What follows belongs to an exercise in optimizing a design on an open flow for small area and few clock cycles per item; a production flow would make more cautious choices.
Where RTL was checked, it was by simulation tests only, not by an equivalence proof against the original.
Some runs may be left out. An edit can pass the tests and still lose a function that they never use.
The RTL of runs 2 to 4 was laid out without a check of its function.

Figure 1. Full-chip view from the flow's report step (run 1).
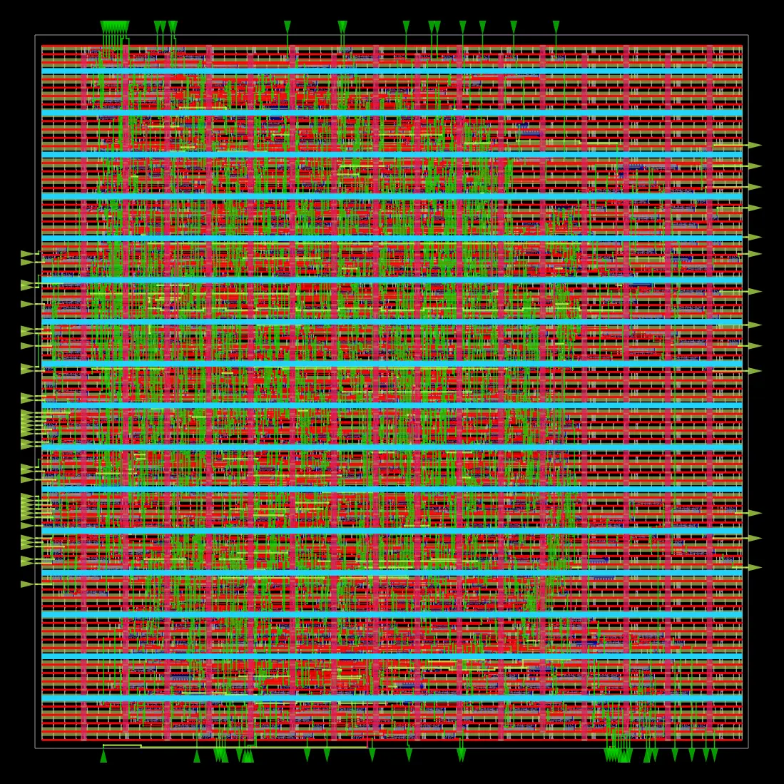
Figure 2. Local utilization (run 1).
The die is cut into 23 by 23 equal tiles; dark blue is low, red is high, 0 to 100% covered.
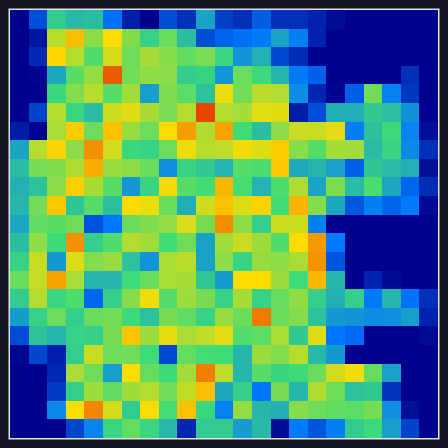
Figure 3. Cell placement (run 1).
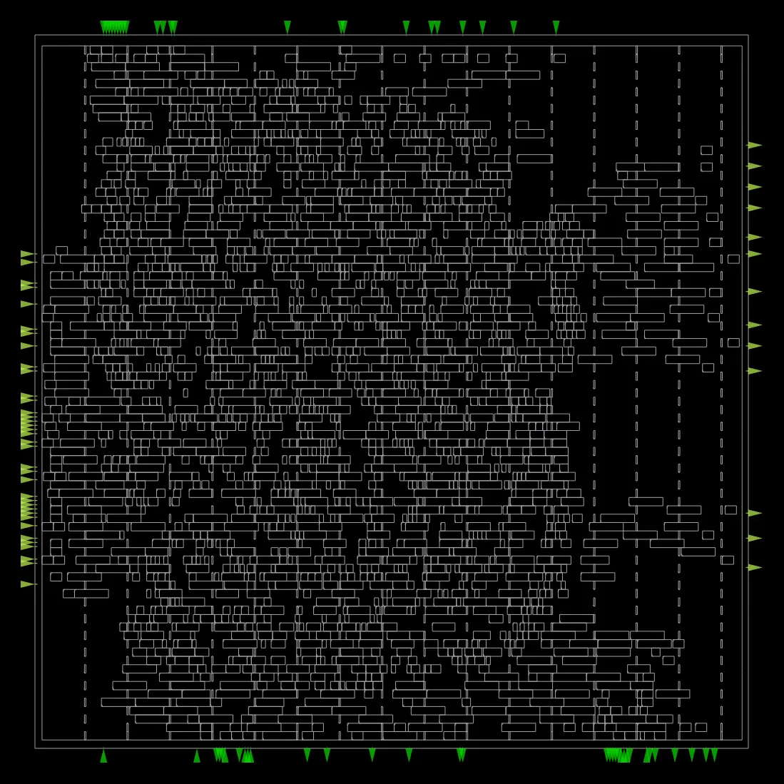
==> flow/design.v <==
module joinC #(parameter N = 5)(
	input [N - 1 : 0] valid_in,
	output reg  [N - 1 : 0] ready_in,
	output valid_out,
	input ready_out
);
	assign valid_out = &valid_in; 
	reg[N - 1 : 0] singleValid;
	integer i, j;
	always @(*)begin
		for(i = 0; i < N; i = i + 1)begin
			singleValid[i] = 1;
			for(j = 0; j < N; j = j + 1)
				if(i != j)
					singleValid[i] = singleValid[i] & valid_in[j];
		end
		for(i = 0; i < N; i = i + 1)begin
			ready_in[i] = singleValid[i] & ready_out;
		end
	end
endmodule
module OEHB #(parameter INPUTS = 1,
		parameter OUTPUTS = 1,
		parameter DATA_IN_SIZE = 32,
		parameter DATA_OUT_SIZE = 32)
	(
		input clk,
		input rst,
		input [INPUTS * (DATA_IN_SIZE)- 1 : 0]data_in_bus,
		input [INPUTS - 1 : 0]valid_in_bus,
		output [INPUTS - 1 : 0] ready_in_bus,
		output [OUTPUTS * (DATA_OUT_SIZE) - 1 : 0]data_out_bus,
		output reg [OUTPUTS - 1 : 0]valid_out_bus,
		input 	[OUTPUTS - 1 : 0] ready_out_bus
);
	wire reg_en;
	reg [DATA_IN_SIZE - 1 : 0] data_reg;
	always@(posedge clk, posedge rst)
		if(rst)
			valid_out_bus[0] <= 0;
		else
			valid_out_bus[0] <= valid_in_bus[0] | ~ready_in_bus[0];
	always@(posedge clk, posedge rst)
		if(rst)
			data_reg <= 0;
		else if(reg_en)
			data_reg <= data_in_bus[0 * DATA_IN_SIZE +: DATA_IN_SIZE];
	assign data_out_bus[0 * DATA_OUT_SIZE +: DATA_OUT_SIZE] = data_reg;
	assign ready_in_bus[0] = ~valid_out_bus[0] | ready_out_bus[0];
	assign reg_en = ready_in_bus[0] & valid_in_bus[0];
endmodule
module delay_buffer #(parameter SIZE = 32) (
	input clk, rst,
	input valid_in, ready_in,
	output valid_out
);
	reg [SIZE - 1 : 0] shift_reg;
	always @(posedge clk)begin
		if(ready_in | rst)
			shift_reg[0] <= valid_in;
	end
	always @(posedge clk)begin
		if(rst)
			shift_reg[SIZE - 1 : 1] <= 0;
		else if(ready_in)
			shift_reg[SIZE - 1 : 1] <= shift_reg[SIZE - 2 : 0];
	end
	assign valid_out = shift_reg[SIZE - 1];
endmodule
module mul_4_stage (
	input clk, ce,
	input[31 : 0] a,
	input [31 : 0] b,
	output [31 : 0] p
);
	reg [31 : 0] a_reg, b_reg, q0, q1, q2;
	wire [63 : 0] mul_wire;
	assign mul_wire = a_reg * b_reg;
	wire [31 : 0] mul;
	assign mul = mul_wire[31 : 0];
	always @(posedge clk)
		if(ce)begin
			a_reg <= a;
			b_reg <= b;
			q0 <= mul;
			q1 <= q0;
			q2 <= q1;
		end
	assign p = q2;
endmodule
module mul_op #(parameter INPUTS = 2,
		parameter OUTPUTS = 1,
		parameter DATA_IN_SIZE = 32,
		parameter DATA_OUT_SIZE = 32)
		(
		input clk,
		input rst,
		input [INPUTS * (DATA_IN_SIZE)- 1 : 0]data_in_bus,
		input [INPUTS - 1 : 0]valid_in_bus,
		output [INPUTS - 1 : 0] ready_in_bus,
		output [OUTPUTS * (DATA_OUT_SIZE) - 1 : 0]data_out_bus,
		output [OUTPUTS - 1 : 0]valid_out_bus,
		input 	[OUTPUTS - 1 : 0] ready_out_bus
);
	localparam LATENCY = 4;
	wire [2 * DATA_OUT_SIZE - 1 : 0] temp_result;
	wire join_valid;
	wire buff_valid, oehb_valid, oehb_ready;
	wire oehb_dataOut, oehb_datain;
	joinC #(.N(INPUTS)) add_fork(.valid_in(valid_in_bus), .ready_in(ready_in_bus), .valid_out(join_valid), .ready_out(oehb_ready));
	mul_4_stage multiply_unit (.clk(clk), .ce(oehb_ready), .a(data_in_bus[0 * DATA_IN_SIZE +: DATA_IN_SIZE]), .b(data_in_bus[1 * DATA_IN_SIZE +: DATA_IN_SIZE]), .p(data_out_bus[0 * DATA_OUT_SIZE +: DATA_OUT_SIZE]));
	delay_buffer #(.SIZE(LATENCY - 1))delay_buff(.clk(clk), .rst(rst), .valid_in(join_valid), .ready_in(oehb_ready), .valid_out(buff_valid));
	OEHB #(.INPUTS(1), .OUTPUTS(1), .DATA_IN_SIZE(1), .DATA_OUT_SIZE(1)) oehb_buffer (.clk(clk), .rst(rst),
										 .data_in_bus(1'b0), .valid_in_bus(buff_valid), .ready_in_bus(oehb_ready),
										 .data_out_bus(oehb_dataOut), .valid_out_bus(valid_out_bus[0]), .ready_out_bus(ready_out_bus[0]));
endmodule
==> flow/run.sh <==
#!/bin/bash
# synth_recipe.tcl (not shown) runs the flow's synth.tcl, then flattens the netlist and writes it again
# the make line also repeats each setting of config.mk as NAME=value (left out here)
make -C /OpenROAD-flow-scripts/flow DESIGN_CONFIG=/design/flow/config.mk WORK_HOME=/design/flow/orfs CLKGATE_MAP_FILE= SYNTH_SCRIPT=/design/flow/synth_recipe.tcl finish
==> flow/config.mk <==
export PLATFORM = sky130hd
export DESIGN_NAME = mul_op
export DESIGN_NICKNAME = mul_op
export VERILOG_FILES = /design/flow/design.v
export SDC_FILE = /design/flow/constraint.sdc
export NUM_CORES = 4
export LEC_CHECK = 0
export CAP_MARGIN = 20
export CORE_MARGIN = 2
export CORE_UTILIZATION = 40
export SLEW_MARGIN = 20
==> flow/constraint.sdc <==
create_clock -name core_clock -period 8.0 [get_ports {clk}]
set_input_delay 1.6000 -clock core_clock [delete_from_list [all_inputs] [get_ports {clk}]]
set_output_delay 1.6000 -clock core_clock [all_outputs]
set_load 0.01 [all_outputs]
==> metrics.csv, run 1 <==
metric,value,unit
Final Setup Violations,0,
top cell type by total area after synthesis,fa_1,
Hold Path Sink,multiply_unit.q2[9],
Ys Warns,4,
Crit Path Max Fanout,24,
Hold Path Origin,multiply_unit.q1[9],
1st-pass router iterations,7,
Post-CTS Setup Bufs,0,
Post-synth EDFFs,161,
RR Startpoint,multiply_unit.b_reg[8],
worst reg2reg path depth,21,
CTS resizes,0,
area grow syn2layout,11.2,%
Nets,2542,
fin. max-slew vios,0,
min Tclk post-route,7.41,ns
Final WS setup,0.585,ns
grt met1 use,25.7,%
post-DP HPWL,37900,um
met3 GRT Util,3.38,%
unique cell type count in the Yosys netlist,48,
Syn Inst Count,1885,
CTS tree,yes,
Synth async-reset ratio,0.610,%
Starting Density,40.5,%
largest net degree at the start of global routing,73,
hold crit path type,register to register,
Std-Cell Rows,83,
final hold viol count,0,
Post-Place Setup Slack,0.582,ns
Crit Path Category,register to register,
Synth Flop Type,edfxtp_1,
clk root buf,clkbuf_16,
fmax,0.135,GHz
setup TNS,0,ns
top post-synthesis cells by area,"fa_1, edfxtp_1, and2_1",
met2 Use GR,31.3,%
most frequent CP cell,fa_1,
Mapped Area,20800,sq um
Iter 0 DRT Violations,621,
initial antenna violation count,0,
part of the Yosys area used for sequential elements,23.6,%
Avg Inst Size Synth,11.0,sq um
Crit. End Element,register,
core area,51400,sq um
outcome,timing/DRC/antenna clean,
CP max stage delay,1.01,ns
CTS sink cnt,164,
crit path to,multiply_unit.q0[31],
placer congestion estimate,0.844,
WP data required,8.21,ns
final worst-path cycle share,92.7,%
Max H-tree Level,4,
"CTS clk-pin slew, worst paths",0.07,ns
GR peak layer,met2,
layout cells sized above 1,3.38,%
top post-synthesis cells by count,"fa_1, and2_1, inv_1, nand2_1, edfxtp_1",
worst skew pair latency,0.49,ns
vias after detailed routing,12619,
slowest CP cell,edfxtp_1,
top cell type's share of synthesized area,39.3,%
routed len/inst,17.9,um
vias per cell,4.79,
post-detailed-route count of antenna-violating nets,0,
worst slew pin tran,1.13,ns
post-route clock skew,0.0138,ns
Critical Path Start,multiply_unit.b_reg[8],
CP arrival,7.63,ns
antenna cells,0,
R2R setup slack,0.59,ns
max-cap violations,0,
port bufs,103,
CP Launch Type,register,
"Net Count, Synth",2485,
RSZ-0062 raised after global routing,false,
"flops & latches, synth",164,
top-count cell post-synth,fa_1,
total wire length,47300,um
reg-to-reg endpoint,multiply_unit.q0[31],
vias in the first global route,13901,
Num CTS Buffers,17,
drt drc,0,
num ports,104,
CTS max path bufs,2,
worst hold path stage count,0,
GR Overflow Total,0,
Max-slew headroom,24.4,%
critical path cell sequence,"nand2_1, fa_1, inv_1, fa_1, fa_1, inv_1, fa_1, inv_1, fa_1, fa_1, fa_1, fa_1, ha_1, a21o_1, a21oi_2, o21ai_1, a221o_1, a21oi_2, o31ai_4, a311oi_2, xnor2_1",
first-pass GRT wire length,77400,um
"Hold-fix buffers, CTS",0,
Global Route Usage Sum,19.1,%
Testbench counts for the RTL of run 1, summed over its fixed seeds: cycles 12,032, items 12,000.
## Picture notes: Figure 1
die area: 53800 sq um
Chip Height: 232 um
die width: 232 um
fin util: 45.0%

## Picture notes: Figure 2
tiles over 75% full: 6.2%
mean over tiles: 41%
emptiest ninth of the die: upper right
fullest tile: 92%
nearly empty tiles: 15%

## Picture notes: Figure 3
fin cells: 2635
Filler cells: 4740
Seq cells: 164

run 1: cell type report:
class	count	area (sq um)
clock buffers	18	429
clock inverters	14	169
fillers	4740	28300
inverters	366	1370
multi-input cells	1273	14200
flip-flops and latches	164	4900
well taps	680	851
repair buffers	120	1180
run 1: critical path: cells and delay by family, from the launching register on:
kind / cells / cell delay [ns]
XOR/XNOR: 1 / 0.10
flip-flops: 1 / 1.01
AO/OA/AOI/OAI: 7 / 1.42
AND/OR/NAND/NOR: 1 / 0.21
buffers and inverters: 3 / 0.20
adder cells (fa/ha/maj): 9 / 4.19
run 1: placed cells by master (no fill, tap or decap), types with 2 or more instances in the layout:
master and count:
buf_4 14, dfxtp_1 2, bufinv_16 2, o21ai_0 7
buf_8 3, nor2_1 17, nand4_1 3, o21ai_1 2
and3_1 4, nand2_1 163, o21a_1 6, clkinvlp_4 5
clkdlybuf4s50_1 103, a21o_1 12, and2_1 370, mux2i_1 2
xor2_1 20, inv_8 4, fa_1 408, a2111oi_2 2
ha_1 123, nand3_1 5, a31oi_1 2, a211o_1 2
o31ai_1 3, a311oi_2 2, o21ai_2 3, edfxtp_1 161
nand2b_1 4, o21bai_1 5, a21oi_2 3, inv_1 366
inv_6 2, a21oi_1 20, xnor2_1 64, nor3_1 4
clkbuf_16 17
run 1: metal layers:
layer  routed length, um  vias to the layer above
li1                    -                     5770
met1               21400                     6575
met2               23000                      226
met3                1740                       48
met4                1110                        0
met5                   0                        -
run 1: per-stage QoR:
| stage | cell area, sq um | hold WS, ns | instances |
|---|---|---|---|
| after floorplan | 20800 | 0.400 | 1885 |
| after global placement | 22500 | 0.403 | 2600 |
| after detailed placement | 22500 | 0.405 | 2600 |
| after CTS | 23100 | 0.421 | 2632 |
| after global routing | 23100 | 0.422 | 2635 |
| final | 23100 | 0.419 | 2635 |
run 1: cells by family (layout without fill, tap and decap cells):
kind of cell / after synthesis / count (layout) / synth area share (%)
and+or+nand+nor: 578 / 578 / 15.2
muxes: 2 / 2 / 0.0963
buffers and inverters: 448 / 518 / 8.09
AOI/OAI and AO/OA: 78 / 78 / 2.82
adders and majority gates: 531 / 531 / 46.7
DFF: 164 / 164 / 23.6
xor gates and xnor gates: 84 / 84 / 3.54
Figure 4. A small window of the routed layout (run 1).
Window x 106 to 126, y 60 to 80 um. Cells in grey, sequential cells in the stronger grey; small squares are vias.
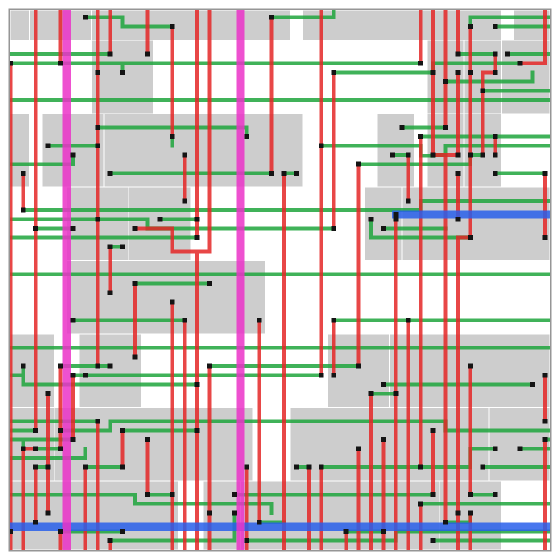

--- run 2 (changed files replaced; the others as in run 1) ---
==> flow/design.v <==
module joinC #(parameter N = 2)(
	input [N - 1 : 0] valid_in,
	output [N - 1 : 0] ready_in,
	output valid_out,
	input ready_out
);
	assign valid_out = &valid_in;
	genvar i;
	generate
		for (i = 0; i < N; i = i + 1) begin : g_ready
			wire [N - 1 : 0] others = valid_in | ({{(N-1){1'b0}}, 1'b1} << i);
			assign ready_in[i] = (&others) & ready_out;
		end
	endgenerate
endmodule
module OEHB #(parameter INPUTS = 1,
		parameter OUTPUTS = 1,
		parameter DATA_IN_SIZE = 32,
		parameter DATA_OUT_SIZE = 32)
	(
		input clk,
		input rst,
		input [INPUTS * (DATA_IN_SIZE)- 1 : 0]data_in_bus,
		input [INPUTS - 1 : 0]valid_in_bus,
		output [INPUTS - 1 : 0] ready_in_bus,
		output [OUTPUTS * (DATA_OUT_SIZE) - 1 : 0]data_out_bus,
		output reg [OUTPUTS - 1 : 0]valid_out_bus,
		input 	[OUTPUTS - 1 : 0] ready_out_bus
);
	reg [DATA_IN_SIZE - 1 : 0] data_reg;
	always@(posedge clk, posedge rst)
		if(rst)
			valid_out_bus[0] <= 0;
		else if(ready_in_bus[0])
			valid_out_bus[0] <= valid_in_bus[0];
	always@(posedge clk)
		if(ready_in_bus[0])
			data_reg <= data_in_bus[0 * DATA_IN_SIZE +: DATA_IN_SIZE];
	assign data_out_bus[0 * DATA_OUT_SIZE +: DATA_OUT_SIZE] = data_reg;
	assign ready_in_bus[0] = ~valid_out_bus[0] | ready_out_bus[0];
endmodule
module mul_comb (
  input [31:0] a,
  input [31:0] b,
  output [31:0] p
);
  wire [15:0] one, two, neg;
  wire [31:0] x, y;
  wire pp0_0, pn0, pp0_1, pp0_2, pp0_3, pp0_4, pp0_5, pp0_6, pp0_7, pp0_8, pp0_9, pp0_10;
  wire pp0_11, pp0_12, pp0_13, pp0_14, pp0_15, pp0_16, pp0_17, pp0_18, pp0_19, pp0_20, pp0_21, pp0_22;
  wire pp0_23, pp0_24, pp0_25, pp0_26, pp0_27, pp0_28, pp0_29, pp0_30, pp0_31, pp1_0, pn1, pp1_1;
  wire pp1_2, pp1_3, pp1_4, pp1_5, pp1_6, pp1_7, pp1_8, pp1_9, pp1_10, pp1_11, pp1_12, pp1_13;
  wire pp1_14, pp1_15, pp1_16, pp1_17, pp1_18, pp1_19, pp1_20, pp1_21, pp1_22, pp1_23, pp1_24, pp1_25;
  wire pp1_26, pp1_27, pp1_28, pp1_29, pp2_0, pn2, pp2_1, pp2_2, pp2_3, pp2_4, pp2_5, pp2_6;
  wire pp2_7, pp2_8, pp2_9, pp2_10, pp2_11, pp2_12, pp2_13, pp2_14, pp2_15, pp2_16, pp2_17, pp2_18;
  wire pp2_19, pp2_20, pp2_21, pp2_22, pp2_23, pp2_24, pp2_25, pp2_26, pp2_27, pp3_0, pn3, pp3_1;
  wire pp3_2, pp3_3, pp3_4, pp3_5, pp3_6, pp3_7, pp3_8, pp3_9, pp3_10, pp3_11, pp3_12, pp3_13;
  wire pp3_14, pp3_15, pp3_16, pp3_17, pp3_18, pp3_19, pp3_20, pp3_21, pp3_22, pp3_23, pp3_24, pp3_25;
  wire pp4_0, pn4, pp4_1, pp4_2, pp4_3, pp4_4, pp4_5, pp4_6, pp4_7, pp4_8, pp4_9, pp4_10;
  wire pp4_11, pp4_12, pp4_13, pp4_14, pp4_15, pp4_16, pp4_17, pp4_18, pp4_19, pp4_20, pp4_21, pp4_22;
  wire pp4_23, pp5_0, pn5, pp5_1, pp5_2, pp5_3, pp5_4, pp5_5, pp5_6, pp5_7, pp5_8, pp5_9;
  wire pp5_10, pp5_11, pp5_12, pp5_13, pp5_14, pp5_15, pp5_16, pp5_17, pp5_18, pp5_19, pp5_20, pp5_21;
  wire pp6_0, pn6, pp6_1, pp6_2, pp6_3, pp6_4, pp6_5, pp6_6, pp6_7, pp6_8, pp6_9, pp6_10;
  wire pp6_11, pp6_12, pp6_13, pp6_14, pp6_15, pp6_16, pp6_17, pp6_18, pp6_19, pp7_0, pn7, pp7_1;
  wire pp7_2, pp7_3, pp7_4, pp7_5, pp7_6, pp7_7, pp7_8, pp7_9, pp7_10, pp7_11, pp7_12, pp7_13;
  wire pp7_14, pp7_15, pp7_16, pp7_17, pp8_0, pn8, pp8_1, pp8_2, pp8_3, pp8_4, pp8_5, pp8_6;
  wire pp8_7, pp8_8, pp8_9, pp8_10, pp8_11, pp8_12, pp8_13, pp8_14, pp8_15, pp9_0, pn9, pp9_1;
  wire pp9_2, pp9_3, pp9_4, pp9_5, pp9_6, pp9_7, pp9_8, pp9_9, pp9_10, pp9_11, pp9_12, pp9_13;
  wire pp10_0, pn10, pp10_1, pp10_2, pp10_3, pp10_4, pp10_5, pp10_6, pp10_7, pp10_8, pp10_9, pp10_10;
  wire pp10_11, pp11_0, pn11, pp11_1, pp11_2, pp11_3, pp11_4, pp11_5, pp11_6, pp11_7, pp11_8, pp11_9;
  wire pp12_0, pn12, pp12_1, pp12_2, pp12_3, pp12_4, pp12_5, pp12_6, pp12_7, pp13_0, pn13, pp13_1;
  wire pp13_2, pp13_3, pp13_4, pp13_5, pp14_0, pn14, pp14_1, pp14_2, pp14_3, pp15_0, pn15, pp15_1;
  wire s1, c2, s3, c4, s5, c6, s7, c8, s9, c10, s11, c12;
  wire s13, c14, s15, c16, s17, c18, s19, c20, s21, c22, s23, c24;
  wire s25, s26, s27, s28, s29, c30, s31, c32, s33, c34, s35, c36;
  wire s37, c38, s39, c40, s41, c42, s43, c44, s45, c46, s47, c48;
  wire s49, c50, s51, c52, s53, c54, s55, c56, s57, c58, s59, c60;
  wire s61, c62, s63, c64, s65, c66, s67, c68, s69, c70, s71, c72;
  wire s73, c74, s75, c76, s77, c78, s79, c80, s81, c82, s83, c84;
  wire s85, c86, s87, c88, s89, c90, s91, c92, s93, c94, s95, c96;
  wire s97, c98, s99, c100, s101, c102, s103, c104, s105, c106, s107, c108;
  wire s109, c110, s111, c112, s113, c114, s115, c116, s117, s118, s119, s120;
  wire s121, c122, s123, c124, s125, c126, s127, c128, s129, c130, s131, c132;
  wire s133, c134, s135, c136, s137, c138, s139, c140, s141, c142, s143, c144;
  wire s145, c146, s147, c148, s149, c150, s151, c152, s153, c154, s155, c156;
  wire s157, c158, s159, c160, s161, c162, s163, c164, s165, c166, s167, c168;
  wire s169, c170, s171, c172, s173, c174, s175, c176, s177, c178, s179, c180;
  wire s181, c182, s183, c184, s185, c186, s187, c188, s189, c190, s191, c192;
  wire s193, c194, s195, c196, s197, c198, s199, c200, s201, c202, s203, c204;
  wire s205, c206, s207, c208, s209, c210, s211, c212, s213, c214, s215, c216;
  wire s217, c218, s219, c220, s221, c222, s223, c224, s225, c226, s227, c228;
  wire s229, s230, s231, s232, c233, s234, c235, s236, c237, s238, c239, s240;
  wire c241, s242, c243, s244, c245, s246, c247, s248, c249, s250, c251, s252;
  wire c253, s254, c255, s256, c257, s258, c259, s260, c261, s262, c263, s264;
  wire c265, s266, c267, s268, c269, s270, c271, s272, c273, s274, c275, s276;
  wire c277, s278, c279, s280, c281, s282, c283, s284, c285, s286, c287, s288;
  wire c289, s290, c291, s292, c293, s294, c295, s296, c297, s298, c299, s300;
  wire c301, s302, c303, s304, c305, s306, c307, s308, c309, s310, c311, s312;
  wire c313, s314, c315, s316, c317, s318, c319, s320, c321, s322, c323, s324;
  wire s325, s326, c327, s328, c329, s330, c331, s332, c333, s334, c335, s336;
  wire c337, s338, c339, s340, c341, s342, c343, s344, c345, s346, c347, s348;
  wire c349, s350, c351, s352, c353, s354, c355, s356, c357, s358, c359, s360;
  wire c361, s362, c363, s364, c365, s366, c367, s368, c369, s370, c371, s372;
  wire c373, s374, c375, s376, c377, s378, s379, c380, s381, c382, s383, c384;
  wire s385, c386, s387, c388, s389, c390, s391, c392, s393, c394, s395, c396;
  wire s397, c398, s399, c400, s401, c402, s403, c404, s405, c406, s407, c408;
  wire s409, c410, s411, c412, s413, c414, s415, c416, s417, c418, s419, c420;
  wire s421, c422, s423, c424, s425, c426, s427, c428, s429, c430, s431, c432;
  wire s433, c434, s435;
  assign one[0] = b[0] ^ 1'b0;
  assign two[0] = (b[1] & ~b[0] & ~1'b0) | (~b[1] & b[0] & 1'b0);
  assign neg[0] = b[1];
  assign one[1] = b[2] ^ b[1];
  assign two[1] = (b[3] & ~b[2] & ~b[1]) | (~b[3] & b[2] & b[1]);
  assign neg[1] = b[3];
  assign one[2] = b[4] ^ b[3];
  assign two[2] = (b[5] & ~b[4] & ~b[3]) | (~b[5] & b[4] & b[3]);
  assign neg[2] = b[5];
  assign one[3] = b[6] ^ b[5];
  assign two[3] = (b[7] & ~b[6] & ~b[5]) | (~b[7] & b[6] & b[5]);
  assign neg[3] = b[7];
  assign one[4] = b[8] ^ b[7];
  assign two[4] = (b[9] & ~b[8] & ~b[7]) | (~b[9] & b[8] & b[7]);
  assign neg[4] = b[9];
  assign one[5] = b[10] ^ b[9];
  assign two[5] = (b[11] & ~b[10] & ~b[9]) | (~b[11] & b[10] & b[9]);
  assign neg[5] = b[11];
  assign one[6] = b[12] ^ b[11];
  assign two[6] = (b[13] & ~b[12] & ~b[11]) | (~b[13] & b[12] & b[11]);
  assign neg[6] = b[13];
  assign one[7] = b[14] ^ b[13];
  assign two[7] = (b[15] & ~b[14] & ~b[13]) | (~b[15] & b[14] & b[13]);
  assign neg[7] = b[15];
  assign one[8] = b[16] ^ b[15];
  assign two[8] = (b[17] & ~b[16] & ~b[15]) | (~b[17] & b[16] & b[15]);
  assign neg[8] = b[17];
  assign one[9] = b[18] ^ b[17];
  assign two[9] = (b[19] & ~b[18] & ~b[17]) | (~b[19] & b[18] & b[17]);
  assign neg[9] = b[19];
  assign one[10] = b[20] ^ b[19];
  assign two[10] = (b[21] & ~b[20] & ~b[19]) | (~b[21] & b[20] & b[19]);
  assign neg[10] = b[21];
  assign one[11] = b[22] ^ b[21];
  assign two[11] = (b[23] & ~b[22] & ~b[21]) | (~b[23] & b[22] & b[21]);
  assign neg[11] = b[23];
  assign one[12] = b[24] ^ b[23];
  assign two[12] = (b[25] & ~b[24] & ~b[23]) | (~b[25] & b[24] & b[23]);
  assign neg[12] = b[25];
  assign one[13] = b[26] ^ b[25];
  assign two[13] = (b[27] & ~b[26] & ~b[25]) | (~b[27] & b[26] & b[25]);
  assign neg[13] = b[27];
  assign one[14] = b[28] ^ b[27];
  assign two[14] = (b[29] & ~b[28] & ~b[27]) | (~b[29] & b[28] & b[27]);
  assign neg[14] = b[29];
  assign one[15] = b[30] ^ b[29];
  assign two[15] = (b[31] & ~b[30] & ~b[29]) | (~b[31] & b[30] & b[29]);
  assign neg[15] = b[31];
  assign pp0_0 = one[0] & a[0];
  assign pn0 = neg[0] & ~(one[0] & a[0]);
  assign pp0_1 = ((one[0] & a[1]) | (two[0] & a[0])) ^ neg[0];
  assign pp0_2 = ((one[0] & a[2]) | (two[0] & a[1])) ^ neg[0];
  assign pp0_3 = ((one[0] & a[3]) | (two[0] & a[2])) ^ neg[0];
  assign pp0_4 = ((one[0] & a[4]) | (two[0] & a[3])) ^ neg[0];
  assign pp0_5 = ((one[0] & a[5]) | (two[0] & a[4])) ^ neg[0];
  assign pp0_6 = ((one[0] & a[6]) | (two[0] & a[5])) ^ neg[0];
  assign pp0_7 = ((one[0] & a[7]) | (two[0] & a[6])) ^ neg[0];
  assign pp0_8 = ((one[0] & a[8]) | (two[0] & a[7])) ^ neg[0];
  assign pp0_9 = ((one[0] & a[9]) | (two[0] & a[8])) ^ neg[0];
  assign pp0_10 = ((one[0] & a[10]) | (two[0] & a[9])) ^ neg[0];
  assign pp0_11 = ((one[0] & a[11]) | (two[0] & a[10])) ^ neg[0];
  assign pp0_12 = ((one[0] & a[12]) | (two[0] & a[11])) ^ neg[0];
  assign pp0_13 = ((one[0] & a[13]) | (two[0] & a[12])) ^ neg[0];
  assign pp0_14 = ((one[0] & a[14]) | (two[0] & a[13])) ^ neg[0];
  assign pp0_15 = ((one[0] & a[15]) | (two[0] & a[14])) ^ neg[0];
  assign pp0_16 = ((one[0] & a[16]) | (two[0] & a[15])) ^ neg[0];
  assign pp0_17 = ((one[0] & a[17]) | (two[0] & a[16])) ^ neg[0];
  assign pp0_18 = ((one[0] & a[18]) | (two[0] & a[17])) ^ neg[0];
  assign pp0_19 = ((one[0] & a[19]) | (two[0] & a[18])) ^ neg[0];
  assign pp0_20 = ((one[0] & a[20]) | (two[0] & a[19])) ^ neg[0];
  assign pp0_21 = ((one[0] & a[21]) | (two[0] & a[20])) ^ neg[0];
  assign pp0_22 = ((one[0] & a[22]) | (two[0] & a[21])) ^ neg[0];
  assign pp0_23 = ((one[0] & a[23]) | (two[0] & a[22])) ^ neg[0];
  assign pp0_24 = ((one[0] & a[24]) | (two[0] & a[23])) ^ neg[0];
  assign pp0_25 = ((one[0] & a[25]) | (two[0] & a[24])) ^ neg[0];
  assign pp0_26 = ((one[0] & a[26]) | (two[0] & a[25])) ^ neg[0];
  assign pp0_27 = ((one[0] & a[27]) | (two[0] & a[26])) ^ neg[0];
  assign pp0_28 = ((one[0] & a[28]) | (two[0] & a[27])) ^ neg[0];
  assign pp0_29 = ((one[0] & a[29]) | (two[0] & a[28])) ^ neg[0];
  assign pp0_30 = ((one[0] & a[30]) | (two[0] & a[29])) ^ neg[0];
  assign pp0_31 = ((one[0] & a[31]) | (two[0] & a[30])) ^ neg[0];
  assign pp1_0 = one[1] & a[0];
  assign pn1 = neg[1] & ~(one[1] & a[0]);
  assign pp1_1 = ((one[1] & a[1]) | (two[1] & a[0])) ^ neg[1];
  assign pp1_2 = ((one[1] & a[2]) | (two[1] & a[1])) ^ neg[1];
  assign pp1_3 = ((one[1] & a[3]) | (two[1] & a[2])) ^ neg[1];
  assign pp1_4 = ((one[1] & a[4]) | (two[1] & a[3])) ^ neg[1];
  assign pp1_5 = ((one[1] & a[5]) | (two[1] & a[4])) ^ neg[1];
  assign pp1_6 = ((one[1] & a[6]) | (two[1] & a[5])) ^ neg[1];
  assign pp1_7 = ((one[1] & a[7]) | (two[1] & a[6])) ^ neg[1];
  assign pp1_8 = ((one[1] & a[8]) | (two[1] & a[7])) ^ neg[1];
  assign pp1_9 = ((one[1] & a[9]) | (two[1] & a[8])) ^ neg[1];
  assign pp1_10 = ((one[1] & a[10]) | (two[1] & a[9])) ^ neg[1];
  assign pp1_11 = ((one[1] & a[11]) | (two[1] & a[10])) ^ neg[1];
  assign pp1_12 = ((one[1] & a[12]) | (two[1] & a[11])) ^ neg[1];
  assign pp1_13 = ((one[1] & a[13]) | (two[1] & a[12])) ^ neg[1];
  assign pp1_14 = ((one[1] & a[14]) | (two[1] & a[13])) ^ neg[1];
  assign pp1_15 = ((one[1] & a[15]) | (two[1] & a[14])) ^ neg[1];
  assign pp1_16 = ((one[1] & a[16]) | (two[1] & a[15])) ^ neg[1];
  assign pp1_17 = ((one[1] & a[17]) | (two[1] & a[16])) ^ neg[1];
  assign pp1_18 = ((one[1] & a[18]) | (two[1] & a[17])) ^ neg[1];
  assign pp1_19 = ((one[1] & a[19]) | (two[1] & a[18])) ^ neg[1];
  assign pp1_20 = ((one[1] & a[20]) | (two[1] & a[19])) ^ neg[1];
  assign pp1_21 = ((one[1] & a[21]) | (two[1] & a[20])) ^ neg[1];
  assign pp1_22 = ((one[1] & a[22]) | (two[1] & a[21])) ^ neg[1];
  assign pp1_23 = ((one[1] & a[23]) | (two[1] & a[22])) ^ neg[1];
  assign pp1_24 = ((one[1] & a[24]) | (two[1] & a[23])) ^ neg[1];
  assign pp1_25 = ((one[1] & a[25]) | (two[1] & a[24])) ^ neg[1];
  assign pp1_26 = ((one[1] & a[26]) | (two[1] & a[25])) ^ neg[1];
  assign pp1_27 = ((one[1] & a[27]) | (two[1] & a[26])) ^ neg[1];
  assign pp1_28 = ((one[1] & a[28]) | (two[1] & a[27])) ^ neg[1];
  assign pp1_29 = ((one[1] & a[29]) | (two[1] & a[28])) ^ neg[1];
  assign pp2_0 = one[2] & a[0];
  assign pn2 = neg[2] & ~(one[2] & a[0]);
  assign pp2_1 = ((one[2] & a[1]) | (two[2] & a[0])) ^ neg[2];
  assign pp2_2 = ((one[2] & a[2]) | (two[2] & a[1])) ^ neg[2];
  assign pp2_3 = ((one[2] & a[3]) | (two[2] & a[2])) ^ neg[2];
  assign pp2_4 = ((one[2] & a[4]) | (two[2] & a[3])) ^ neg[2];
  assign pp2_5 = ((one[2] & a[5]) | (two[2] & a[4])) ^ neg[2];
  assign pp2_6 = ((one[2] & a[6]) | (two[2] & a[5])) ^ neg[2];
  assign pp2_7 = ((one[2] & a[7]) | (two[2] & a[6])) ^ neg[2];
  assign pp2_8 = ((one[2] & a[8]) | (two[2] & a[7])) ^ neg[2];
  assign pp2_9 = ((one[2] & a[9]) | (two[2] & a[8])) ^ neg[2];
  assign pp2_10 = ((one[2] & a[10]) | (two[2] & a[9])) ^ neg[2];
  assign pp2_11 = ((one[2] & a[11]) | (two[2] & a[10])) ^ neg[2];
  assign pp2_12 = ((one[2] & a[12]) | (two[2] & a[11])) ^ neg[2];
  assign pp2_13 = ((one[2] & a[13]) | (two[2] & a[12])) ^ neg[2];
  assign pp2_14 = ((one[2] & a[14]) | (two[2] & a[13])) ^ neg[2];
  assign pp2_15 = ((one[2] & a[15]) | (two[2] & a[14])) ^ neg[2];
  assign pp2_16 = ((one[2] & a[16]) | (two[2] & a[15])) ^ neg[2];
  assign pp2_17 = ((one[2] & a[17]) | (two[2] & a[16])) ^ neg[2];
  assign pp2_18 = ((one[2] & a[18]) | (two[2] & a[17])) ^ neg[2];
  assign pp2_19 = ((one[2] & a[19]) | (two[2] & a[18])) ^ neg[2];
  assign pp2_20 = ((one[2] & a[20]) | (two[2] & a[19])) ^ neg[2];
  assign pp2_21 = ((one[2] & a[21]) | (two[2] & a[20])) ^ neg[2];
  assign pp2_22 = ((one[2] & a[22]) | (two[2] & a[21])) ^ neg[2];
  assign pp2_23 = ((one[2] & a[23]) | (two[2] & a[22])) ^ neg[2];
  assign pp2_24 = ((one[2] & a[24]) | (two[2] & a[23])) ^ neg[2];
  assign pp2_25 = ((one[2] & a[25]) | (two[2] & a[24])) ^ neg[2];
  assign pp2_26 = ((one[2] & a[26]) | (two[2] & a[25])) ^ neg[2];
  assign pp2_27 = ((one[2] & a[27]) | (two[2] & a[26])) ^ neg[2];
  assign pp3_0 = one[3] & a[0];
  assign pn3 = neg[3] & ~(one[3] & a[0]);
  assign pp3_1 = ((one[3] & a[1]) | (two[3] & a[0])) ^ neg[3];
  assign pp3_2 = ((one[3] & a[2]) | (two[3] & a[1])) ^ neg[3];
  assign pp3_3 = ((one[3] & a[3]) | (two[3] & a[2])) ^ neg[3];
  assign pp3_4 = ((one[3] & a[4]) | (two[3] & a[3])) ^ neg[3];
  assign pp3_5 = ((one[3] & a[5]) | (two[3] & a[4])) ^ neg[3];
  assign pp3_6 = ((one[3] & a[6]) | (two[3] & a[5])) ^ neg[3];
  assign pp3_7 = ((one[3] & a[7]) | (two[3] & a[6])) ^ neg[3];
  assign pp3_8 = ((one[3] & a[8]) | (two[3] & a[7])) ^ neg[3];
  assign pp3_9 = ((one[3] & a[9]) | (two[3] & a[8])) ^ neg[3];
  assign pp3_10 = ((one[3] & a[10]) | (two[3] & a[9])) ^ neg[3];
  assign pp3_11 = ((one[3] & a[11]) | (two[3] & a[10])) ^ neg[3];
  assign pp3_12 = ((one[3] & a[12]) | (two[3] & a[11])) ^ neg[3];
  assign pp3_13 = ((one[3] & a[13]) | (two[3] & a[12])) ^ neg[3];
  assign pp3_14 = ((one[3] & a[14]) | (two[3] & a[13])) ^ neg[3];
  assign pp3_15 = ((one[3] & a[15]) | (two[3] & a[14])) ^ neg[3];
  assign pp3_16 = ((one[3] & a[16]) | (two[3] & a[15])) ^ neg[3];
  assign pp3_17 = ((one[3] & a[17]) | (two[3] & a[16])) ^ neg[3];
  assign pp3_18 = ((one[3] & a[18]) | (two[3] & a[17])) ^ neg[3];
  assign pp3_19 = ((one[3] & a[19]) | (two[3] & a[18])) ^ neg[3];
  assign pp3_20 = ((one[3] & a[20]) | (two[3] & a[19])) ^ neg[3];
  assign pp3_21 = ((one[3] & a[21]) | (two[3] & a[20])) ^ neg[3];
  assign pp3_22 = ((one[3] & a[22]) | (two[3] & a[21])) ^ neg[3];
  assign pp3_23 = ((one[3] & a[23]) | (two[3] & a[22])) ^ neg[3];
  assign pp3_24 = ((one[3] & a[24]) | (two[3] & a[23])) ^ neg[3];
  assign pp3_25 = ((one[3] & a[25]) | (two[3] & a[24])) ^ neg[3];
  assign pp4_0 = one[4] & a[0];
  assign pn4 = neg[4] & ~(one[4] & a[0]);
  assign pp4_1 = ((one[4] & a[1]) | (two[4] & a[0])) ^ neg[4];
  assign pp4_2 = ((one[4] & a[2]) | (two[4] & a[1])) ^ neg[4];
  assign pp4_3 = ((one[4] & a[3]) | (two[4] & a[2])) ^ neg[4];
  assign pp4_4 = ((one[4] & a[4]) | (two[4] & a[3])) ^ neg[4];
  assign pp4_5 = ((one[4] & a[5]) | (two[4] & a[4])) ^ neg[4];
  assign pp4_6 = ((one[4] & a[6]) | (two[4] & a[5])) ^ neg[4];
  assign pp4_7 = ((one[4] & a[7]) | (two[4] & a[6])) ^ neg[4];
  assign pp4_8 = ((one[4] & a[8]) | (two[4] & a[7])) ^ neg[4];
  assign pp4_9 = ((one[4] & a[9]) | (two[4] & a[8])) ^ neg[4];
  assign pp4_10 = ((one[4] & a[10]) | (two[4] & a[9])) ^ neg[4];
  assign pp4_11 = ((one[4] & a[11]) | (two[4] & a[10])) ^ neg[4];
  assign pp4_12 = ((one[4] & a[12]) | (two[4] & a[11])) ^ neg[4];
  assign pp4_13 = ((one[4] & a[13]) | (two[4] & a[12])) ^ neg[4];
  assign pp4_14 = ((one[4] & a[14]) | (two[4] & a[13])) ^ neg[4];
  assign pp4_15 = ((one[4] & a[15]) | (two[4] & a[14])) ^ neg[4];
  assign pp4_16 = ((one[4] & a[16]) | (two[4] & a[15])) ^ neg[4];
  assign pp4_17 = ((one[4] & a[17]) | (two[4] & a[16])) ^ neg[4];
  assign pp4_18 = ((one[4] & a[18]) | (two[4] & a[17])) ^ neg[4];
  assign pp4_19 = ((one[4] & a[19]) | (two[4] & a[18])) ^ neg[4];
  assign pp4_20 = ((one[4] & a[20]) | (two[4] & a[19])) ^ neg[4];
  assign pp4_21 = ((one[4] & a[21]) | (two[4] & a[20])) ^ neg[4];
  assign pp4_22 = ((one[4] & a[22]) | (two[4] & a[21])) ^ neg[4];
  assign pp4_23 = ((one[4] & a[23]) | (two[4] & a[22])) ^ neg[4];
  assign pp5_0 = one[5] & a[0];
  assign pn5 = neg[5] & ~(one[5] & a[0]);
  assign pp5_1 = ((one[5] & a[1]) | (two[5] & a[0])) ^ neg[5];
  assign pp5_2 = ((one[5] & a[2]) | (two[5] & a[1])) ^ neg[5];
  assign pp5_3 = ((one[5] & a[3]) | (two[5] & a[2])) ^ neg[5];
  assign pp5_4 = ((one[5] & a[4]) | (two[5] & a[3])) ^ neg[5];
  assign pp5_5 = ((one[5] & a[5]) | (two[5] & a[4])) ^ neg[5];
  assign pp5_6 = ((one[5] & a[6]) | (two[5] & a[5])) ^ neg[5];
  assign pp5_7 = ((one[5] & a[7]) | (two[5] & a[6])) ^ neg[5];
  assign pp5_8 = ((one[5] & a[8]) | (two[5] & a[7])) ^ neg[5];
  assign pp5_9 = ((one[5] & a[9]) | (two[5] & a[8])) ^ neg[5];
  assign pp5_10 = ((one[5] & a[10]) | (two[5] & a[9])) ^ neg[5];
  assign pp5_11 = ((one[5] & a[11]) | (two[5] & a[10])) ^ neg[5];
  assign pp5_12 = ((one[5] & a[12]) | (two[5] & a[11])) ^ neg[5];
  assign pp5_13 = ((one[5] & a[13]) | (two[5] & a[12])) ^ neg[5];
  assign pp5_14 = ((one[5] & a[14]) | (two[5] & a[13])) ^ neg[5];
  assign pp5_15 = ((one[5] & a[15]) | (two[5] & a[14])) ^ neg[5];
  assign pp5_16 = ((one[5] & a[16]) | (two[5] & a[15])) ^ neg[5];
  assign pp5_17 = ((one[5] & a[17]) | (two[5] & a[16])) ^ neg[5];
  assign pp5_18 = ((one[5] & a[18]) | (two[5] & a[17])) ^ neg[5];
  assign pp5_19 = ((one[5] & a[19]) | (two[5] & a[18])) ^ neg[5];
  assign pp5_20 = ((one[5] & a[20]) | (two[5] & a[19])) ^ neg[5];
  assign pp5_21 = ((one[5] & a[21]) | (two[5] & a[20])) ^ neg[5];
  assign pp6_0 = one[6] & a[0];
  assign pn6 = neg[6] & ~(one[6] & a[0]);
  assign pp6_1 = ((one[6] & a[1]) | (two[6] & a[0])) ^ neg[6];
  assign pp6_2 = ((one[6] & a[2]) | (two[6] & a[1])) ^ neg[6];
  assign pp6_3 = ((one[6] & a[3]) | (two[6] & a[2])) ^ neg[6];
  assign pp6_4 = ((one[6] & a[4]) | (two[6] & a[3])) ^ neg[6];
  assign pp6_5 = ((one[6] & a[5]) | (two[6] & a[4])) ^ neg[6];
  assign pp6_6 = ((one[6] & a[6]) | (two[6] & a[5])) ^ neg[6];
  assign pp6_7 = ((one[6] & a[7]) | (two[6] & a[6])) ^ neg[6];
  assign pp6_8 = ((one[6] & a[8]) | (two[6] & a[7])) ^ neg[6];
  assign pp6_9 = ((one[6] & a[9]) | (two[6] & a[8])) ^ neg[6];
  assign pp6_10 = ((one[6] & a[10]) | (two[6] & a[9])) ^ neg[6];
  assign pp6_11 = ((one[6] & a[11]) | (two[6] & a[10])) ^ neg[6];
  assign pp6_12 = ((one[6] & a[12]) | (two[6] & a[11])) ^ neg[6];
  assign pp6_13 = ((one[6] & a[13]) | (two[6] & a[12])) ^ neg[6];
  assign pp6_14 = ((one[6] & a[14]) | (two[6] & a[13])) ^ neg[6];
  assign pp6_15 = ((one[6] & a[15]) | (two[6] & a[14])) ^ neg[6];
  assign pp6_16 = ((one[6] & a[16]) | (two[6] & a[15])) ^ neg[6];
  assign pp6_17 = ((one[6] & a[17]) | (two[6] & a[16])) ^ neg[6];
  assign pp6_18 = ((one[6] & a[18]) | (two[6] & a[17])) ^ neg[6];
  assign pp6_19 = ((one[6] & a[19]) | (two[6] & a[18])) ^ neg[6];
  assign pp7_0 = one[7] & a[0];
  assign pn7 = neg[7] & ~(one[7] & a[0]);
  assign pp7_1 = ((one[7] & a[1]) | (two[7] & a[0])) ^ neg[7];
  assign pp7_2 = ((one[7] & a[2]) | (two[7] & a[1])) ^ neg[7];
  assign pp7_3 = ((one[7] & a[3]) | (two[7] & a[2])) ^ neg[7];
  assign pp7_4 = ((one[7] & a[4]) | (two[7] & a[3])) ^ neg[7];
  assign pp7_5 = ((one[7] & a[5]) | (two[7] & a[4])) ^ neg[7];
  assign pp7_6 = ((one[7] & a[6]) | (two[7] & a[5])) ^ neg[7];
  assign pp7_7 = ((one[7] & a[7]) | (two[7] & a[6])) ^ neg[7];
  assign pp7_8 = ((one[7] & a[8]) | (two[7] & a[7])) ^ neg[7];
  assign pp7_9 = ((one[7] & a[9]) | (two[7] & a[8])) ^ neg[7];
  assign pp7_10 = ((one[7] & a[10]) | (two[7] & a[9])) ^ neg[7];
  assign pp7_11 = ((one[7] & a[11]) | (two[7] & a[10])) ^ neg[7];
  assign pp7_12 = ((one[7] & a[12]) | (two[7] & a[11])) ^ neg[7];
  assign pp7_13 = ((one[7] & a[13]) | (two[7] & a[12])) ^ neg[7];
  assign pp7_14 = ((one[7] & a[14]) | (two[7] & a[13])) ^ neg[7];
  assign pp7_15 = ((one[7] & a[15]) | (two[7] & a[14])) ^ neg[7];
  assign pp7_16 = ((one[7] & a[16]) | (two[7] & a[15])) ^ neg[7];
  assign pp7_17 = ((one[7] & a[17]) | (two[7] & a[16])) ^ neg[7];
  assign pp8_0 = one[8] & a[0];
  assign pn8 = neg[8] & ~(one[8] & a[0]);
  assign pp8_1 = ((one[8] & a[1]) | (two[8] & a[0])) ^ neg[8];
  assign pp8_2 = ((one[8] & a[2]) | (two[8] & a[1])) ^ neg[8];
  assign pp8_3 = ((one[8] & a[3]) | (two[8] & a[2])) ^ neg[8];
  assign pp8_4 = ((one[8] & a[4]) | (two[8] & a[3])) ^ neg[8];
  assign pp8_5 = ((one[8] & a[5]) | (two[8] & a[4])) ^ neg[8];
  assign pp8_6 = ((one[8] & a[6]) | (two[8] & a[5])) ^ neg[8];
  assign pp8_7 = ((one[8] & a[7]) | (two[8] & a[6])) ^ neg[8];
  assign pp8_8 = ((one[8] & a[8]) | (two[8] & a[7])) ^ neg[8];
  assign pp8_9 = ((one[8] & a[9]) | (two[8] & a[8])) ^ neg[8];
  assign pp8_10 = ((one[8] & a[10]) | (two[8] & a[9])) ^ neg[8];
  assign pp8_11 = ((one[8] & a[11]) | (two[8] & a[10])) ^ neg[8];
  assign pp8_12 = ((one[8] & a[12]) | (two[8] & a[11])) ^ neg[8];
  assign pp8_13 = ((one[8] & a[13]) | (two[8] & a[12])) ^ neg[8];
  assign pp8_14 = ((one[8] & a[14]) | (two[8] & a[13])) ^ neg[8];
  assign pp8_15 = ((one[8] & a[15]) | (two[8] & a[14])) ^ neg[8];
  assign pp9_0 = one[9] & a[0];
  assign pn9 = neg[9] & ~(one[9] & a[0]);
  assign pp9_1 = ((one[9] & a[1]) | (two[9] & a[0])) ^ neg[9];
  assign pp9_2 = ((one[9] & a[2]) | (two[9] & a[1])) ^ neg[9];
  assign pp9_3 = ((one[9] & a[3]) | (two[9] & a[2])) ^ neg[9];
  assign pp9_4 = ((one[9] & a[4]) | (two[9] & a[3])) ^ neg[9];
  assign pp9_5 = ((one[9] & a[5]) | (two[9] & a[4])) ^ neg[9];
  assign pp9_6 = ((one[9] & a[6]) | (two[9] & a[5])) ^ neg[9];
  assign pp9_7 = ((one[9] & a[7]) | (two[9] & a[6])) ^ neg[9];
  assign pp9_8 = ((one[9] & a[8]) | (two[9] & a[7])) ^ neg[9];
  assign pp9_9 = ((one[9] & a[9]) | (two[9] & a[8])) ^ neg[9];
  assign pp9_10 = ((one[9] & a[10]) | (two[9] & a[9])) ^ neg[9];
  assign pp9_11 = ((one[9] & a[11]) | (two[9] & a[10])) ^ neg[9];
  assign pp9_12 = ((one[9] & a[12]) | (two[9] & a[11])) ^ neg[9];
  assign pp9_13 = ((one[9] & a[13]) | (two[9] & a[12])) ^ neg[9];
  assign pp10_0 = one[10] & a[0];
  assign pn10 = neg[10] & ~(one[10] & a[0]);
  assign pp10_1 = ((one[10] & a[1]) | (two[10] & a[0])) ^ neg[10];
  assign pp10_2 = ((one[10] & a[2]) | (two[10] & a[1])) ^ neg[10];
  assign pp10_3 = ((one[10] & a[3]) | (two[10] & a[2])) ^ neg[10];
  assign pp10_4 = ((one[10] & a[4]) | (two[10] & a[3])) ^ neg[10];
  assign pp10_5 = ((one[10] & a[5]) | (two[10] & a[4])) ^ neg[10];
  assign pp10_6 = ((one[10] & a[6]) | (two[10] & a[5])) ^ neg[10];
  assign pp10_7 = ((one[10] & a[7]) | (two[10] & a[6])) ^ neg[10];
  assign pp10_8 = ((one[10] & a[8]) | (two[10] & a[7])) ^ neg[10];
  assign pp10_9 = ((one[10] & a[9]) | (two[10] & a[8])) ^ neg[10];
  assign pp10_10 = ((one[10] & a[10]) | (two[10] & a[9])) ^ neg[10];
  assign pp10_11 = ((one[10] & a[11]) | (two[10] & a[10])) ^ neg[10];
  assign pp11_0 = one[11] & a[0];
  assign pn11 = neg[11] & ~(one[11] & a[0]);
  assign pp11_1 = ((one[11] & a[1]) | (two[11] & a[0])) ^ neg[11];
  assign pp11_2 = ((one[11] & a[2]) | (two[11] & a[1])) ^ neg[11];
  assign pp11_3 = ((one[11] & a[3]) | (two[11] & a[2])) ^ neg[11];
  assign pp11_4 = ((one[11] & a[4]) | (two[11] & a[3])) ^ neg[11];
  assign pp11_5 = ((one[11] & a[5]) | (two[11] & a[4])) ^ neg[11];
  assign pp11_6 = ((one[11] & a[6]) | (two[11] & a[5])) ^ neg[11];
  assign pp11_7 = ((one[11] & a[7]) | (two[11] & a[6])) ^ neg[11];
  assign pp11_8 = ((one[11] & a[8]) | (two[11] & a[7])) ^ neg[11];
  assign pp11_9 = ((one[11] & a[9]) | (two[11] & a[8])) ^ neg[11];
  assign pp12_0 = one[12] & a[0];
  assign pn12 = neg[12] & ~(one[12] & a[0]);
  assign pp12_1 = ((one[12] & a[1]) | (two[12] & a[0])) ^ neg[12];
  assign pp12_2 = ((one[12] & a[2]) | (two[12] & a[1])) ^ neg[12];
  assign pp12_3 = ((one[12] & a[3]) | (two[12] & a[2])) ^ neg[12];
  assign pp12_4 = ((one[12] & a[4]) | (two[12] & a[3])) ^ neg[12];
  assign pp12_5 = ((one[12] & a[5]) | (two[12] & a[4])) ^ neg[12];
  assign pp12_6 = ((one[12] & a[6]) | (two[12] & a[5])) ^ neg[12];
  assign pp12_7 = ((one[12] & a[7]) | (two[12] & a[6])) ^ neg[12];
  assign pp13_0 = one[13] & a[0];
  assign pn13 = neg[13] & ~(one[13] & a[0]);
  assign pp13_1 = ((one[13] & a[1]) | (two[13] & a[0])) ^ neg[13];
  assign pp13_2 = ((one[13] & a[2]) | (two[13] & a[1])) ^ neg[13];
  assign pp13_3 = ((one[13] & a[3]) | (two[13] & a[2])) ^ neg[13];
  assign pp13_4 = ((one[13] & a[4]) | (two[13] & a[3])) ^ neg[13];
  assign pp13_5 = ((one[13] & a[5]) | (two[13] & a[4])) ^ neg[13];
  assign pp14_0 = one[14] & a[0];
  assign pn14 = neg[14] & ~(one[14] & a[0]);
  assign pp14_1 = ((one[14] & a[1]) | (two[14] & a[0])) ^ neg[14];
  assign pp14_2 = ((one[14] & a[2]) | (two[14] & a[1])) ^ neg[14];
  assign pp14_3 = ((one[14] & a[3]) | (two[14] & a[2])) ^ neg[14];
  assign pp15_0 = one[15] & a[0];
  assign pn15 = neg[15] & ~(one[15] & a[0]);
  assign pp15_1 = ((one[15] & a[1]) | (two[15] & a[0])) ^ neg[15];
  ha_cell us1 (.a(pp0_25), .b(pp1_23), .s(s1), .co(c2));
  fa_cell us3 (.a(pp0_26), .b(pp1_24), .ci(pp2_22), .s(s3), .co(c4));
  fa_cell us5 (.a(pp0_27), .b(pp1_25), .ci(pp2_23), .s(s5), .co(c6));
  ha_cell us7 (.a(pp3_21), .b(pp4_19), .s(s7), .co(c8));
  fa_cell us9 (.a(pp0_28), .b(pp1_26), .ci(pp2_24), .s(s9), .co(c10));
  fa_cell us11 (.a(pp3_22), .b(pp4_20), .ci(pp5_18), .s(s11), .co(c12));
  fa_cell us13 (.a(pp0_29), .b(pp1_27), .ci(pp2_25), .s(s13), .co(c14));
  fa_cell us15 (.a(pp3_23), .b(pp4_21), .ci(pp5_19), .s(s15), .co(c16));
  ha_cell us17 (.a(pp6_17), .b(pp7_15), .s(s17), .co(c18));
  fa_cell us19 (.a(pp0_30), .b(pp1_28), .ci(pp2_26), .s(s19), .co(c20));
  fa_cell us21 (.a(pp3_24), .b(pp4_22), .ci(pp5_20), .s(s21), .co(c22));
  fa_cell us23 (.a(pp6_18), .b(pp7_16), .ci(pp8_14), .s(s23), .co(c24));
  assign s25 = pp0_31 ^ pp1_29 ^ pp2_27;
  assign s26 = pp3_25 ^ pp4_23 ^ pp5_21;
  assign s27 = pp6_19 ^ pp7_17 ^ pp8_15;
  assign s28 = pp9_13 ^ pp10_11;
  ha_cell us29 (.a(pp0_17), .b(pp1_15), .s(s29), .co(c30));
  fa_cell us31 (.a(pp0_18), .b(pp1_16), .ci(pp2_14), .s(s31), .co(c32));
  fa_cell us33 (.a(pp0_19), .b(pp1_17), .ci(pp2_15), .s(s33), .co(c34));
  ha_cell us35 (.a(pp3_13), .b(pp4_11), .s(s35), .co(c36));
  fa_cell us37 (.a(pp0_20), .b(pp1_18), .ci(pp2_16), .s(s37), .co(c38));
  fa_cell us39 (.a(pp3_14), .b(pp4_12), .ci(pp5_10), .s(s39), .co(c40));
  fa_cell us41 (.a(pp0_21), .b(pp1_19), .ci(pp2_17), .s(s41), .co(c42));
  fa_cell us43 (.a(pp3_15), .b(pp4_13), .ci(pp5_11), .s(s43), .co(c44));
  ha_cell us45 (.a(pp6_9), .b(pp7_7), .s(s45), .co(c46));
  fa_cell us47 (.a(pp0_22), .b(pp1_20), .ci(pp2_18), .s(s47), .co(c48));
  fa_cell us49 (.a(pp3_16), .b(pp4_14), .ci(pp5_12), .s(s49), .co(c50));
  fa_cell us51 (.a(pp6_10), .b(pp7_8), .ci(pp8_6), .s(s51), .co(c52));
  fa_cell us53 (.a(pp0_23), .b(pp1_21), .ci(pp2_19), .s(s53), .co(c54));
  fa_cell us55 (.a(pp3_17), .b(pp4_15), .ci(pp5_13), .s(s55), .co(c56));
  fa_cell us57 (.a(pp6_11), .b(pp7_9), .ci(pp8_7), .s(s57), .co(c58));
  ha_cell us59 (.a(pp9_5), .b(pp10_3), .s(s59), .co(c60));
  fa_cell us61 (.a(pp0_24), .b(pp1_22), .ci(pp2_20), .s(s61), .co(c62));
  fa_cell us63 (.a(pp3_18), .b(pp4_16), .ci(pp5_14), .s(s63), .co(c64));
  fa_cell us65 (.a(pp6_12), .b(pp7_10), .ci(pp8_8), .s(s65), .co(c66));
  fa_cell us67 (.a(pp9_6), .b(pp10_4), .ci(pp11_2), .s(s67), .co(c68));
  fa_cell us69 (.a(s1), .b(pp2_21), .ci(pp3_19), .s(s69), .co(c70));
  fa_cell us71 (.a(pp4_17), .b(pp5_15), .ci(pp6_13), .s(s71), .co(c72));
  fa_cell us73 (.a(pp7_11), .b(pp8_9), .ci(pp9_7), .s(s73), .co(c74));
  fa_cell us75 (.a(pp10_5), .b(pp11_3), .ci(pn12), .s(s75), .co(c76));
  fa_cell us77 (.a(c2), .b(s3), .ci(pp3_20), .s(s77), .co(c78));
  fa_cell us79 (.a(pp4_18), .b(pp5_16), .ci(pp6_14), .s(s79), .co(c80));
  fa_cell us81 (.a(pp7_12), .b(pp8_10), .ci(pp9_8), .s(s81), .co(c82));
  fa_cell us83 (.a(pp10_6), .b(pp11_4), .ci(pp12_2), .s(s83), .co(c84));
  fa_cell us85 (.a(c4), .b(s5), .ci(s7), .s(s85), .co(c86));
  fa_cell us87 (.a(pp5_17), .b(pp6_15), .ci(pp7_13), .s(s87), .co(c88));
  fa_cell us89 (.a(pp8_11), .b(pp9_9), .ci(pp10_7), .s(s89), .co(c90));
  fa_cell us91 (.a(pp11_5), .b(pp12_3), .ci(pn13), .s(s91), .co(c92));
  fa_cell us93 (.a(c6), .b(c8), .ci(s9), .s(s93), .co(c94));
  fa_cell us95 (.a(s11), .b(pp6_16), .ci(pp7_14), .s(s95), .co(c96));
  fa_cell us97 (.a(pp8_12), .b(pp9_10), .ci(pp10_8), .s(s97), .co(c98));
  fa_cell us99 (.a(pp11_6), .b(pp12_4), .ci(pp13_2), .s(s99), .co(c100));
  fa_cell us101 (.a(c10), .b(c12), .ci(s13), .s(s101), .co(c102));
  fa_cell us103 (.a(s15), .b(s17), .ci(pp8_13), .s(s103), .co(c104));
  fa_cell us105 (.a(pp9_11), .b(pp10_9), .ci(pp11_7), .s(s105), .co(c106));
  fa_cell us107 (.a(pp12_5), .b(pp13_3), .ci(pn14), .s(s107), .co(c108));
  fa_cell us109 (.a(c14), .b(c16), .ci(c18), .s(s109), .co(c110));
  fa_cell us111 (.a(s19), .b(s21), .ci(s23), .s(s111), .co(c112));
  fa_cell us113 (.a(pp9_12), .b(pp10_10), .ci(pp11_8), .s(s113), .co(c114));
  fa_cell us115 (.a(pp12_6), .b(pp13_4), .ci(pp14_2), .s(s115), .co(c116));
  assign s117 = c20 ^ c22 ^ c24;
  assign s118 = s25 ^ s26 ^ s27;
  assign s119 = s28 ^ pp11_9 ^ pp12_7;
  assign s120 = pp13_5 ^ pp14_3 ^ pn15;
  ha_cell us121 (.a(pp0_11), .b(pp1_9), .s(s121), .co(c122));
  fa_cell us123 (.a(pp0_12), .b(pp1_10), .ci(pp2_8), .s(s123), .co(c124));
  fa_cell us125 (.a(pp0_13), .b(pp1_11), .ci(pp2_9), .s(s125), .co(c126));
  ha_cell us127 (.a(pp3_7), .b(pp4_5), .s(s127), .co(c128));
  fa_cell us129 (.a(pp0_14), .b(pp1_12), .ci(pp2_10), .s(s129), .co(c130));
  fa_cell us131 (.a(pp3_8), .b(pp4_6), .ci(pp5_4), .s(s131), .co(c132));
  fa_cell us133 (.a(pp0_15), .b(pp1_13), .ci(pp2_11), .s(s133), .co(c134));
  fa_cell us135 (.a(pp3_9), .b(pp4_7), .ci(pp5_5), .s(s135), .co(c136));
  ha_cell us137 (.a(pp6_3), .b(pn7), .s(s137), .co(c138));
  fa_cell us139 (.a(pp0_16), .b(pp1_14), .ci(pp2_12), .s(s139), .co(c140));
  fa_cell us141 (.a(pp3_10), .b(pp4_8), .ci(pp5_6), .s(s141), .co(c142));
  fa_cell us143 (.a(pp6_4), .b(pp7_2), .ci(pp8_0), .s(s143), .co(c144));
  fa_cell us145 (.a(s29), .b(pp2_13), .ci(pp3_11), .s(s145), .co(c146));
  fa_cell us147 (.a(pp4_9), .b(pp5_7), .ci(pp6_5), .s(s147), .co(c148));
  fa_cell us149 (.a(pp7_3), .b(pn8), .ci(pp8_1), .s(s149), .co(c150));
  fa_cell us151 (.a(c30), .b(s31), .ci(pp3_12), .s(s151), .co(c152));
  fa_cell us153 (.a(pp4_10), .b(pp5_8), .ci(pp6_6), .s(s153), .co(c154));
  fa_cell us155 (.a(pp7_4), .b(pp8_2), .ci(pp9_0), .s(s155), .co(c156));
  fa_cell us157 (.a(c32), .b(s33), .ci(s35), .s(s157), .co(c158));
  fa_cell us159 (.a(pp5_9), .b(pp6_7), .ci(pp7_5), .s(s159), .co(c160));
  fa_cell us161 (.a(pp8_3), .b(pn9), .ci(pp9_1), .s(s161), .co(c162));
  fa_cell us163 (.a(c34), .b(c36), .ci(s37), .s(s163), .co(c164));
  fa_cell us165 (.a(s39), .b(pp6_8), .ci(pp7_6), .s(s165), .co(c166));
  fa_cell us167 (.a(pp8_4), .b(pp9_2), .ci(pp10_0), .s(s167), .co(c168));
  fa_cell us169 (.a(c38), .b(c40), .ci(s41), .s(s169), .co(c170));
  fa_cell us171 (.a(s43), .b(s45), .ci(pp8_5), .s(s171), .co(c172));
  fa_cell us173 (.a(pp9_3), .b(pn10), .ci(pp10_1), .s(s173), .co(c174));
  fa_cell us175 (.a(c42), .b(c44), .ci(c46), .s(s175), .co(c176));
  fa_cell us177 (.a(s47), .b(s49), .ci(s51), .s(s177), .co(c178));
  fa_cell us179 (.a(pp9_4), .b(pp10_2), .ci(pp11_0), .s(s179), .co(c180));
  fa_cell us181 (.a(c48), .b(c50), .ci(c52), .s(s181), .co(c182));
  fa_cell us183 (.a(s53), .b(s55), .ci(s57), .s(s183), .co(c184));
  fa_cell us185 (.a(s59), .b(pn11), .ci(pp11_1), .s(s185), .co(c186));
  fa_cell us187 (.a(c54), .b(c56), .ci(c58), .s(s187), .co(c188));
  fa_cell us189 (.a(c60), .b(s61), .ci(s63), .s(s189), .co(c190));
  fa_cell us191 (.a(s65), .b(s67), .ci(pp12_0), .s(s191), .co(c192));
  fa_cell us193 (.a(c62), .b(c64), .ci(c66), .s(s193), .co(c194));
  fa_cell us195 (.a(c68), .b(s69), .ci(s71), .s(s195), .co(c196));
  fa_cell us197 (.a(s73), .b(s75), .ci(pp12_1), .s(s197), .co(c198));
  fa_cell us199 (.a(c70), .b(c72), .ci(c74), .s(s199), .co(c200));
  fa_cell us201 (.a(c76), .b(s77), .ci(s79), .s(s201), .co(c202));
  fa_cell us203 (.a(s81), .b(s83), .ci(pp13_0), .s(s203), .co(c204));
  fa_cell us205 (.a(c78), .b(c80), .ci(c82), .s(s205), .co(c206));
  fa_cell us207 (.a(c84), .b(s85), .ci(s87), .s(s207), .co(c208));
  fa_cell us209 (.a(s89), .b(s91), .ci(pp13_1), .s(s209), .co(c210));
  fa_cell us211 (.a(c86), .b(c88), .ci(c90), .s(s211), .co(c212));
  fa_cell us213 (.a(c92), .b(s93), .ci(s95), .s(s213), .co(c214));
  fa_cell us215 (.a(s97), .b(s99), .ci(pp14_0), .s(s215), .co(c216));
  fa_cell us217 (.a(c94), .b(c96), .ci(c98), .s(s217), .co(c218));
  fa_cell us219 (.a(c100), .b(s101), .ci(s103), .s(s219), .co(c220));
  fa_cell us221 (.a(s105), .b(s107), .ci(pp14_1), .s(s221), .co(c222));
  fa_cell us223 (.a(c102), .b(c104), .ci(c106), .s(s223), .co(c224));
  fa_cell us225 (.a(c108), .b(s109), .ci(s111), .s(s225), .co(c226));
  fa_cell us227 (.a(s113), .b(s115), .ci(pp15_0), .s(s227), .co(c228));
  assign s229 = c110 ^ c112 ^ c114;
  assign s230 = c116 ^ s117 ^ s118;
  assign s231 = s119 ^ s120 ^ pp15_1;
  ha_cell us232 (.a(pp0_7), .b(pp1_5), .s(s232), .co(c233));
  fa_cell us234 (.a(pp0_8), .b(pp1_6), .ci(pp2_4), .s(s234), .co(c235));
  fa_cell us236 (.a(pp0_9), .b(pp1_7), .ci(pp2_5), .s(s236), .co(c237));
  ha_cell us238 (.a(pp3_3), .b(pn4), .s(s238), .co(c239));
  fa_cell us240 (.a(pp0_10), .b(pp1_8), .ci(pp2_6), .s(s240), .co(c241));
  fa_cell us242 (.a(pp3_4), .b(pp4_2), .ci(pp5_0), .s(s242), .co(c243));
  fa_cell us244 (.a(s121), .b(pp2_7), .ci(pp3_5), .s(s244), .co(c245));
  fa_cell us246 (.a(pp4_3), .b(pn5), .ci(pp5_1), .s(s246), .co(c247));
  fa_cell us248 (.a(c122), .b(s123), .ci(pp3_6), .s(s248), .co(c249));
  fa_cell us250 (.a(pp4_4), .b(pp5_2), .ci(pp6_0), .s(s250), .co(c251));
  fa_cell us252 (.a(c124), .b(s125), .ci(s127), .s(s252), .co(c253));
  fa_cell us254 (.a(pp5_3), .b(pn6), .ci(pp6_1), .s(s254), .co(c255));
  fa_cell us256 (.a(c126), .b(c128), .ci(s129), .s(s256), .co(c257));
  fa_cell us258 (.a(s131), .b(pp6_2), .ci(pp7_0), .s(s258), .co(c259));
  fa_cell us260 (.a(c130), .b(c132), .ci(s133), .s(s260), .co(c261));
  fa_cell us262 (.a(s135), .b(s137), .ci(pp7_1), .s(s262), .co(c263));
  fa_cell us264 (.a(c134), .b(c136), .ci(c138), .s(s264), .co(c265));
  fa_cell us266 (.a(s139), .b(s141), .ci(s143), .s(s266), .co(c267));
  fa_cell us268 (.a(c140), .b(c142), .ci(c144), .s(s268), .co(c269));
  fa_cell us270 (.a(s145), .b(s147), .ci(s149), .s(s270), .co(c271));
  fa_cell us272 (.a(c146), .b(c148), .ci(c150), .s(s272), .co(c273));
  fa_cell us274 (.a(s151), .b(s153), .ci(s155), .s(s274), .co(c275));
  fa_cell us276 (.a(c152), .b(c154), .ci(c156), .s(s276), .co(c277));
  fa_cell us278 (.a(s157), .b(s159), .ci(s161), .s(s278), .co(c279));
  fa_cell us280 (.a(c158), .b(c160), .ci(c162), .s(s280), .co(c281));
  fa_cell us282 (.a(s163), .b(s165), .ci(s167), .s(s282), .co(c283));
  fa_cell us284 (.a(c164), .b(c166), .ci(c168), .s(s284), .co(c285));
  fa_cell us286 (.a(s169), .b(s171), .ci(s173), .s(s286), .co(c287));
  fa_cell us288 (.a(c170), .b(c172), .ci(c174), .s(s288), .co(c289));
  fa_cell us290 (.a(s175), .b(s177), .ci(s179), .s(s290), .co(c291));
  fa_cell us292 (.a(c176), .b(c178), .ci(c180), .s(s292), .co(c293));
  fa_cell us294 (.a(s181), .b(s183), .ci(s185), .s(s294), .co(c295));
  fa_cell us296 (.a(c182), .b(c184), .ci(c186), .s(s296), .co(c297));
  fa_cell us298 (.a(s187), .b(s189), .ci(s191), .s(s298), .co(c299));
  fa_cell us300 (.a(c188), .b(c190), .ci(c192), .s(s300), .co(c301));
  fa_cell us302 (.a(s193), .b(s195), .ci(s197), .s(s302), .co(c303));
  fa_cell us304 (.a(c194), .b(c196), .ci(c198), .s(s304), .co(c305));
  fa_cell us306 (.a(s199), .b(s201), .ci(s203), .s(s306), .co(c307));
  fa_cell us308 (.a(c200), .b(c202), .ci(c204), .s(s308), .co(c309));
  fa_cell us310 (.a(s205), .b(s207), .ci(s209), .s(s310), .co(c311));
  fa_cell us312 (.a(c206), .b(c208), .ci(c210), .s(s312), .co(c313));
  fa_cell us314 (.a(s211), .b(s213), .ci(s215), .s(s314), .co(c315));
  fa_cell us316 (.a(c212), .b(c214), .ci(c216), .s(s316), .co(c317));
  fa_cell us318 (.a(s217), .b(s219), .ci(s221), .s(s318), .co(c319));
  fa_cell us320 (.a(c218), .b(c220), .ci(c222), .s(s320), .co(c321));
  fa_cell us322 (.a(s223), .b(s225), .ci(s227), .s(s322), .co(c323));
  assign s324 = c224 ^ c226 ^ c228;
  assign s325 = s229 ^ s230 ^ s231;
  ha_cell us326 (.a(pp0_5), .b(pp1_3), .s(s326), .co(c327));
  fa_cell us328 (.a(pp0_6), .b(pp1_4), .ci(pp2_2), .s(s328), .co(c329));
  fa_cell us330 (.a(s232), .b(pp2_3), .ci(pn3), .s(s330), .co(c331));
  fa_cell us332 (.a(c233), .b(s234), .ci(pp3_2), .s(s332), .co(c333));
  fa_cell us334 (.a(c235), .b(s236), .ci(s238), .s(s334), .co(c335));
  fa_cell us336 (.a(c237), .b(c239), .ci(s240), .s(s336), .co(c337));
  fa_cell us338 (.a(c241), .b(c243), .ci(s244), .s(s338), .co(c339));
  fa_cell us340 (.a(c245), .b(c247), .ci(s248), .s(s340), .co(c341));
  fa_cell us342 (.a(c249), .b(c251), .ci(s252), .s(s342), .co(c343));
  fa_cell us344 (.a(c253), .b(c255), .ci(s256), .s(s344), .co(c345));
  fa_cell us346 (.a(c257), .b(c259), .ci(s260), .s(s346), .co(c347));
  fa_cell us348 (.a(c261), .b(c263), .ci(s264), .s(s348), .co(c349));
  fa_cell us350 (.a(c265), .b(c267), .ci(s268), .s(s350), .co(c351));
  fa_cell us352 (.a(c269), .b(c271), .ci(s272), .s(s352), .co(c353));
  fa_cell us354 (.a(c273), .b(c275), .ci(s276), .s(s354), .co(c355));
  fa_cell us356 (.a(c277), .b(c279), .ci(s280), .s(s356), .co(c357));
  fa_cell us358 (.a(c281), .b(c283), .ci(s284), .s(s358), .co(c359));
  fa_cell us360 (.a(c285), .b(c287), .ci(s288), .s(s360), .co(c361));
  fa_cell us362 (.a(c289), .b(c291), .ci(s292), .s(s362), .co(c363));
  fa_cell us364 (.a(c293), .b(c295), .ci(s296), .s(s364), .co(c365));
  fa_cell us366 (.a(c297), .b(c299), .ci(s300), .s(s366), .co(c367));
  fa_cell us368 (.a(c301), .b(c303), .ci(s304), .s(s368), .co(c369));
  fa_cell us370 (.a(c305), .b(c307), .ci(s308), .s(s370), .co(c371));
  fa_cell us372 (.a(c309), .b(c311), .ci(s312), .s(s372), .co(c373));
  fa_cell us374 (.a(c313), .b(c315), .ci(s316), .s(s374), .co(c375));
  fa_cell us376 (.a(c317), .b(c319), .ci(s320), .s(s376), .co(c377));
  assign s378 = c321 ^ c323 ^ s324;
  ha_cell us379 (.a(pp0_3), .b(pn1), .s(s379), .co(c380));
  fa_cell us381 (.a(pp0_4), .b(pp1_2), .ci(pp2_0), .s(s381), .co(c382));
  fa_cell us383 (.a(s326), .b(pn2), .ci(pp2_1), .s(s383), .co(c384));
  fa_cell us385 (.a(c327), .b(s328), .ci(pp3_0), .s(s385), .co(c386));
  fa_cell us387 (.a(c329), .b(s330), .ci(pp3_1), .s(s387), .co(c388));
  fa_cell us389 (.a(c331), .b(s332), .ci(pp4_0), .s(s389), .co(c390));
  fa_cell us391 (.a(c333), .b(s334), .ci(pp4_1), .s(s391), .co(c392));
  fa_cell us393 (.a(c335), .b(s336), .ci(s242), .s(s393), .co(c394));
  fa_cell us395 (.a(c337), .b(s338), .ci(s246), .s(s395), .co(c396));
  fa_cell us397 (.a(c339), .b(s340), .ci(s250), .s(s397), .co(c398));
  fa_cell us399 (.a(c341), .b(s342), .ci(s254), .s(s399), .co(c400));
  fa_cell us401 (.a(c343), .b(s344), .ci(s258), .s(s401), .co(c402));
  fa_cell us403 (.a(c345), .b(s346), .ci(s262), .s(s403), .co(c404));
  fa_cell us405 (.a(c347), .b(s348), .ci(s266), .s(s405), .co(c406));
  fa_cell us407 (.a(c349), .b(s350), .ci(s270), .s(s407), .co(c408));
  fa_cell us409 (.a(c351), .b(s352), .ci(s274), .s(s409), .co(c410));
  fa_cell us411 (.a(c353), .b(s354), .ci(s278), .s(s411), .co(c412));
  fa_cell us413 (.a(c355), .b(s356), .ci(s282), .s(s413), .co(c414));
  fa_cell us415 (.a(c357), .b(s358), .ci(s286), .s(s415), .co(c416));
  fa_cell us417 (.a(c359), .b(s360), .ci(s290), .s(s417), .co(c418));
  fa_cell us419 (.a(c361), .b(s362), .ci(s294), .s(s419), .co(c420));
  fa_cell us421 (.a(c363), .b(s364), .ci(s298), .s(s421), .co(c422));
  fa_cell us423 (.a(c365), .b(s366), .ci(s302), .s(s423), .co(c424));
  fa_cell us425 (.a(c367), .b(s368), .ci(s306), .s(s425), .co(c426));
  fa_cell us427 (.a(c369), .b(s370), .ci(s310), .s(s427), .co(c428));
  fa_cell us429 (.a(c371), .b(s372), .ci(s314), .s(s429), .co(c430));
  fa_cell us431 (.a(c373), .b(s374), .ci(s318), .s(s431), .co(c432));
  fa_cell us433 (.a(c375), .b(s376), .ci(s322), .s(s433), .co(c434));
  assign s435 = c377 ^ s378 ^ s325;
  assign x = {c434, c432, c430, c428, c426, c424, c422, c420, c418, c416, c414, c412, c410, c408, c406, c404, c402, c400, c398, c396, c394, c392, c390, c388, c386, c384, c382, c380, s379, pp0_2, pn0, pp0_0};
  assign y = {s435, s433, s431, s429, s427, s425, s423, s421, s419, s417, s415, s413, s411, s409, s407, s405, s403, s401, s399, s397, s395, s393, s391, s389, s387, s385, s383, s381, pp1_1, pp1_0, pp0_1, 1'b0};
  assign p = x + y;
endmodule
module fa_cell (input a, input b, input ci, output s, output co);
  assign s = a ^ b ^ ci;
  assign co = (a & b) | (a & ci) | (b & ci);
endmodule
module ha_cell (input a, input b, output s, output co);
  assign s = a ^ b;
  assign co = a & b;
endmodule
module mul_op #(parameter INPUTS = 2,
		parameter OUTPUTS = 1,
		parameter DATA_IN_SIZE = 32,
		parameter DATA_OUT_SIZE = 32)
		(
		input clk,
		input rst,
		input [INPUTS * (DATA_IN_SIZE)- 1 : 0]data_in_bus,
		input [INPUTS - 1 : 0]valid_in_bus,
		output [INPUTS - 1 : 0] ready_in_bus,
		output [OUTPUTS * (DATA_OUT_SIZE) - 1 : 0]data_out_bus,
		output [OUTPUTS - 1 : 0]valid_out_bus,
		input 	[OUTPUTS - 1 : 0] ready_out_bus
);
	wire join_valid, oehb_ready;
	wire [DATA_OUT_SIZE - 1 : 0] product;
	joinC #(.N(INPUTS)) add_fork(.valid_in(valid_in_bus), .ready_in(ready_in_bus), .valid_out(join_valid), .ready_out(oehb_ready));
	mul_comb multiply_unit (.a(data_in_bus[0 * DATA_IN_SIZE +: DATA_IN_SIZE]), .b(data_in_bus[1 * DATA_IN_SIZE +: DATA_IN_SIZE]), .p(product));
	OEHB #(.INPUTS(1), .OUTPUTS(1), .DATA_IN_SIZE(DATA_OUT_SIZE), .DATA_OUT_SIZE(DATA_OUT_SIZE)) oehb_buffer (.clk(clk), .rst(rst),
										 .data_in_bus(product), .valid_in_bus(join_valid), .ready_in_bus(oehb_ready),
										 .data_out_bus(data_out_bus), .valid_out_bus(valid_out_bus[0]), .ready_out_bus(ready_out_bus[0]));
endmodule
==> flow/config.mk <==
export PLATFORM = sky130hd
export DESIGN_NAME = mul_op
export DESIGN_NICKNAME = mul_op
export VERILOG_FILES = /design/flow/design.v
export SDC_FILE = /design/flow/constraint.sdc
export NUM_CORES = 4
export LEC_CHECK = 0
export ABC_AREA = 1
export CAP_MARGIN = 20
export CORE_MARGIN = 2
export CORE_UTILIZATION = 40
export SLEW_MARGIN = 20
export SYNTH_HIERARCHICAL = 1
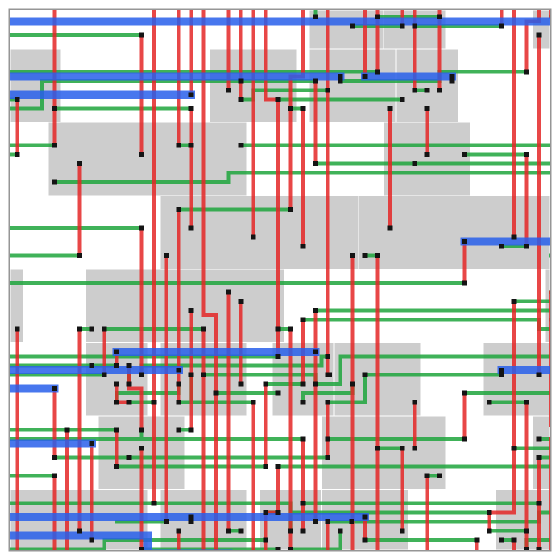
Figure 5: run 2, a small window of the routed layout.
Window x 80 to 100, y 44 to 64 um. Cells in grey, sequential cells in the stronger grey; small squares are vias.
[met2] red
[met1] green
[met3] blue
cells with their middle in the window: 22
most frequent: xor2_1 (9), o22ai_1 (6), fa_1 (5)
sequential cells in the window: 0

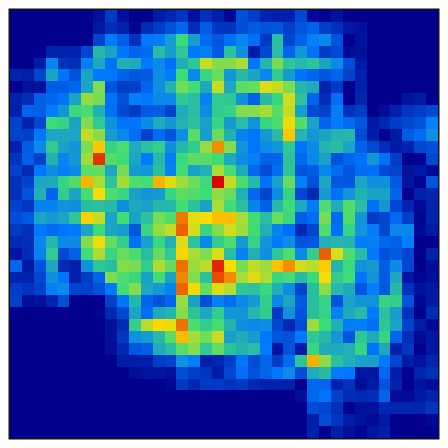
Figure 6: run 2, routed metal per tile.
The die is cut into 36 by 36 equal tiles; dark blue is low, red is high, scaled to the fullest tile. Values are wire area over tile area, all layers added.
densest ninth of the die: centre
tiles over half the peak: 14%
fullest tile: 0.80
routed len/inst: 19.8 um
total wire length: 39000 um
vias after detailed routing: 11278
Global Route Usage Sum: 23.5%

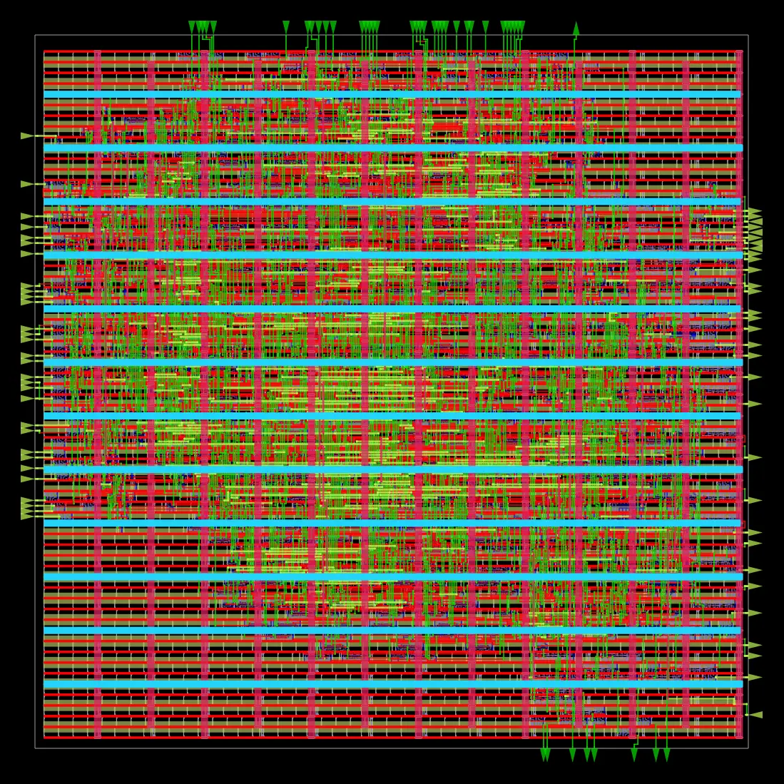
Figure 7: run 2, full-chip view from the flow's report step.
die width: 181 um
Std-Cell Rows: 64

==> run 2 against run 1 <==
Sequential share of layout area decreased by 14 points; clock skew decreased by 0.0097 ns; worst setup slack improved by 0.042 ns; register-to-register slack gained 6.1 ns; routed wire length is 17% lower; die area is 39% lower; flip-flop and latch count is 131 lower; first-iteration DRC count is 53% higher; worst hold slack improved by 0.59 ns; critical path type is now input port to register; critical endpoint is now oehb_buffer.data_reg[31]; highest routed layer unchanged.
==> metrics.csv, run 2 <==
metric,value,unit,change
Synth async-reset ratio,3.03,%,+2.4 points
top cell type's share of synthesized area,31.5,%,-7.8 points
top post-synthesis cells by count,"xor2_1, o22ai_1, nand2_1, fa_1, inv_1",,
WP data required,8.03,ns,-0.18 ns
top-count cell post-synth,xor2_1,,
Crit. End Element,register,,
setup TNS,0,ns,unchanged
Critical Path Start,data_in_bus[39],,
first-pass GRT wire length,61300,um,-21%
"Net Count, Synth",1822,,-27%
GR Overflow Total,0,,unchanged
area grow syn2layout,13.0,%,
"Hold-fix buffers, CTS",0,,unchanged
top post-synthesis cells by area,"fa_1, xor2_1, o22ai_1",,
worst reg2reg path depth,1,,-95%
Hold Path Origin,oehb_buffer.valid_out_bus,,
RR Startpoint,oehb_buffer.valid_out_bus,,
port bufs,103,,unchanged
Post-synth EDFFs,32,,-80%
final worst-path cycle share,92.2,%,-0.53 points
vias per cell,5.72,,+20%
reg-to-reg endpoint,oehb_buffer.data_reg[17],,
min Tclk post-route,7.37,ns,-0.0422 ns
CTS tree,yes,,
CP Launch Type,input port,,
Finished Cell Area,14200,sq um,-39%
fin util,46.0,%,+1.1 points
1st-pass router iterations,9,,+2
unique cell type count in the Yosys netlist,41,,-15%
Filler cells,3066,,-35%
CTS sink cnt,33,,-80%
Iter 0 DRT Violations,950,,+53%
Post-Place Setup Slack,0.405,ns,-0.177 ns
hold crit path type,register to register,,
RSZ-0062 raised after global routing,false,,
Mapped Area,12500,sq um,-40%
post-detailed-route count of antenna-violating nets,0,,unchanged
crit path to,oehb_buffer.data_reg[31],,
Post-CTS Setup Bufs,0,,unchanged
Max-slew headroom,47.0,%,+23 points
part of the Yosys area used for sequential elements,7.87,%,-16 points
Hold Path Sink,oehb_buffer.valid_out_bus,,
R2R setup slack,6.64,ns,+6.05 ns
Ys Warns,7,,+3
placer congestion estimate,0.929,,+10%
"flops & latches, synth",33,,-80%
fmax,0.136,GHz,+0.57%
worst hold path stage count,2,,+2
CP arrival,7.40,ns,-0.23 ns
drt drc,0,,unchanged
max reg flops,32,,
die area,32800,sq um,-39%
Starting Density,40.7,%,+0.28 points
post-route clock skew,0.00401,ns,-0.00975 ns
Max H-tree Level,2,,-2
worst slew pin tran,0.792,ns,-0.341 ns
post-DP HPWL,31900,um,-16%
Synth Flop Type,edfxtp_1,,
CTS max path bufs,2,,unchanged
top cell type by total area after synthesis,fa_1,,
clk root buf,clkbuf_16,,
Final WS setup,0.628,ns,+0.0422 ns
vias in the first global route,11232,,-19%
num ports,104,,unchanged
max-cap violations,0,,unchanged
Crit Path Max Fanout,15,,-38%
antenna cells,0,,unchanged
Area after DPL,14000,sq um,-38%
Avg Inst Size Synth,8.29,sq um,-25%
"commonest non-fill, non-tap cell in the layout",xor2_1,,
Syn Inst Count,1512,,-20%
largest net degree at the start of global routing,36,,-51%
most frequent cells in the layout,"xor2_1, o22ai_1, nand2_1",,
worst skew pair latency,0.28,ns,-0.21 ns
initial antenna violation count,0,,unchanged
core area,30700,sq um,-40%
CTS resizes,0,,unchanged
Crit Path Category,input port to register,,
final hold viol count,0,,unchanged
Num CTS Buffers,5,,-12
outcome,timing/DRC/antenna clean,,
Final Setup Violations,0,,unchanged
layout cells sized above 1,6.29,%,+2.9 points
"CTS clk-pin slew, worst paths",0.05,ns,-0.02 ns
Nets,1883,,-26%
fin. max-slew vios,0,,unchanged
[run 2: critical path, cell delays in order]
cell and delay, ns:
clkdlybuf4s50_1 0.62, nor2_1 0.11, nor2_1 0.14, inv_1 0.25, o22ai_1 0.27, xor2_1 0.22
fa_1 0.49, fa_1 0.58, fa_1 0.45, fa_1 0.43, fa_1 0.54, fa_1 0.45
ha_1 0.39, inv_1 0.11, nor3_1 0.24, nand2_1 0.08, inv_1 0.07, nand4_1 0.10
nand2_1 0.11, inv_1 0.05, nand3_1 0.07, nand2_1 0.05
[run 2: final cells by class]
| cell class | instances | area, sq um | area share [%] |
|---|---|---|---|
| well taps | 396 | 495 | 3.50 |
| clock buffers | 8 | 146 | 1.03 |
| multi-input cells | 1206 | 10400 | 73.8 |
| flip-flops and latches | 33 | 986 | 6.96 |
| inverters | 163 | 612 | 4.32 |
| repair buffers | 164 | 1470 | 10.4 |
[run 2: layer usage]
metal	GRT usage, %	up-vias	wire length [um]
li1	-	5166	-
met1	33.2	5465	16900
met2	37.6	589	17700
met3	3.49	58	3540
met4	6.11	0	872
met5	0	-	0
[run 2: logic make-up (layout without fill, tap and decap cells)]
logic type,count (synthesis),in the layout,synth area share [%]
and+or+nand+nor,349,349,11.5
buffers and inverters,273,335,8.76
xor gates and xnor gates,283,283,19.8
DFF,33,33,7.87
AOI/OAI and AO/OA,333,333,16.2
adders and majority gates,241,241,35.9
[run 2: per-module statistics from Yosys (local to each module, per instance), a selection]
module | cells | times used | area (sq um) | flops+latches
ha_cell | 1 | 14 | 12.5 | 0
mul_comb | 1258 | 1 | 7400 | 0
fa_cell | 1 | 196 | 20.0 | 0
[run 2: through the flow]
step | hold slack (ns) | instances
6_report | 1.01 | 1970
3_3_place_gp | 1.01 | 1962
3_5_place_dp | 1.05 | 1962
2_1_floorplan | 0.922 | 1512
5_1_grt | 1.16 | 1970
4_1_cts | 1.06 | 1970
Figure 8. Selected gate families (run 2).
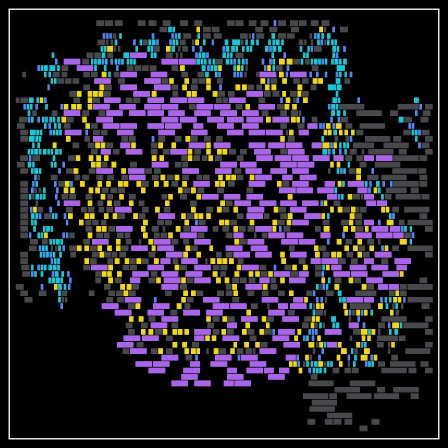

--- run 3 (diff from run 2) ---
--- a/flow/config.mk
+++ b/flow/config.mk
@@ -6,8 +6,8 @@
 export NUM_CORES = 4
 export LEC_CHECK = 0
 export ABC_AREA = 1
-export CAP_MARGIN = 20
+export CAP_MARGIN = 0
 export CORE_MARGIN = 2
-export CORE_UTILIZATION = 40
-export SLEW_MARGIN = 20
+export CORE_UTILIZATION = 65
+export SLEW_MARGIN = 0
 export SYNTH_HIERARCHICAL = 1
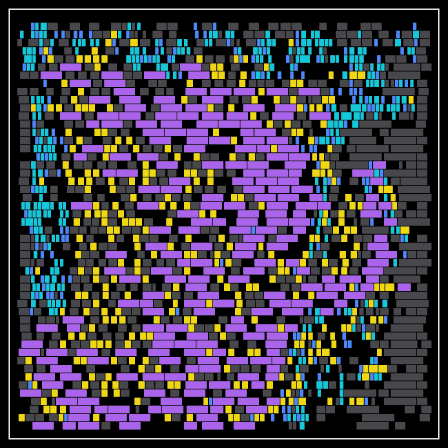
Figure 9: run 3, selected gate families.
[NAND gates] cyan | cells: 281 | most used: nand2_1 | where: spread over the die
[inverting AOI/OAI gates] yellow | cells: 328 | most used: o22ai_1 | where: spread over the die
[adder and majority cells] purple | cells: 241 | most used: fa_1
[inverters] blue | cells: 163 | most used: inv_1 | where: spread over the die
commonest non-fill, non-tap cell in the layout: xor2_1
fin cells: 1840
fraction of area in multi-input gates: 74.3%

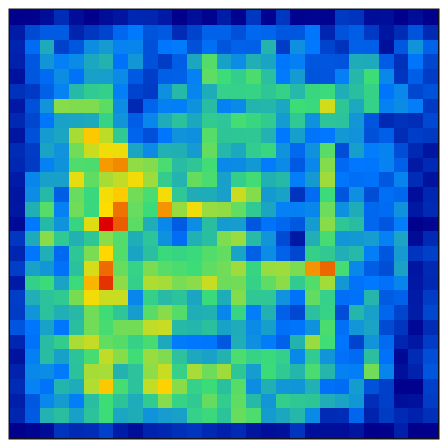
Figure 10: run 3, routed metal per tile.
The die is cut into 29 by 29 equal tiles; dark blue is low, red is high, scaled to the fullest tile. Values are wire area over tile area, all layers added.
tiles over half the peak: 19%
mean over tiles: 0.33
fullest tile: 0.99
nearly empty tiles: 2.9%

==> run 3 against run 2 <==
Still clean on timing, DRC and antenna; non-clock buffer count up 6; worst hold slack gained 0.0030 ns; critical path depth unchanged; worst setup slack got worse by 0.029 ns; maximum frequency is 0.39% lower; routed wire length shrank 2.3%; cell count shrank 6.6%; clock skew up 0.0010 ns; synthesized area stayed put; utilization is 29 points higher; critical path type unchanged; critical endpoint unchanged.
==> metrics.csv, run 3 <==
metric,value,unit,change
placer congestion estimate,1.01,,+8.7%
WP data required,8.04,ns,about the same
unique cell type count in the Yosys netlist,41,,unchanged
"flops & latches, synth",33,,unchanged
top post-synthesis cells by count,"xor2_1, o22ai_1, nand2_1, fa_1, inv_1",,
Final WS setup,0.598,ns,-0.0291 ns
vias after detailed routing,11826,,+4.9%
post-route clock skew,0.00505,ns,+0.00105 ns
Crit. End Element,register,,
part of the Yosys area used for sequential elements,7.87,%,unchanged
post-detailed-route count of antenna-violating nets,0,,unchanged
die area,20400,sq um,-38%
critical path cell sequence,"clkdlybuf4s50_1, inv_2, nand2_1, nand2_1, o22ai_1, xor2_1, fa_1, fa_1, fa_1, fa_1, fa_1, fa_1, ha_1, inv_1, nor3_1, nand2_1, inv_1, nand4_1, nand2_1, inv_1, nand3_1, nand2_1",,
worst path bufs/invs,5,,unchanged
"Hold-fix buffers, CTS",0,,unchanged
Syn Inst Count,1512,,unchanged
Post-CTS Setup Bufs,0,,unchanged
setup TNS,0,ns,unchanged
area grow syn2layout,12.2,%,
core area,18800,sq um,-39%
Post-Place Setup Slack,0.407,ns,+0.00232 ns
final hold viol count,0,,unchanged
Max-slew headroom,43.5,%,-3.5 points
most frequent cells in the layout,"xor2_1, o22ai_1, nand2_1",,
Max H-tree Level,2,,unchanged
CTS tree,yes,,
top cell type's share of synthesized area,31.5,%,unchanged
drt drc,0,,unchanged
slowest CP cell,clkdlybuf4s50_1,,
worst reg2reg path depth,1,,unchanged
Filler cells,1509,,-51%
Std-Cell Rows,50,,-22%
RR Startpoint,oehb_buffer.valid_out_bus,,
layout cells sized above 1,6.71,%,+0.42 points
"Net Count, Synth",1822,,unchanged
num ports,104,,unchanged
first-pass GRT wire length,60400,um,-1.5%
Ys Warns,7,,unchanged
Starting Density,66.5,%,+26 points
total wire length,38200,um,-2.3%
max reg flops,32,,unchanged
Crit Path Max Fanout,12,,-3
final worst-path cycle share,92.5,%,+0.36 points
sequential cell area,986,sq um,unchanged
"CTS clk-pin slew, worst paths",0.05,ns,about the same
Global Route Usage Sum,38.2,%,+15 points
CP arrival,7.44,ns,+0.04 ns
RSZ-0062 raised after global routing,false,,
routed len/inst,20.7,um,+4.6%
Post-synth EDFFs,32,,unchanged
CTS resizes,0,,unchanged
top post-synthesis cells by area,"fa_1, xor2_1, o22ai_1",,
Final Setup Violations,0,,unchanged
CP Launch Type,input port,,
vias per cell,6.43,,+12%
vias in the first global route,11549,,+2.8%
Synth async-reset ratio,3.03,%,unchanged
area of the multi-input gates,10400,sq um,unchanged
die width,143,um,-21%
worst skew pair latency,0.28,ns,about the same
GR Overflow Total,0,,unchanged
Hold Path Origin,oehb_buffer.valid_out_bus,,
fmax,0.135,GHz,-0.39%
fin util,74.6,%,+29 points
crit-path leading delay family,adder cells,,
Avg Inst Size Synth,8.29,sq um,unchanged
fin. max-slew vios,0,,unchanged
clk root buf,clkbuf_16,,
initial antenna violation count,0,,unchanged
worst slew pin tran,0.842,ns,+0.0503 ns
Crit Path Category,input port to register,,
antenna cells,0,,unchanged
CP max stage delay,0.69,ns,+0.07 ns
worst hold path stage count,2,,unchanged
Mapped Area,12500,sq um,unchanged
top-count cell post-synth,xor2_1,,
largest net degree at the start of global routing,36,,unchanged
CTS max path bufs,2,,unchanged
post-DP HPWL,30700,um,-3.8%
Chip Height,143,um,
port bufs,103,,unchanged
most frequent CP cell,fa_1,,
outcome,timing/DRC/antenna clean,,
Nets,1889,,+0.32%
max-cap violations,0,,unchanged
hold crit path type,register to register,,
CTS sink cnt,33,,unchanged
Post-Place Cells,1832,,-6.6%
Num CTS Buffers,5,,unchanged
Critical Path Start,data_in_bus[43],,
Iter 0 DRT Violations,1313,,+38%
min Tclk post-route,7.40,ns,+0.0291 ns
Synth Flop Type,edfxtp_1,,
Worst path depth,22,,unchanged
1st-pass router iterations,6,,-3
top cell type by total area after synthesis,fa_1,,
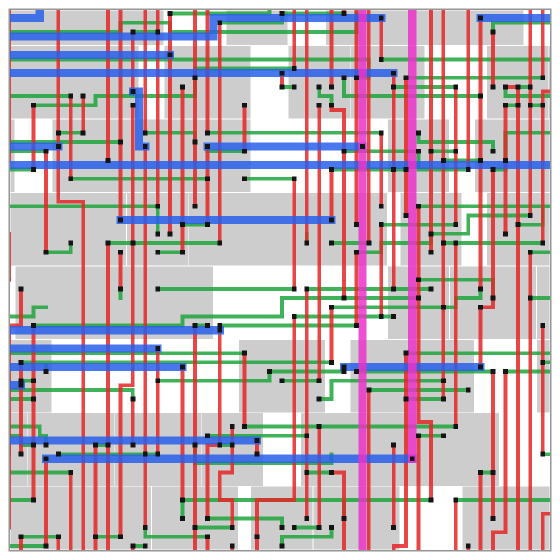
Figure 11: run 3, a small window of the routed layout.
Window x 61 to 81, y 33 to 53 um. Cells in grey, sequential cells in the stronger grey; small squares are vias.
[met3] blue
[met4] magenta
[met1] green
[met2] red
sequential cells in the window: 0
cells with their middle in the window: 27
most frequent: o22ai_1 (9), xor2_1 (9), fa_1 (7)

## run 3: layout make-up
class                      count  area share [%]
inverter                     163            4.35
clock inverter                 3           0.294
multi-input combinational   1206            74.3
sequential                    33            7.02
clock buffer                   5           0.890
timing repair buffer         170            10.8
tap                          260            2.31
## run 3: modules after synthesis (local to each module, per instance), a selection
module | copies in the design | cells inside | flip-flops and latches
mul_comb | 1 | 1258 | 0
fa_cell | 196 | 1 | 0
ha_cell | 14 | 1 | 0
## run 3: final timing paths
path / to / slack, ns
min in group asynchronous: oehb_buffer.valid_out_bus / 1.46
setup reg to reg: oehb_buffer.data_reg[12] / 6.64
setup / recovery: oehb_buffer.data_reg[31] / 0.60
hold reg to reg: oehb_buffer.valid_out_bus / 1.02
max in group asynchronous: oehb_buffer.valid_out_bus / 6.45
hold / removal: oehb_buffer.valid_out_bus / 1.02
## run 3: layer usage
| layer | vias up | track usage (%) | share of wire (%) |
|---|---|---|---|
| li1 | 5171 | - | - |
| met1 | 5649 | 51.7 | 38 |
| met2 | 858 | 60.8 | 46 |
| met3 | 148 | 7.01 | 12 |
| met4 | 0 | 16.1 | 4.2 |
| met5 | - | 0 | 0 |
## run 3: metrics by stage
step | hold WS (ns) | cell area [sq um]
3_3_place_gp | 0.979 | 13900
4_1_cts | 1.03 | 14100
3_5_place_dp | 1.02 | 13900
5_1_grt | 1.10 | 14100
2_1_floorplan | 0.922 | 12500
6_report | 1.02 | 14100
## run 3: cells by family after synthesis
group                    after synthesis  synth area share, %
XOR/XNOR                             283                 19.8
AO/OA/AOI/OAI                        333                 16.2
flip-flops                            33                 7.87
adder cells (fa/ha/maj)              241                 35.9
buffers and inverters                273                 8.76
AND/OR/NAND/NOR                      349                 11.5
## run 3: worst min-delay path, delay by kind of cell (launching register included)
family | cells | cell delay [ns]
flops | 1 | 0.36
simple gates | 2 | 0.62
Figure 12. Full-chip view from the flow's report step (run 3).
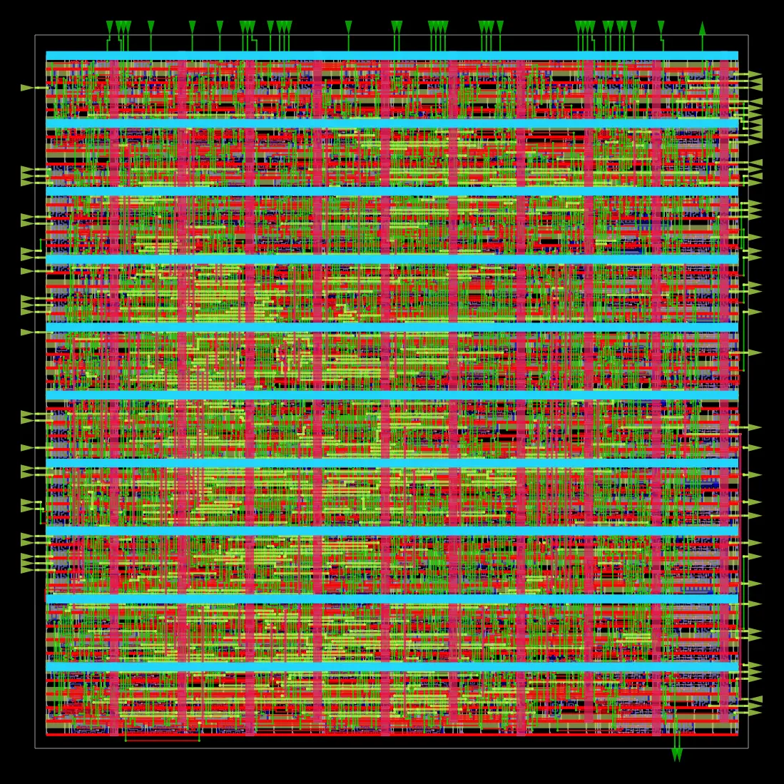

--- run 4 (diff from run 3) ---
--- a/flow/design.v
+++ b/flow/design.v
@@ -670,7 +670,145 @@
   assign s435 = c377 ^ s378 ^ s325;
   assign x = {c434, c432, c430, c428, c426, c424, c422, c420, c418, c416, c414, c412, c410, c408, c406, c404, c402, c400, c398, c396, c394, c392, c390, c388, c386, c384, c382, c380, s379, pp0_2, pn0, pp0_0};
   assign y = {s435, s433, s431, s429, s427, s425, s423, s421, s419, s417, s415, s413, s411, s409, s407, s405, s403, s401, s399, s397, s395, s393, s391, s389, s387, s385, s383, s381, pp1_1, pp1_0, pp0_1, 1'b0};
-  assign p = x + y;
+  wire [31:0] g, t, cg, cp;
+  assign g = x & y;
+  assign t = x ^ y;
+  wire pg1 = g[1] | (t[1] & g[0]);
+  wire pp1 = t[1] & t[0];
+  wire pg2 = g[3] | (t[3] & g[2]);
+  wire pp2 = t[3] & t[2];
+  wire pg3 = g[5] | (t[5] & g[4]);
+  wire pp3 = t[5] & t[4];
+  wire pg4 = g[7] | (t[7] & g[6]);
+  wire pp4 = t[7] & t[6];
+  wire pg5 = g[9] | (t[9] & g[8]);
+  wire pp5 = t[9] & t[8];
+  wire pg6 = g[11] | (t[11] & g[10]);
+  wire pp6 = t[11] & t[10];
+  wire pg7 = g[13] | (t[13] & g[12]);
+  wire pp7 = t[13] & t[12];
+  wire pg8 = g[15] | (t[15] & g[14]);
+  wire pp8 = t[15] & t[14];
+  wire pg9 = g[17] | (t[17] & g[16]);
+  wire pp9 = t[17] & t[16];
+  wire pg10 = g[19] | (t[19] & g[18]);
+  wire pp10 = t[19] & t[18];
+  wire pg11 = g[21] | (t[21] & g[20]);
+  wire pp11 = t[21] & t[20];
+  wire pg12 = g[23] | (t[23] & g[22]);
+  wire pp12 = t[23] & t[22];
+  wire pg13 = g[25] | (t[25] & g[24]);
+  wire pp13 = t[25] & t[24];
+  wire pg14 = g[27] | (t[27] & g[26]);
+  wire pp14 = t[27] & t[26];
+  wire pg15 = g[29] | (t[29] & g[28]);
+  wire pp15 = t[29] & t[28];
+  wire pg16 = pg2 | (pp2 & pg1);
+  wire pp16 = pp2 & pp1;
+  wire pg17 = pg4 | (pp4 & pg3);
+  wire pp17 = pp4 & pp3;
+  wire pg18 = pg6 | (pp6 & pg5);
+  wire pp18 = pp6 & pp5;
+  wire pg19 = pg8 | (pp8 & pg7);
+  wire pp19 = pp8 & pp7;
+  wire pg20 = pg10 | (pp10 & pg9);
+  wire pp20 = pp10 & pp9;
+  wire pg21 = pg12 | (pp12 & pg11);
+  wire pp21 = pp12 & pp11;
+  wire pg22 = pg14 | (pp14 & pg13);
+  wire pp22 = pp14 & pp13;
+  wire pg23 = pg17 | (pp17 & pg16);
+  wire pp23 = pp17 & pp16;
+  wire pg24 = pg19 | (pp19 & pg18);
+  wire pp24 = pp19 & pp18;
+  wire pg25 = pg21 | (pp21 & pg20);
+  wire pp25 = pp21 & pp20;
+  wire pg26 = pg24 | (pp24 & pg23);
+  wire pp26 = pp24 & pp23;
+  wire pg27 = pg25 | (pp25 & pg26);
+  wire pp27 = pp25 & pp26;
+  wire pg28 = pg18 | (pp18 & pg23);
+  wire pp28 = pp18 & pp23;
+  wire pg29 = pg20 | (pp20 & pg26);
+  wire pp29 = pp20 & pp26;
+  wire pg30 = pg22 | (pp22 & pg27);
+  wire pp30 = pp22 & pp27;
+  wire pg31 = pg3 | (pp3 & pg16);
+  wire pp31 = pp3 & pp16;
+  wire pg32 = pg5 | (pp5 & pg23);
+  wire pp32 = pp5 & pp23;
+  wire pg33 = pg7 | (pp7 & pg28);
+  wire pp33 = pp7 & pp28;
+  wire pg34 = pg9 | (pp9 & pg26);
+  wire pp34 = pp9 & pp26;
+  wire pg35 = pg11 | (pp11 & pg29);
+  wire pp35 = pp11 & pp29;
+  wire pg36 = pg13 | (pp13 & pg27);
+  wire pp36 = pp13 & pp27;
+  wire pg37 = pg15 | (pp15 & pg30);
+  wire pp37 = pp15 & pp30;
+  wire pg38 = g[2] | (t[2] & pg1);
+  wire pp38 = t[2] & pp1;
+  wire pg39 = g[4] | (t[4] & pg16);
+  wire pp39 = t[4] & pp16;
+  wire pg40 = g[6] | (t[6] & pg31);
+  wire pp40 = t[6] & pp31;
+  wire pg41 = g[8] | (t[8] & pg23);
+  wire pp41 = t[8] & pp23;
+  wire pg42 = g[10] | (t[10] & pg32);
+  wire pp42 = t[10] & pp32;
+  wire pg43 = g[12] | (t[12] & pg28);
+  wire pp43 = t[12] & pp28;
+  wire pg44 = g[14] | (t[14] & pg33);
+  wire pp44 = t[14] & pp33;
+  wire pg45 = g[16] | (t[16] & pg26);
+  wire pp45 = t[16] & pp26;
+  wire pg46 = g[18] | (t[18] & pg34);
+  wire pp46 = t[18] & pp34;
+  wire pg47 = g[20] | (t[20] & pg29);
+  wire pp47 = t[20] & pp29;
+  wire pg48 = g[22] | (t[22] & pg35);
+  wire pp48 = t[22] & pp35;
+  wire pg49 = g[24] | (t[24] & pg27);
+  wire pp49 = t[24] & pp27;
+  wire pg50 = g[26] | (t[26] & pg36);
+  wire pp50 = t[26] & pp36;
+  wire pg51 = g[28] | (t[28] & pg30);
+  wire pp51 = t[28] & pp30;
+  wire pg52 = g[30] | (t[30] & pg37);
+  wire pp52 = t[30] & pp37;
+  assign p[0] = t[0];
+  assign p[1] = t[1] ^ g[0];
+  assign p[2] = t[2] ^ pg1;
+  assign p[3] = t[3] ^ pg38;
+  assign p[4] = t[4] ^ pg16;
+  assign p[5] = t[5] ^ pg39;
+  assign p[6] = t[6] ^ pg31;
+  assign p[7] = t[7] ^ pg40;
+  assign p[8] = t[8] ^ pg23;
+  assign p[9] = t[9] ^ pg41;
+  assign p[10] = t[10] ^ pg32;
+  assign p[11] = t[11] ^ pg42;
+  assign p[12] = t[12] ^ pg28;
+  assign p[13] = t[13] ^ pg43;
+  assign p[14] = t[14] ^ pg33;
+  assign p[15] = t[15] ^ pg44;
+  assign p[16] = t[16] ^ pg26;
+  assign p[17] = t[17] ^ pg45;
+  assign p[18] = t[18] ^ pg34;
+  assign p[19] = t[19] ^ pg46;
+  assign p[20] = t[20] ^ pg29;
+  assign p[21] = t[21] ^ pg47;
+  assign p[22] = t[22] ^ pg35;
+  assign p[23] = t[23] ^ pg48;
+  assign p[24] = t[24] ^ pg27;
+  assign p[25] = t[25] ^ pg49;
+  assign p[26] = t[26] ^ pg36;
+  assign p[27] = t[27] ^ pg50;
+  assign p[28] = t[28] ^ pg30;
+  assign p[29] = t[29] ^ pg51;
+  assign p[30] = t[30] ^ pg37;
+  assign p[31] = t[31] ^ pg52;
 endmodule
 module fa_cell (input a, input b, input ci, output s, output co);
   assign s = a ^ b ^ ci;
--- a/flow/config.mk
+++ b/flow/config.mk
@@ -6,8 +6,8 @@
 export NUM_CORES = 4
 export LEC_CHECK = 0
 export ABC_AREA = 1
-export CAP_MARGIN = 0
+export CAP_MARGIN = 20
 export CORE_MARGIN = 2
-export CORE_UTILIZATION = 65
-export SLEW_MARGIN = 0
+export CORE_UTILIZATION = 40
+export SLEW_MARGIN = 20
 export SYNTH_HIERARCHICAL = 1
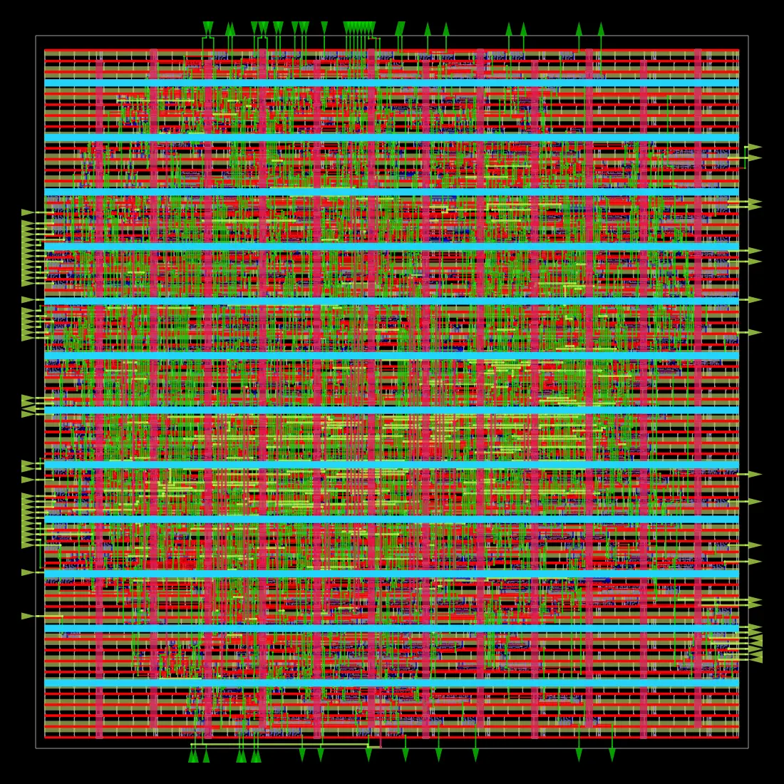
Figure 13: run 4, full-chip view from the flow's report step.
fin util: 51.9%
die width: 178 um
Chip Height: 178 um

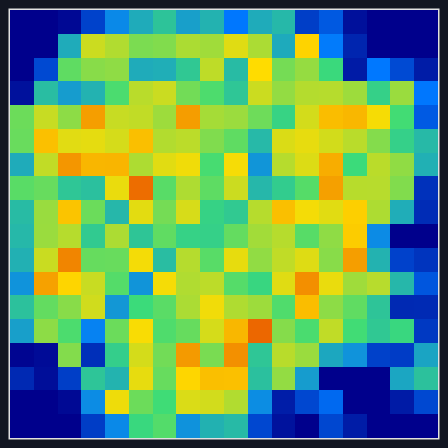
Figure 14: run 4, local utilization.
The die is cut into 18 by 18 equal tiles; dark blue is low, red is high, 0 to 100% covered.
emptiest ninth of the die: lower right
nearly empty tiles: 9.3%
mean over tiles: 47%
tiles over 75% full: 9.3%
fullest tile: 88%

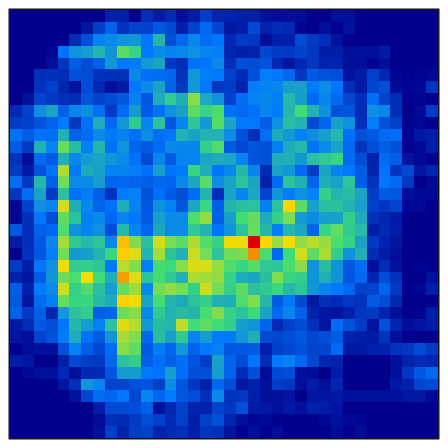
Figure 15: run 4, routed metal per tile.
The die is cut into 36 by 36 equal tiles; dark blue is low, red is high, scaled to the fullest tile. Values are wire area over tile area, all layers added.
tiles over half the peak: 8.3%
densest ninth of the die: centre
emptiest ninth of the die: lower right
mean over tiles: 0.20

==> run 4 against run 3 <==
Still clean; die area is 55% higher; via count decreased by 7.9%; non-clock buffer count grew 169; critical path type unchanged; critical endpoint unchanged; largest cell class unchanged.
==> metrics.csv, run 4 <==
metric,value,unit,change
most frequent cells in the layout,"xor2_1, buf_4, o22ai_1",,
vias after detailed routing,10896,,-7.9%
die area,31600,sq um,+55%
met3 GRT Util,2.85,%,-4.2 points
"flops & latches, synth",33,,unchanged
CP max stage delay,0.60,ns,-0.09 ns
max-cap violations,0,,unchanged
Area after DPL,14900,sq um,+7.4%
clk root buf,clkbuf_16,,
Crit Path Category,input port to register,,
Nets,1931,,+2.2%
Std-Cell Rows,63,,+26%
unique cell type count in the Yosys netlist,38,,-7.3%
routed len/inst,19.3,um,-6.8%
initial antenna violation count,0,,unchanged
worst slew pin tran,1.01,ns,+0.164 ns
part of the Yosys area used for sequential elements,8.17,%,+0.30 points
final worst-path cycle share,96.1,%,+3.6 points
Avg Inst Size Synth,8.81,sq um,+6.3%
RSZ-0062 raised after global routing,false,,
worst skew pair latency,0.30,ns,+0.02 ns
top post-synthesis cells by count,"xor2_1, o22ai_1, fa_1, nand2_1, inv_1",,
Final WS setup,0.312,ns,-0.287 ns
Max-slew headroom,32.7,%,-11 points
Synth async-reset ratio,3.03,%,unchanged
"Net Count, Synth",1693,,-7.1%
Post-Place Setup Slack,-0.456,ns,-0.863 ns
CP arrival,7.76,ns,+0.32 ns
GR peak layer,met2,,
Synth Flop Type,edfxtp_1,,
outcome,timing/DRC/antenna clean,,
GR Overflow Total,0,,unchanged
Iter 0 DRT Violations,778,,-41%
post-DP HPWL,32500,um,+5.9%
setup TNS,0,ns,unchanged
CTS tree,yes,,
"CTS clk-pin slew, worst paths",0.07,ns,+0.02 ns
"Hold-fix buffers, CTS",0,,unchanged
fin. max-slew vios,0,,unchanged
post-detailed-route count of antenna-violating nets,0,,unchanged
hold crit path type,register to register,,
Ys Warns,7,,unchanged
most frequent CP cell,nand2_1,,
met2 Use GR,42.9,%,-18 points
Mapped Area,12100,sq um,-3.7%
Hold Path Origin,oehb_buffer.valid_out_bus,,
area grow syn2layout,27.6,%,
RR Startpoint,oehb_buffer.valid_out_bus,,
core area,29600,sq um,+57%
CP Launch Type,input port,,
reg-to-reg endpoint,oehb_buffer.data_reg[7],,
Syn Inst Count,1370,,-9.4%
port bufs,103,,unchanged
"commonest non-fill, non-tap cell in the layout",xor2_1,,
CTS sink cnt,33,,unchanged
largest net degree at the start of global routing,36,,unchanged
vias in the first global route,11258,,-2.5%
post-route clock skew,0.0141,ns,+0.00903 ns
Post-Place Cells,1989,,+8.6%
max reg flops,32,,unchanged
top cell type's share of synthesized area,35.0,%,+3.5 points
antenna cells,0,,unchanged
1st-pass router iterations,6,,unchanged
fmax,0.130,GHz,-3.7%
final hold viol count,0,,unchanged
R2R setup slack,6.48,ns,-0.16 ns
Starting Density,40.7,%,-26 points
first-pass GRT wire length,60800,um,+0.70%
worst reg2reg path depth,1,,unchanged
fin cells,1999,,+8.6%
top-count cell post-synth,xor2_1,,
layout cells sized above 1,20.6,%,+14 points
vias per cell,5.45,,-15%
area of the multi-input gates,10400,sq um,-0.63%
Crit Path Max Fanout,12,,unchanged
CTS max path bufs,2,,unchanged
Finished Cell Area,15400,sq um,+9.5%
Max H-tree Level,2,,unchanged
num ports,104,,unchanged
placer congestion estimate,0.974,,-3.5%
sequential cell area,986,sq um,unchanged
top cell type by total area after synthesis,fa_1,,
min Tclk post-route,7.69,ns,+0.287 ns
Global Route Usage Sum,25.1,%,-13 points
[run 4: cell count changes in the layout (fill, tap and decap cells not counted), sizes merged, moves of 6 or more]
| cell | delta |
|---|---|
| a21oi | -25 |
| dlymetal6s2s | +6 |
| nand3 | -6 |
| nor2 | -24 |
| xnor2 | -9 |
| o21ai | -11 |
| xor2 | -7 |
| buf | +168 |
| fa | +14 |
| clkdlybuf4s50 | -7 |
| nand2 | -38 |
| inv | -22 |
[run 4: area by class of cell]
cell class / instances / share of cell area [%]
clock inverter: 3 / 0.0813
multi-input combinational: 1091 / 67.4
tap: 390 / 3.17
clock buffer: 5 / 0.813
inverter: 138 / 3.36
sequential: 33 / 6.40
timing repair buffer: 339 / 18.7
[run 4: modules after synthesis (local to each module, per instance), a selection]
module,flops+latches,area (sq um),times used,cells
fa_cell,0,20.0,196,1
ha_cell,0,12.5,14,1
mul_comb,0,6940,1,1116
[run 4: how the worst min path moves through the flow]
stage                                     end  slack, ns  cells past startpoint
floorplan           oehb_buffer.valid_out_bus       0.92                      2
global placement    oehb_buffer.valid_out_bus       1.17                      2
detailed placement  oehb_buffer.valid_out_bus       1.22                      2
CTS                 oehb_buffer.valid_out_bus       1.24                      2
global route        oehb_buffer.valid_out_bus       1.27                      2
finish              oehb_buffer.valid_out_bus       1.14                      2
[run 4: critical path: cells and delay by family]
| kind | cells | cell delay (ns) |
|---|---|---|
| adder cells (fa/ha/maj) | 8 | 3.54 |
| XOR/XNOR | 2 | 0.37 |
| AND/OR/NAND/NOR | 12 | 0.82 |
| AO/OA/AOI/OAI | 2 | 0.44 |
| buffers and inverters | 8 | 0.99 |
[run 4: kinds of logic after synthesis]
family / Yosys count / synth area share, %
buffers and inverters: 246 / 8.25
and+or+nand+nor: 283 / 9.95
AOI/OAI and AO/OA: 287 / 14.7
DFF: 33 / 8.17
adders and majority gates: 254 / 39.5
xor gates and xnor gates: 267 / 19.4
[run 4: routing by layer]
layer,vias to the layer above,routed length [um]
li1,5044,-
met1,5338,15700
met2,437,19000
met3,77,2070
met4,0,1900
met5,-,0
[run 4: what timing repair did]
action                                  4_1_cts  5_1_grt
resized for setup                             4       70
pin swaps                                     3       34
endpoints found under the setup margin        1        1
setup buffers                                 1        1
Figure 16. Selected gate families (run 4).
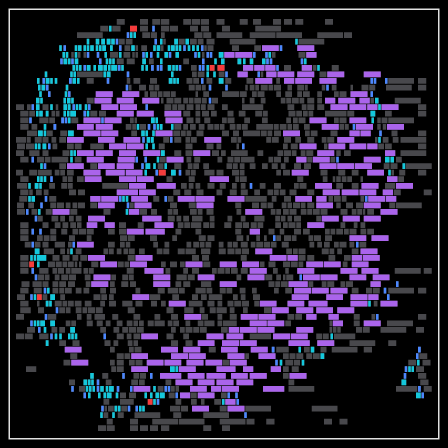

--- run 5 (diff from run 4) ---
--- a/flow/design.v
+++ b/flow/design.v
@@ -675,140 +675,132 @@
   assign t = x ^ y;
   wire pg1 = g[1] | (t[1] & g[0]);
   wire pp1 = t[1] & t[0];
-  wire pg2 = g[3] | (t[3] & g[2]);
-  wire pp2 = t[3] & t[2];
-  wire pg3 = g[5] | (t[5] & g[4]);
-  wire pp3 = t[5] & t[4];
-  wire pg4 = g[7] | (t[7] & g[6]);
-  wire pp4 = t[7] & t[6];
-  wire pg5 = g[9] | (t[9] & g[8]);
-  wire pp5 = t[9] & t[8];
-  wire pg6 = g[11] | (t[11] & g[10]);
-  wire pp6 = t[11] & t[10];
-  wire pg7 = g[13] | (t[13] & g[12]);
-  wire pp7 = t[13] & t[12];
-  wire pg8 = g[15] | (t[15] & g[14]);
-  wire pp8 = t[15] & t[14];
-  wire pg9 = g[17] | (t[17] & g[16]);
-  wire pp9 = t[17] & t[16];
-  wire pg10 = g[19] | (t[19] & g[18]);
-  wire pp10 = t[19] & t[18];
-  wire pg11 = g[21] | (t[21] & g[20]);
-  wire pp11 = t[21] & t[20];
-  wire pg12 = g[23] | (t[23] & g[22]);
-  wire pp12 = t[23] & t[22];
-  wire pg13 = g[25] | (t[25] & g[24]);
-  wire pp13 = t[25] & t[24];
-  wire pg14 = g[27] | (t[27] & g[26]);
-  wire pp14 = t[27] & t[26];
-  wire pg15 = g[29] | (t[29] & g[28]);
-  wire pp15 = t[29] & t[28];
-  wire pg16 = pg2 | (pp2 & pg1);
-  wire pp16 = pp2 & pp1;
-  wire pg17 = pg4 | (pp4 & pg3);
-  wire pp17 = pp4 & pp3;
-  wire pg18 = pg6 | (pp6 & pg5);
-  wire pp18 = pp6 & pp5;
-  wire pg19 = pg8 | (pp8 & pg7);
-  wire pp19 = pp8 & pp7;
-  wire pg20 = pg10 | (pp10 & pg9);
-  wire pp20 = pp10 & pp9;
-  wire pg21 = pg12 | (pp12 & pg11);
-  wire pp21 = pp12 & pp11;
-  wire pg22 = pg14 | (pp14 & pg13);
-  wire pp22 = pp14 & pp13;
-  wire pg23 = pg17 | (pp17 & pg16);
-  wire pp23 = pp17 & pp16;
-  wire pg24 = pg19 | (pp19 & pg18);
-  wire pp24 = pp19 & pp18;
-  wire pg25 = pg21 | (pp21 & pg20);
-  wire pp25 = pp21 & pp20;
-  wire pg26 = pg24 | (pp24 & pg23);
-  wire pp26 = pp24 & pp23;
-  wire pg27 = pg25 | (pp25 & pg26);
-  wire pp27 = pp25 & pp26;
-  wire pg28 = pg18 | (pp18 & pg23);
-  wire pp28 = pp18 & pp23;
-  wire pg29 = pg20 | (pp20 & pg26);
-  wire pp29 = pp20 & pp26;
-  wire pg30 = pg22 | (pp22 & pg27);
-  wire pp30 = pp22 & pp27;
-  wire pg31 = pg3 | (pp3 & pg16);
-  wire pp31 = pp3 & pp16;
-  wire pg32 = pg5 | (pp5 & pg23);
-  wire pp32 = pp5 & pp23;
-  wire pg33 = pg7 | (pp7 & pg28);
-  wire pp33 = pp7 & pp28;
-  wire pg34 = pg9 | (pp9 & pg26);
-  wire pp34 = pp9 & pp26;
-  wire pg35 = pg11 | (pp11 & pg29);
-  wire pp35 = pp11 & pp29;
-  wire pg36 = pg13 | (pp13 & pg27);
-  wire pp36 = pp13 & pp27;
-  wire pg37 = pg15 | (pp15 & pg30);
-  wire pp37 = pp15 & pp30;
-  wire pg38 = g[2] | (t[2] & pg1);
-  wire pp38 = t[2] & pp1;
-  wire pg39 = g[4] | (t[4] & pg16);
-  wire pp39 = t[4] & pp16;
-  wire pg40 = g[6] | (t[6] & pg31);
-  wire pp40 = t[6] & pp31;
-  wire pg41 = g[8] | (t[8] & pg23);
-  wire pp41 = t[8] & pp23;
-  wire pg42 = g[10] | (t[10] & pg32);
-  wire pp42 = t[10] & pp32;
-  wire pg43 = g[12] | (t[12] & pg28);
-  wire pp43 = t[12] & pp28;
-  wire pg44 = g[14] | (t[14] & pg33);
-  wire pp44 = t[14] & pp33;
-  wire pg45 = g[16] | (t[16] & pg26);
-  wire pp45 = t[16] & pp26;
-  wire pg46 = g[18] | (t[18] & pg34);
-  wire pp46 = t[18] & pp34;
-  wire pg47 = g[20] | (t[20] & pg29);
-  wire pp47 = t[20] & pp29;
-  wire pg48 = g[22] | (t[22] & pg35);
-  wire pp48 = t[22] & pp35;
-  wire pg49 = g[24] | (t[24] & pg27);
-  wire pp49 = t[24] & pp27;
-  wire pg50 = g[26] | (t[26] & pg36);
-  wire pp50 = t[26] & pp36;
-  wire pg51 = g[28] | (t[28] & pg30);
-  wire pp51 = t[28] & pp30;
-  wire pg52 = g[30] | (t[30] & pg37);
-  wire pp52 = t[30] & pp37;
+  wire pg2 = g[2] | (t[2] & pg1);
+  wire pp2 = t[2] & pp1;
+  wire pg3 = g[3] | (t[3] & pg2);
+  wire pp3 = t[3] & pp2;
+  wire pg4 = g[4] | (t[4] & pg3);
+  wire pp4 = t[4] & pp3;
+  wire pg5 = g[5] | (t[5] & pg4);
+  wire pp5 = t[5] & pp4;
+  wire pg6 = g[6] | (t[6] & pg5);
+  wire pp6 = t[6] & pp5;
+  wire pg7 = g[7] | (t[7] & pg6);
+  wire pp7 = t[7] & pp6;
+  wire pg8 = g[8] | (t[8] & pg7);
+  wire pp8 = t[8] & pp7;
+  wire pg9 = g[10] | (t[10] & g[9]);
+  wire pp9 = t[10] & t[9];
+  wire pg10 = g[12] | (t[12] & g[11]);
+  wire pp10 = t[12] & t[11];
+  wire pg11 = g[14] | (t[14] & g[13]);
+  wire pp11 = t[14] & t[13];
+  wire pg12 = g[16] | (t[16] & g[15]);
+  wire pp12 = t[16] & t[15];
+  wire pg13 = g[18] | (t[18] & g[17]);
+  wire pp13 = t[18] & t[17];
+  wire pg14 = g[20] | (t[20] & g[19]);
+  wire pp14 = t[20] & t[19];
+  wire pg15 = g[22] | (t[22] & g[21]);
+  wire pp15 = t[22] & t[21];
+  wire pg16 = g[24] | (t[24] & g[23]);
+  wire pp16 = t[24] & t[23];
+  wire pg17 = g[26] | (t[26] & g[25]);
+  wire pp17 = t[26] & t[25];
+  wire pg18 = g[28] | (t[28] & g[27]);
+  wire pp18 = t[28] & t[27];
+  wire pg19 = g[30] | (t[30] & g[29]);
+  wire pp19 = t[30] & t[29];
+  wire pg20 = pg9 | (pp9 & pg8);
+  wire pp20 = pp9 & pp8;
+  wire pg21 = pg11 | (pp11 & pg10);
+  wire pp21 = pp11 & pp10;
+  wire pg22 = pg13 | (pp13 & pg12);
+  wire pp22 = pp13 & pp12;
+  wire pg23 = pg15 | (pp15 & pg14);
+  wire pp23 = pp15 & pp14;
+  wire pg24 = pg17 | (pp17 & pg16);
+  wire pp24 = pp17 & pp16;
+  wire pg25 = pg19 | (pp19 & pg18);
+  wire pp25 = pp19 & pp18;
+  wire pg26 = pg21 | (pp21 & pg20);
+  wire pp26 = pp21 & pp20;
+  wire pg27 = pg23 | (pp23 & pg22);
+  wire pp27 = pp23 & pp22;
+  wire pg28 = pg25 | (pp25 & pg24);
+  wire pp28 = pp25 & pp24;
+  wire pg29 = pg27 | (pp27 & pg26);
+  wire pp29 = pp27 & pp26;
+  wire pg30 = pg28 | (pp28 & pg29);
+  wire pp30 = pp28 & pp29;
+  wire pg31 = pg22 | (pp22 & pg26);
+  wire pp31 = pp22 & pp26;
+  wire pg32 = pg24 | (pp24 & pg29);
+  wire pp32 = pp24 & pp29;
+  wire pg33 = pg10 | (pp10 & pg20);
+  wire pp33 = pp10 & pp20;
+  wire pg34 = pg12 | (pp12 & pg26);
+  wire pp34 = pp12 & pp26;
+  wire pg35 = pg14 | (pp14 & pg31);
+  wire pp35 = pp14 & pp31;
+  wire pg36 = pg16 | (pp16 & pg29);
+  wire pp36 = pp16 & pp29;
+  wire pg37 = pg18 | (pp18 & pg32);
+  wire pp37 = pp18 & pp32;
+  wire pg38 = g[9] | (t[9] & pg8);
+  wire pp38 = t[9] & pp8;
+  wire pg39 = g[11] | (t[11] & pg20);
+  wire pp39 = t[11] & pp20;
+  wire pg40 = g[13] | (t[13] & pg33);
+  wire pp40 = t[13] & pp33;
+  wire pg41 = g[15] | (t[15] & pg26);
+  wire pp41 = t[15] & pp26;
+  wire pg42 = g[17] | (t[17] & pg34);
+  wire pp42 = t[17] & pp34;
+  wire pg43 = g[19] | (t[19] & pg31);
+  wire pp43 = t[19] & pp31;
+  wire pg44 = g[21] | (t[21] & pg35);
+  wire pp44 = t[21] & pp35;
+  wire pg45 = g[23] | (t[23] & pg29);
+  wire pp45 = t[23] & pp29;
+  wire pg46 = g[25] | (t[25] & pg36);
+  wire pp46 = t[25] & pp36;
+  wire pg47 = g[27] | (t[27] & pg32);
+  wire pp47 = t[27] & pp32;
+  wire pg48 = g[29] | (t[29] & pg37);
+  wire pp48 = t[29] & pp37;
   assign p[0] = t[0];
   assign p[1] = t[1] ^ g[0];
   assign p[2] = t[2] ^ pg1;
-  assign p[3] = t[3] ^ pg38;
-  assign p[4] = t[4] ^ pg16;
-  assign p[5] = t[5] ^ pg39;
-  assign p[6] = t[6] ^ pg31;
-  assign p[7] = t[7] ^ pg40;
-  assign p[8] = t[8] ^ pg23;
-  assign p[9] = t[9] ^ pg41;
-  assign p[10] = t[10] ^ pg32;
-  assign p[11] = t[11] ^ pg42;
-  assign p[12] = t[12] ^ pg28;
-  assign p[13] = t[13] ^ pg43;
-  assign p[14] = t[14] ^ pg33;
-  assign p[15] = t[15] ^ pg44;
-  assign p[16] = t[16] ^ pg26;
-  assign p[17] = t[17] ^ pg45;
-  assign p[18] = t[18] ^ pg34;
-  assign p[19] = t[19] ^ pg46;
-  assign p[20] = t[20] ^ pg29;
-  assign p[21] = t[21] ^ pg47;
-  assign p[22] = t[22] ^ pg35;
-  assign p[23] = t[23] ^ pg48;
-  assign p[24] = t[24] ^ pg27;
-  assign p[25] = t[25] ^ pg49;
-  assign p[26] = t[26] ^ pg36;
-  assign p[27] = t[27] ^ pg50;
-  assign p[28] = t[28] ^ pg30;
-  assign p[29] = t[29] ^ pg51;
-  assign p[30] = t[30] ^ pg37;
-  assign p[31] = t[31] ^ pg52;
+  assign p[3] = t[3] ^ pg2;
+  assign p[4] = t[4] ^ pg3;
+  assign p[5] = t[5] ^ pg4;
+  assign p[6] = t[6] ^ pg5;
+  assign p[7] = t[7] ^ pg6;
+  assign p[8] = t[8] ^ pg7;
+  assign p[9] = t[9] ^ pg8;
+  assign p[10] = t[10] ^ pg38;
+  assign p[11] = t[11] ^ pg20;
+  assign p[12] = t[12] ^ pg39;
+  assign p[13] = t[13] ^ pg33;
+  assign p[14] = t[14] ^ pg40;
+  assign p[15] = t[15] ^ pg26;
+  assign p[16] = t[16] ^ pg41;
+  assign p[17] = t[17] ^ pg34;
+  assign p[18] = t[18] ^ pg42;
+  assign p[19] = t[19] ^ pg31;
+  assign p[20] = t[20] ^ pg43;
+  assign p[21] = t[21] ^ pg35;
+  assign p[22] = t[22] ^ pg44;
+  assign p[23] = t[23] ^ pg29;
+  assign p[24] = t[24] ^ pg45;
+  assign p[25] = t[25] ^ pg36;
+  assign p[26] = t[26] ^ pg46;
+  assign p[27] = t[27] ^ pg32;
+  assign p[28] = t[28] ^ pg47;
+  assign p[29] = t[29] ^ pg37;
+  assign p[30] = t[30] ^ pg48;
+  assign p[31] = t[31] ^ pg30;
 endmodule
 module fa_cell (input a, input b, input ci, output s, output co);
   assign s = a ^ b ^ ci;
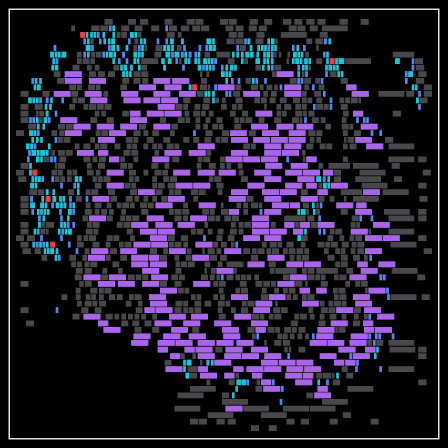
Figure 17: run 5, selected gate families.
[AND and OR gates] red | cells: 6 | most used: and2_1
[inverters] blue | cells: 148 | most used: inv_1 | where: spread over the die
[adder and majority cells] purple | cells: 251 | most used: fa_1
[NAND gates] cyan | cells: 233 | most used: nand2_1

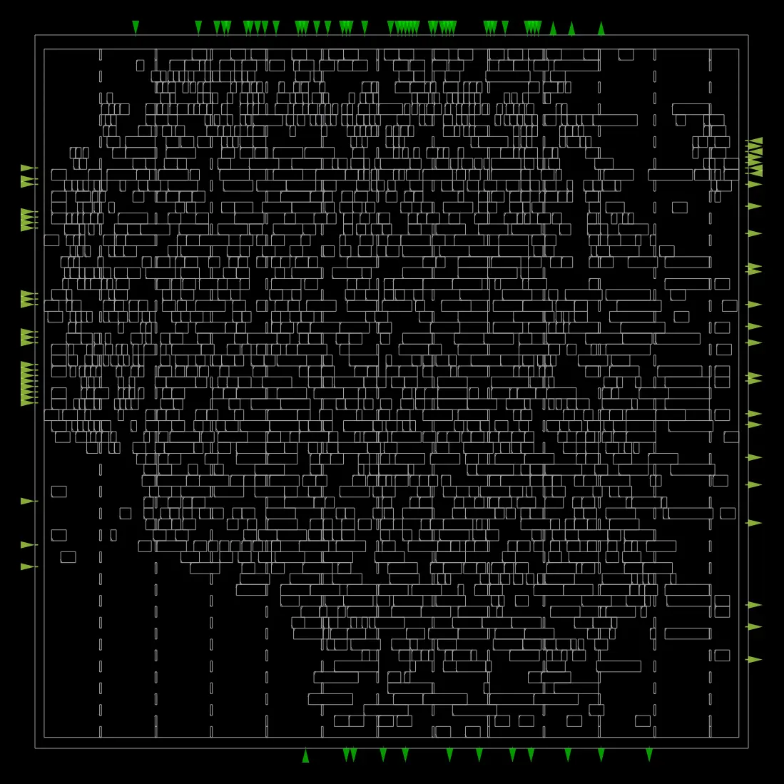
Figure 18: run 5, cell placement.
Seq cells: 33
number of tapcells: 390

==> run 5 against run 4 <==
Still clean on timing, DRC and antenna; clock skew shrank 0.0053 ns; cell area shrank 10%; worst hold slack lost 0.084 ns; non-clock buffer count shrank 157; critical path depth shrank 12; count of clock-buffer cells in the layout grew 3; largest cell class unchanged.
==> metrics.csv, run 5 <==
metric,value,unit,change
die area,31500,sq um,-0.10%
largest family of logic cells by synthesized area,adder cells,,
worst skew pair latency,0.28,ns,-0.02 ns
fmax,0.132,GHz,+1.6%
"flops & latches, synth",33,,unchanged
Iter 0 DRT Violations,839,,+7.8%
CP Launch Type,input port,,
clk root buf,clkbuf_16,,
CTS resizes,0,,-4
worst reg2reg path depth,1,,unchanged
CTS tree,yes,,
Crit Path Max Fanout,10,,-2
RSZ-0062 raised after global routing,false,,
top cell type by total area after synthesis,fa_1,,
outcome,timing/DRC/antenna clean,,
final hold viol count,0,,unchanged
post-route clock skew,0.00875,ns,-0.00533 ns
Std-Cell Rows,63,,unchanged
post-detailed-route count of antenna-violating nets,0,,unchanged
Area after DPL,13700,sq um,-8.3%
routed len/inst,19.7,um,+2.0%
"Net Count, Synth",1694,,+0.059%
R2R setup slack,6.58,ns,+0.10 ns
Hold Path Sink,oehb_buffer.valid_out_bus,,
Testbench counts for the RTL of run 5, summed over its fixed seeds: cycles 12,008, items 12,000.
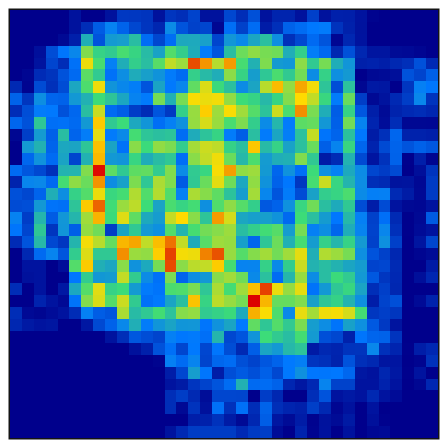
Figure 19: run 5, routed metal per tile.
The die is cut into 36 by 36 equal tiles; dark blue is low, red is high, scaled to the fullest tile. Values are wire area over tile area, all layers added.
emptiest ninth of the die: lower left
nearly empty tiles: 19%
tiles over half the peak: 19%
mean over tiles: 0.19
densest ninth of the die: centre
fullest tile: 0.71
vias after detailed routing: 10448
total wire length: 36300 um

==> run 5: cell types whose count changed after synthesis, sizes merged, moves of 3 or more <==
cell | before | now
nand3 | 49 | 43
nor3 | 3 | 0
xnor2 | 8 | 12
a21oi | 12 | 8
xor2 | 259 | 253
ha | 43 | 37
o211ai | 1 | 4
inv | 128 | 136
buf | 42 | 35
clkbuf | 66 | 77
fa | 211 | 214
nand4 | 2 | 5
==> run 5: routing by layer <==
metal / global-route usage (%) / vias to the layer above / part of all wire [%]
met4: 5.98 / 0 / 1.9
li1: - / 4708 / -
met2: 37.0 / 468 / 47
met3: 3.58 / 53 / 8.1
met5: 0 / - / 0
met1: 32.5 / 5219 / 43
==> run 5: area by class of cell <==
type | instances | area, sq um | area share, %
flip-flops and latches | 33 | 986 | 7.14
well taps | 390 | 488 | 3.53
clock buffers | 8 | 136 | 0.987
repair buffers | 182 | 1630 | 11.8
inverters | 148 | 556 | 4.02
multi-input cells | 1081 | 10000 | 72.5
==> run 5: through the flow <==
step | worst slack (ns) | utilization (%) | instances
after floorplan | 1.05 | - | 1374
after CTS | 0.471 | 46.6 | 1842
after global placement | 0.261 | 46.2 | 1834
after global routing | 0.115 | 46.6 | 1842
after detailed placement | 0.184 | 46.2 | 1834
final | 0.435 | 46.6 | 1842

[separate check: timing with driven ports]
No port has a modelled driver above. Below, the same layouts with a new extraction and two added sets of constraints.
Step 1: set_driving_cell puts a clkbuf_16 on clk and a buf_2 on each other input, an assumption about the parent block.
Step 2 times the ports against the registers' clock, not the clock port: input delays grow and output delays shrink by t, the midpoint of the rising clock arrivals with the driver on.
Three values: ideal, step 1, step 2; two values: the first two.
run | t, ns | setup slack, ns | latest minus earliest clock arrival (ns) | cell pins on the clock port's net
run 1 | 0.537 | 0.585 / 0.585 / 0.585 | 0.014 / 0.014 | 1
run 2 | 0.313 | 0.628 / 0.641 / 0.328 | 0.006 / 0.006 | 1
run 3 | 0.309 | 0.598 / 0.609 / 0.300 | 0.005 / 0.005 | 1
run 4 | 0.348 | 0.312 / 0.339 / -0.008 | 0.014 / 0.015 | 1
run 5 | 0.320 | 0.435 / 0.451 / 0.131 | 0.013 / 0.012 | 1
With both steps, setup timing fails in run 4, where it was met with ideal ports. For run 4, which loses most, drivers alone change the setup slack by +0.027 ns; drivers and shift together by -0.320 ns.
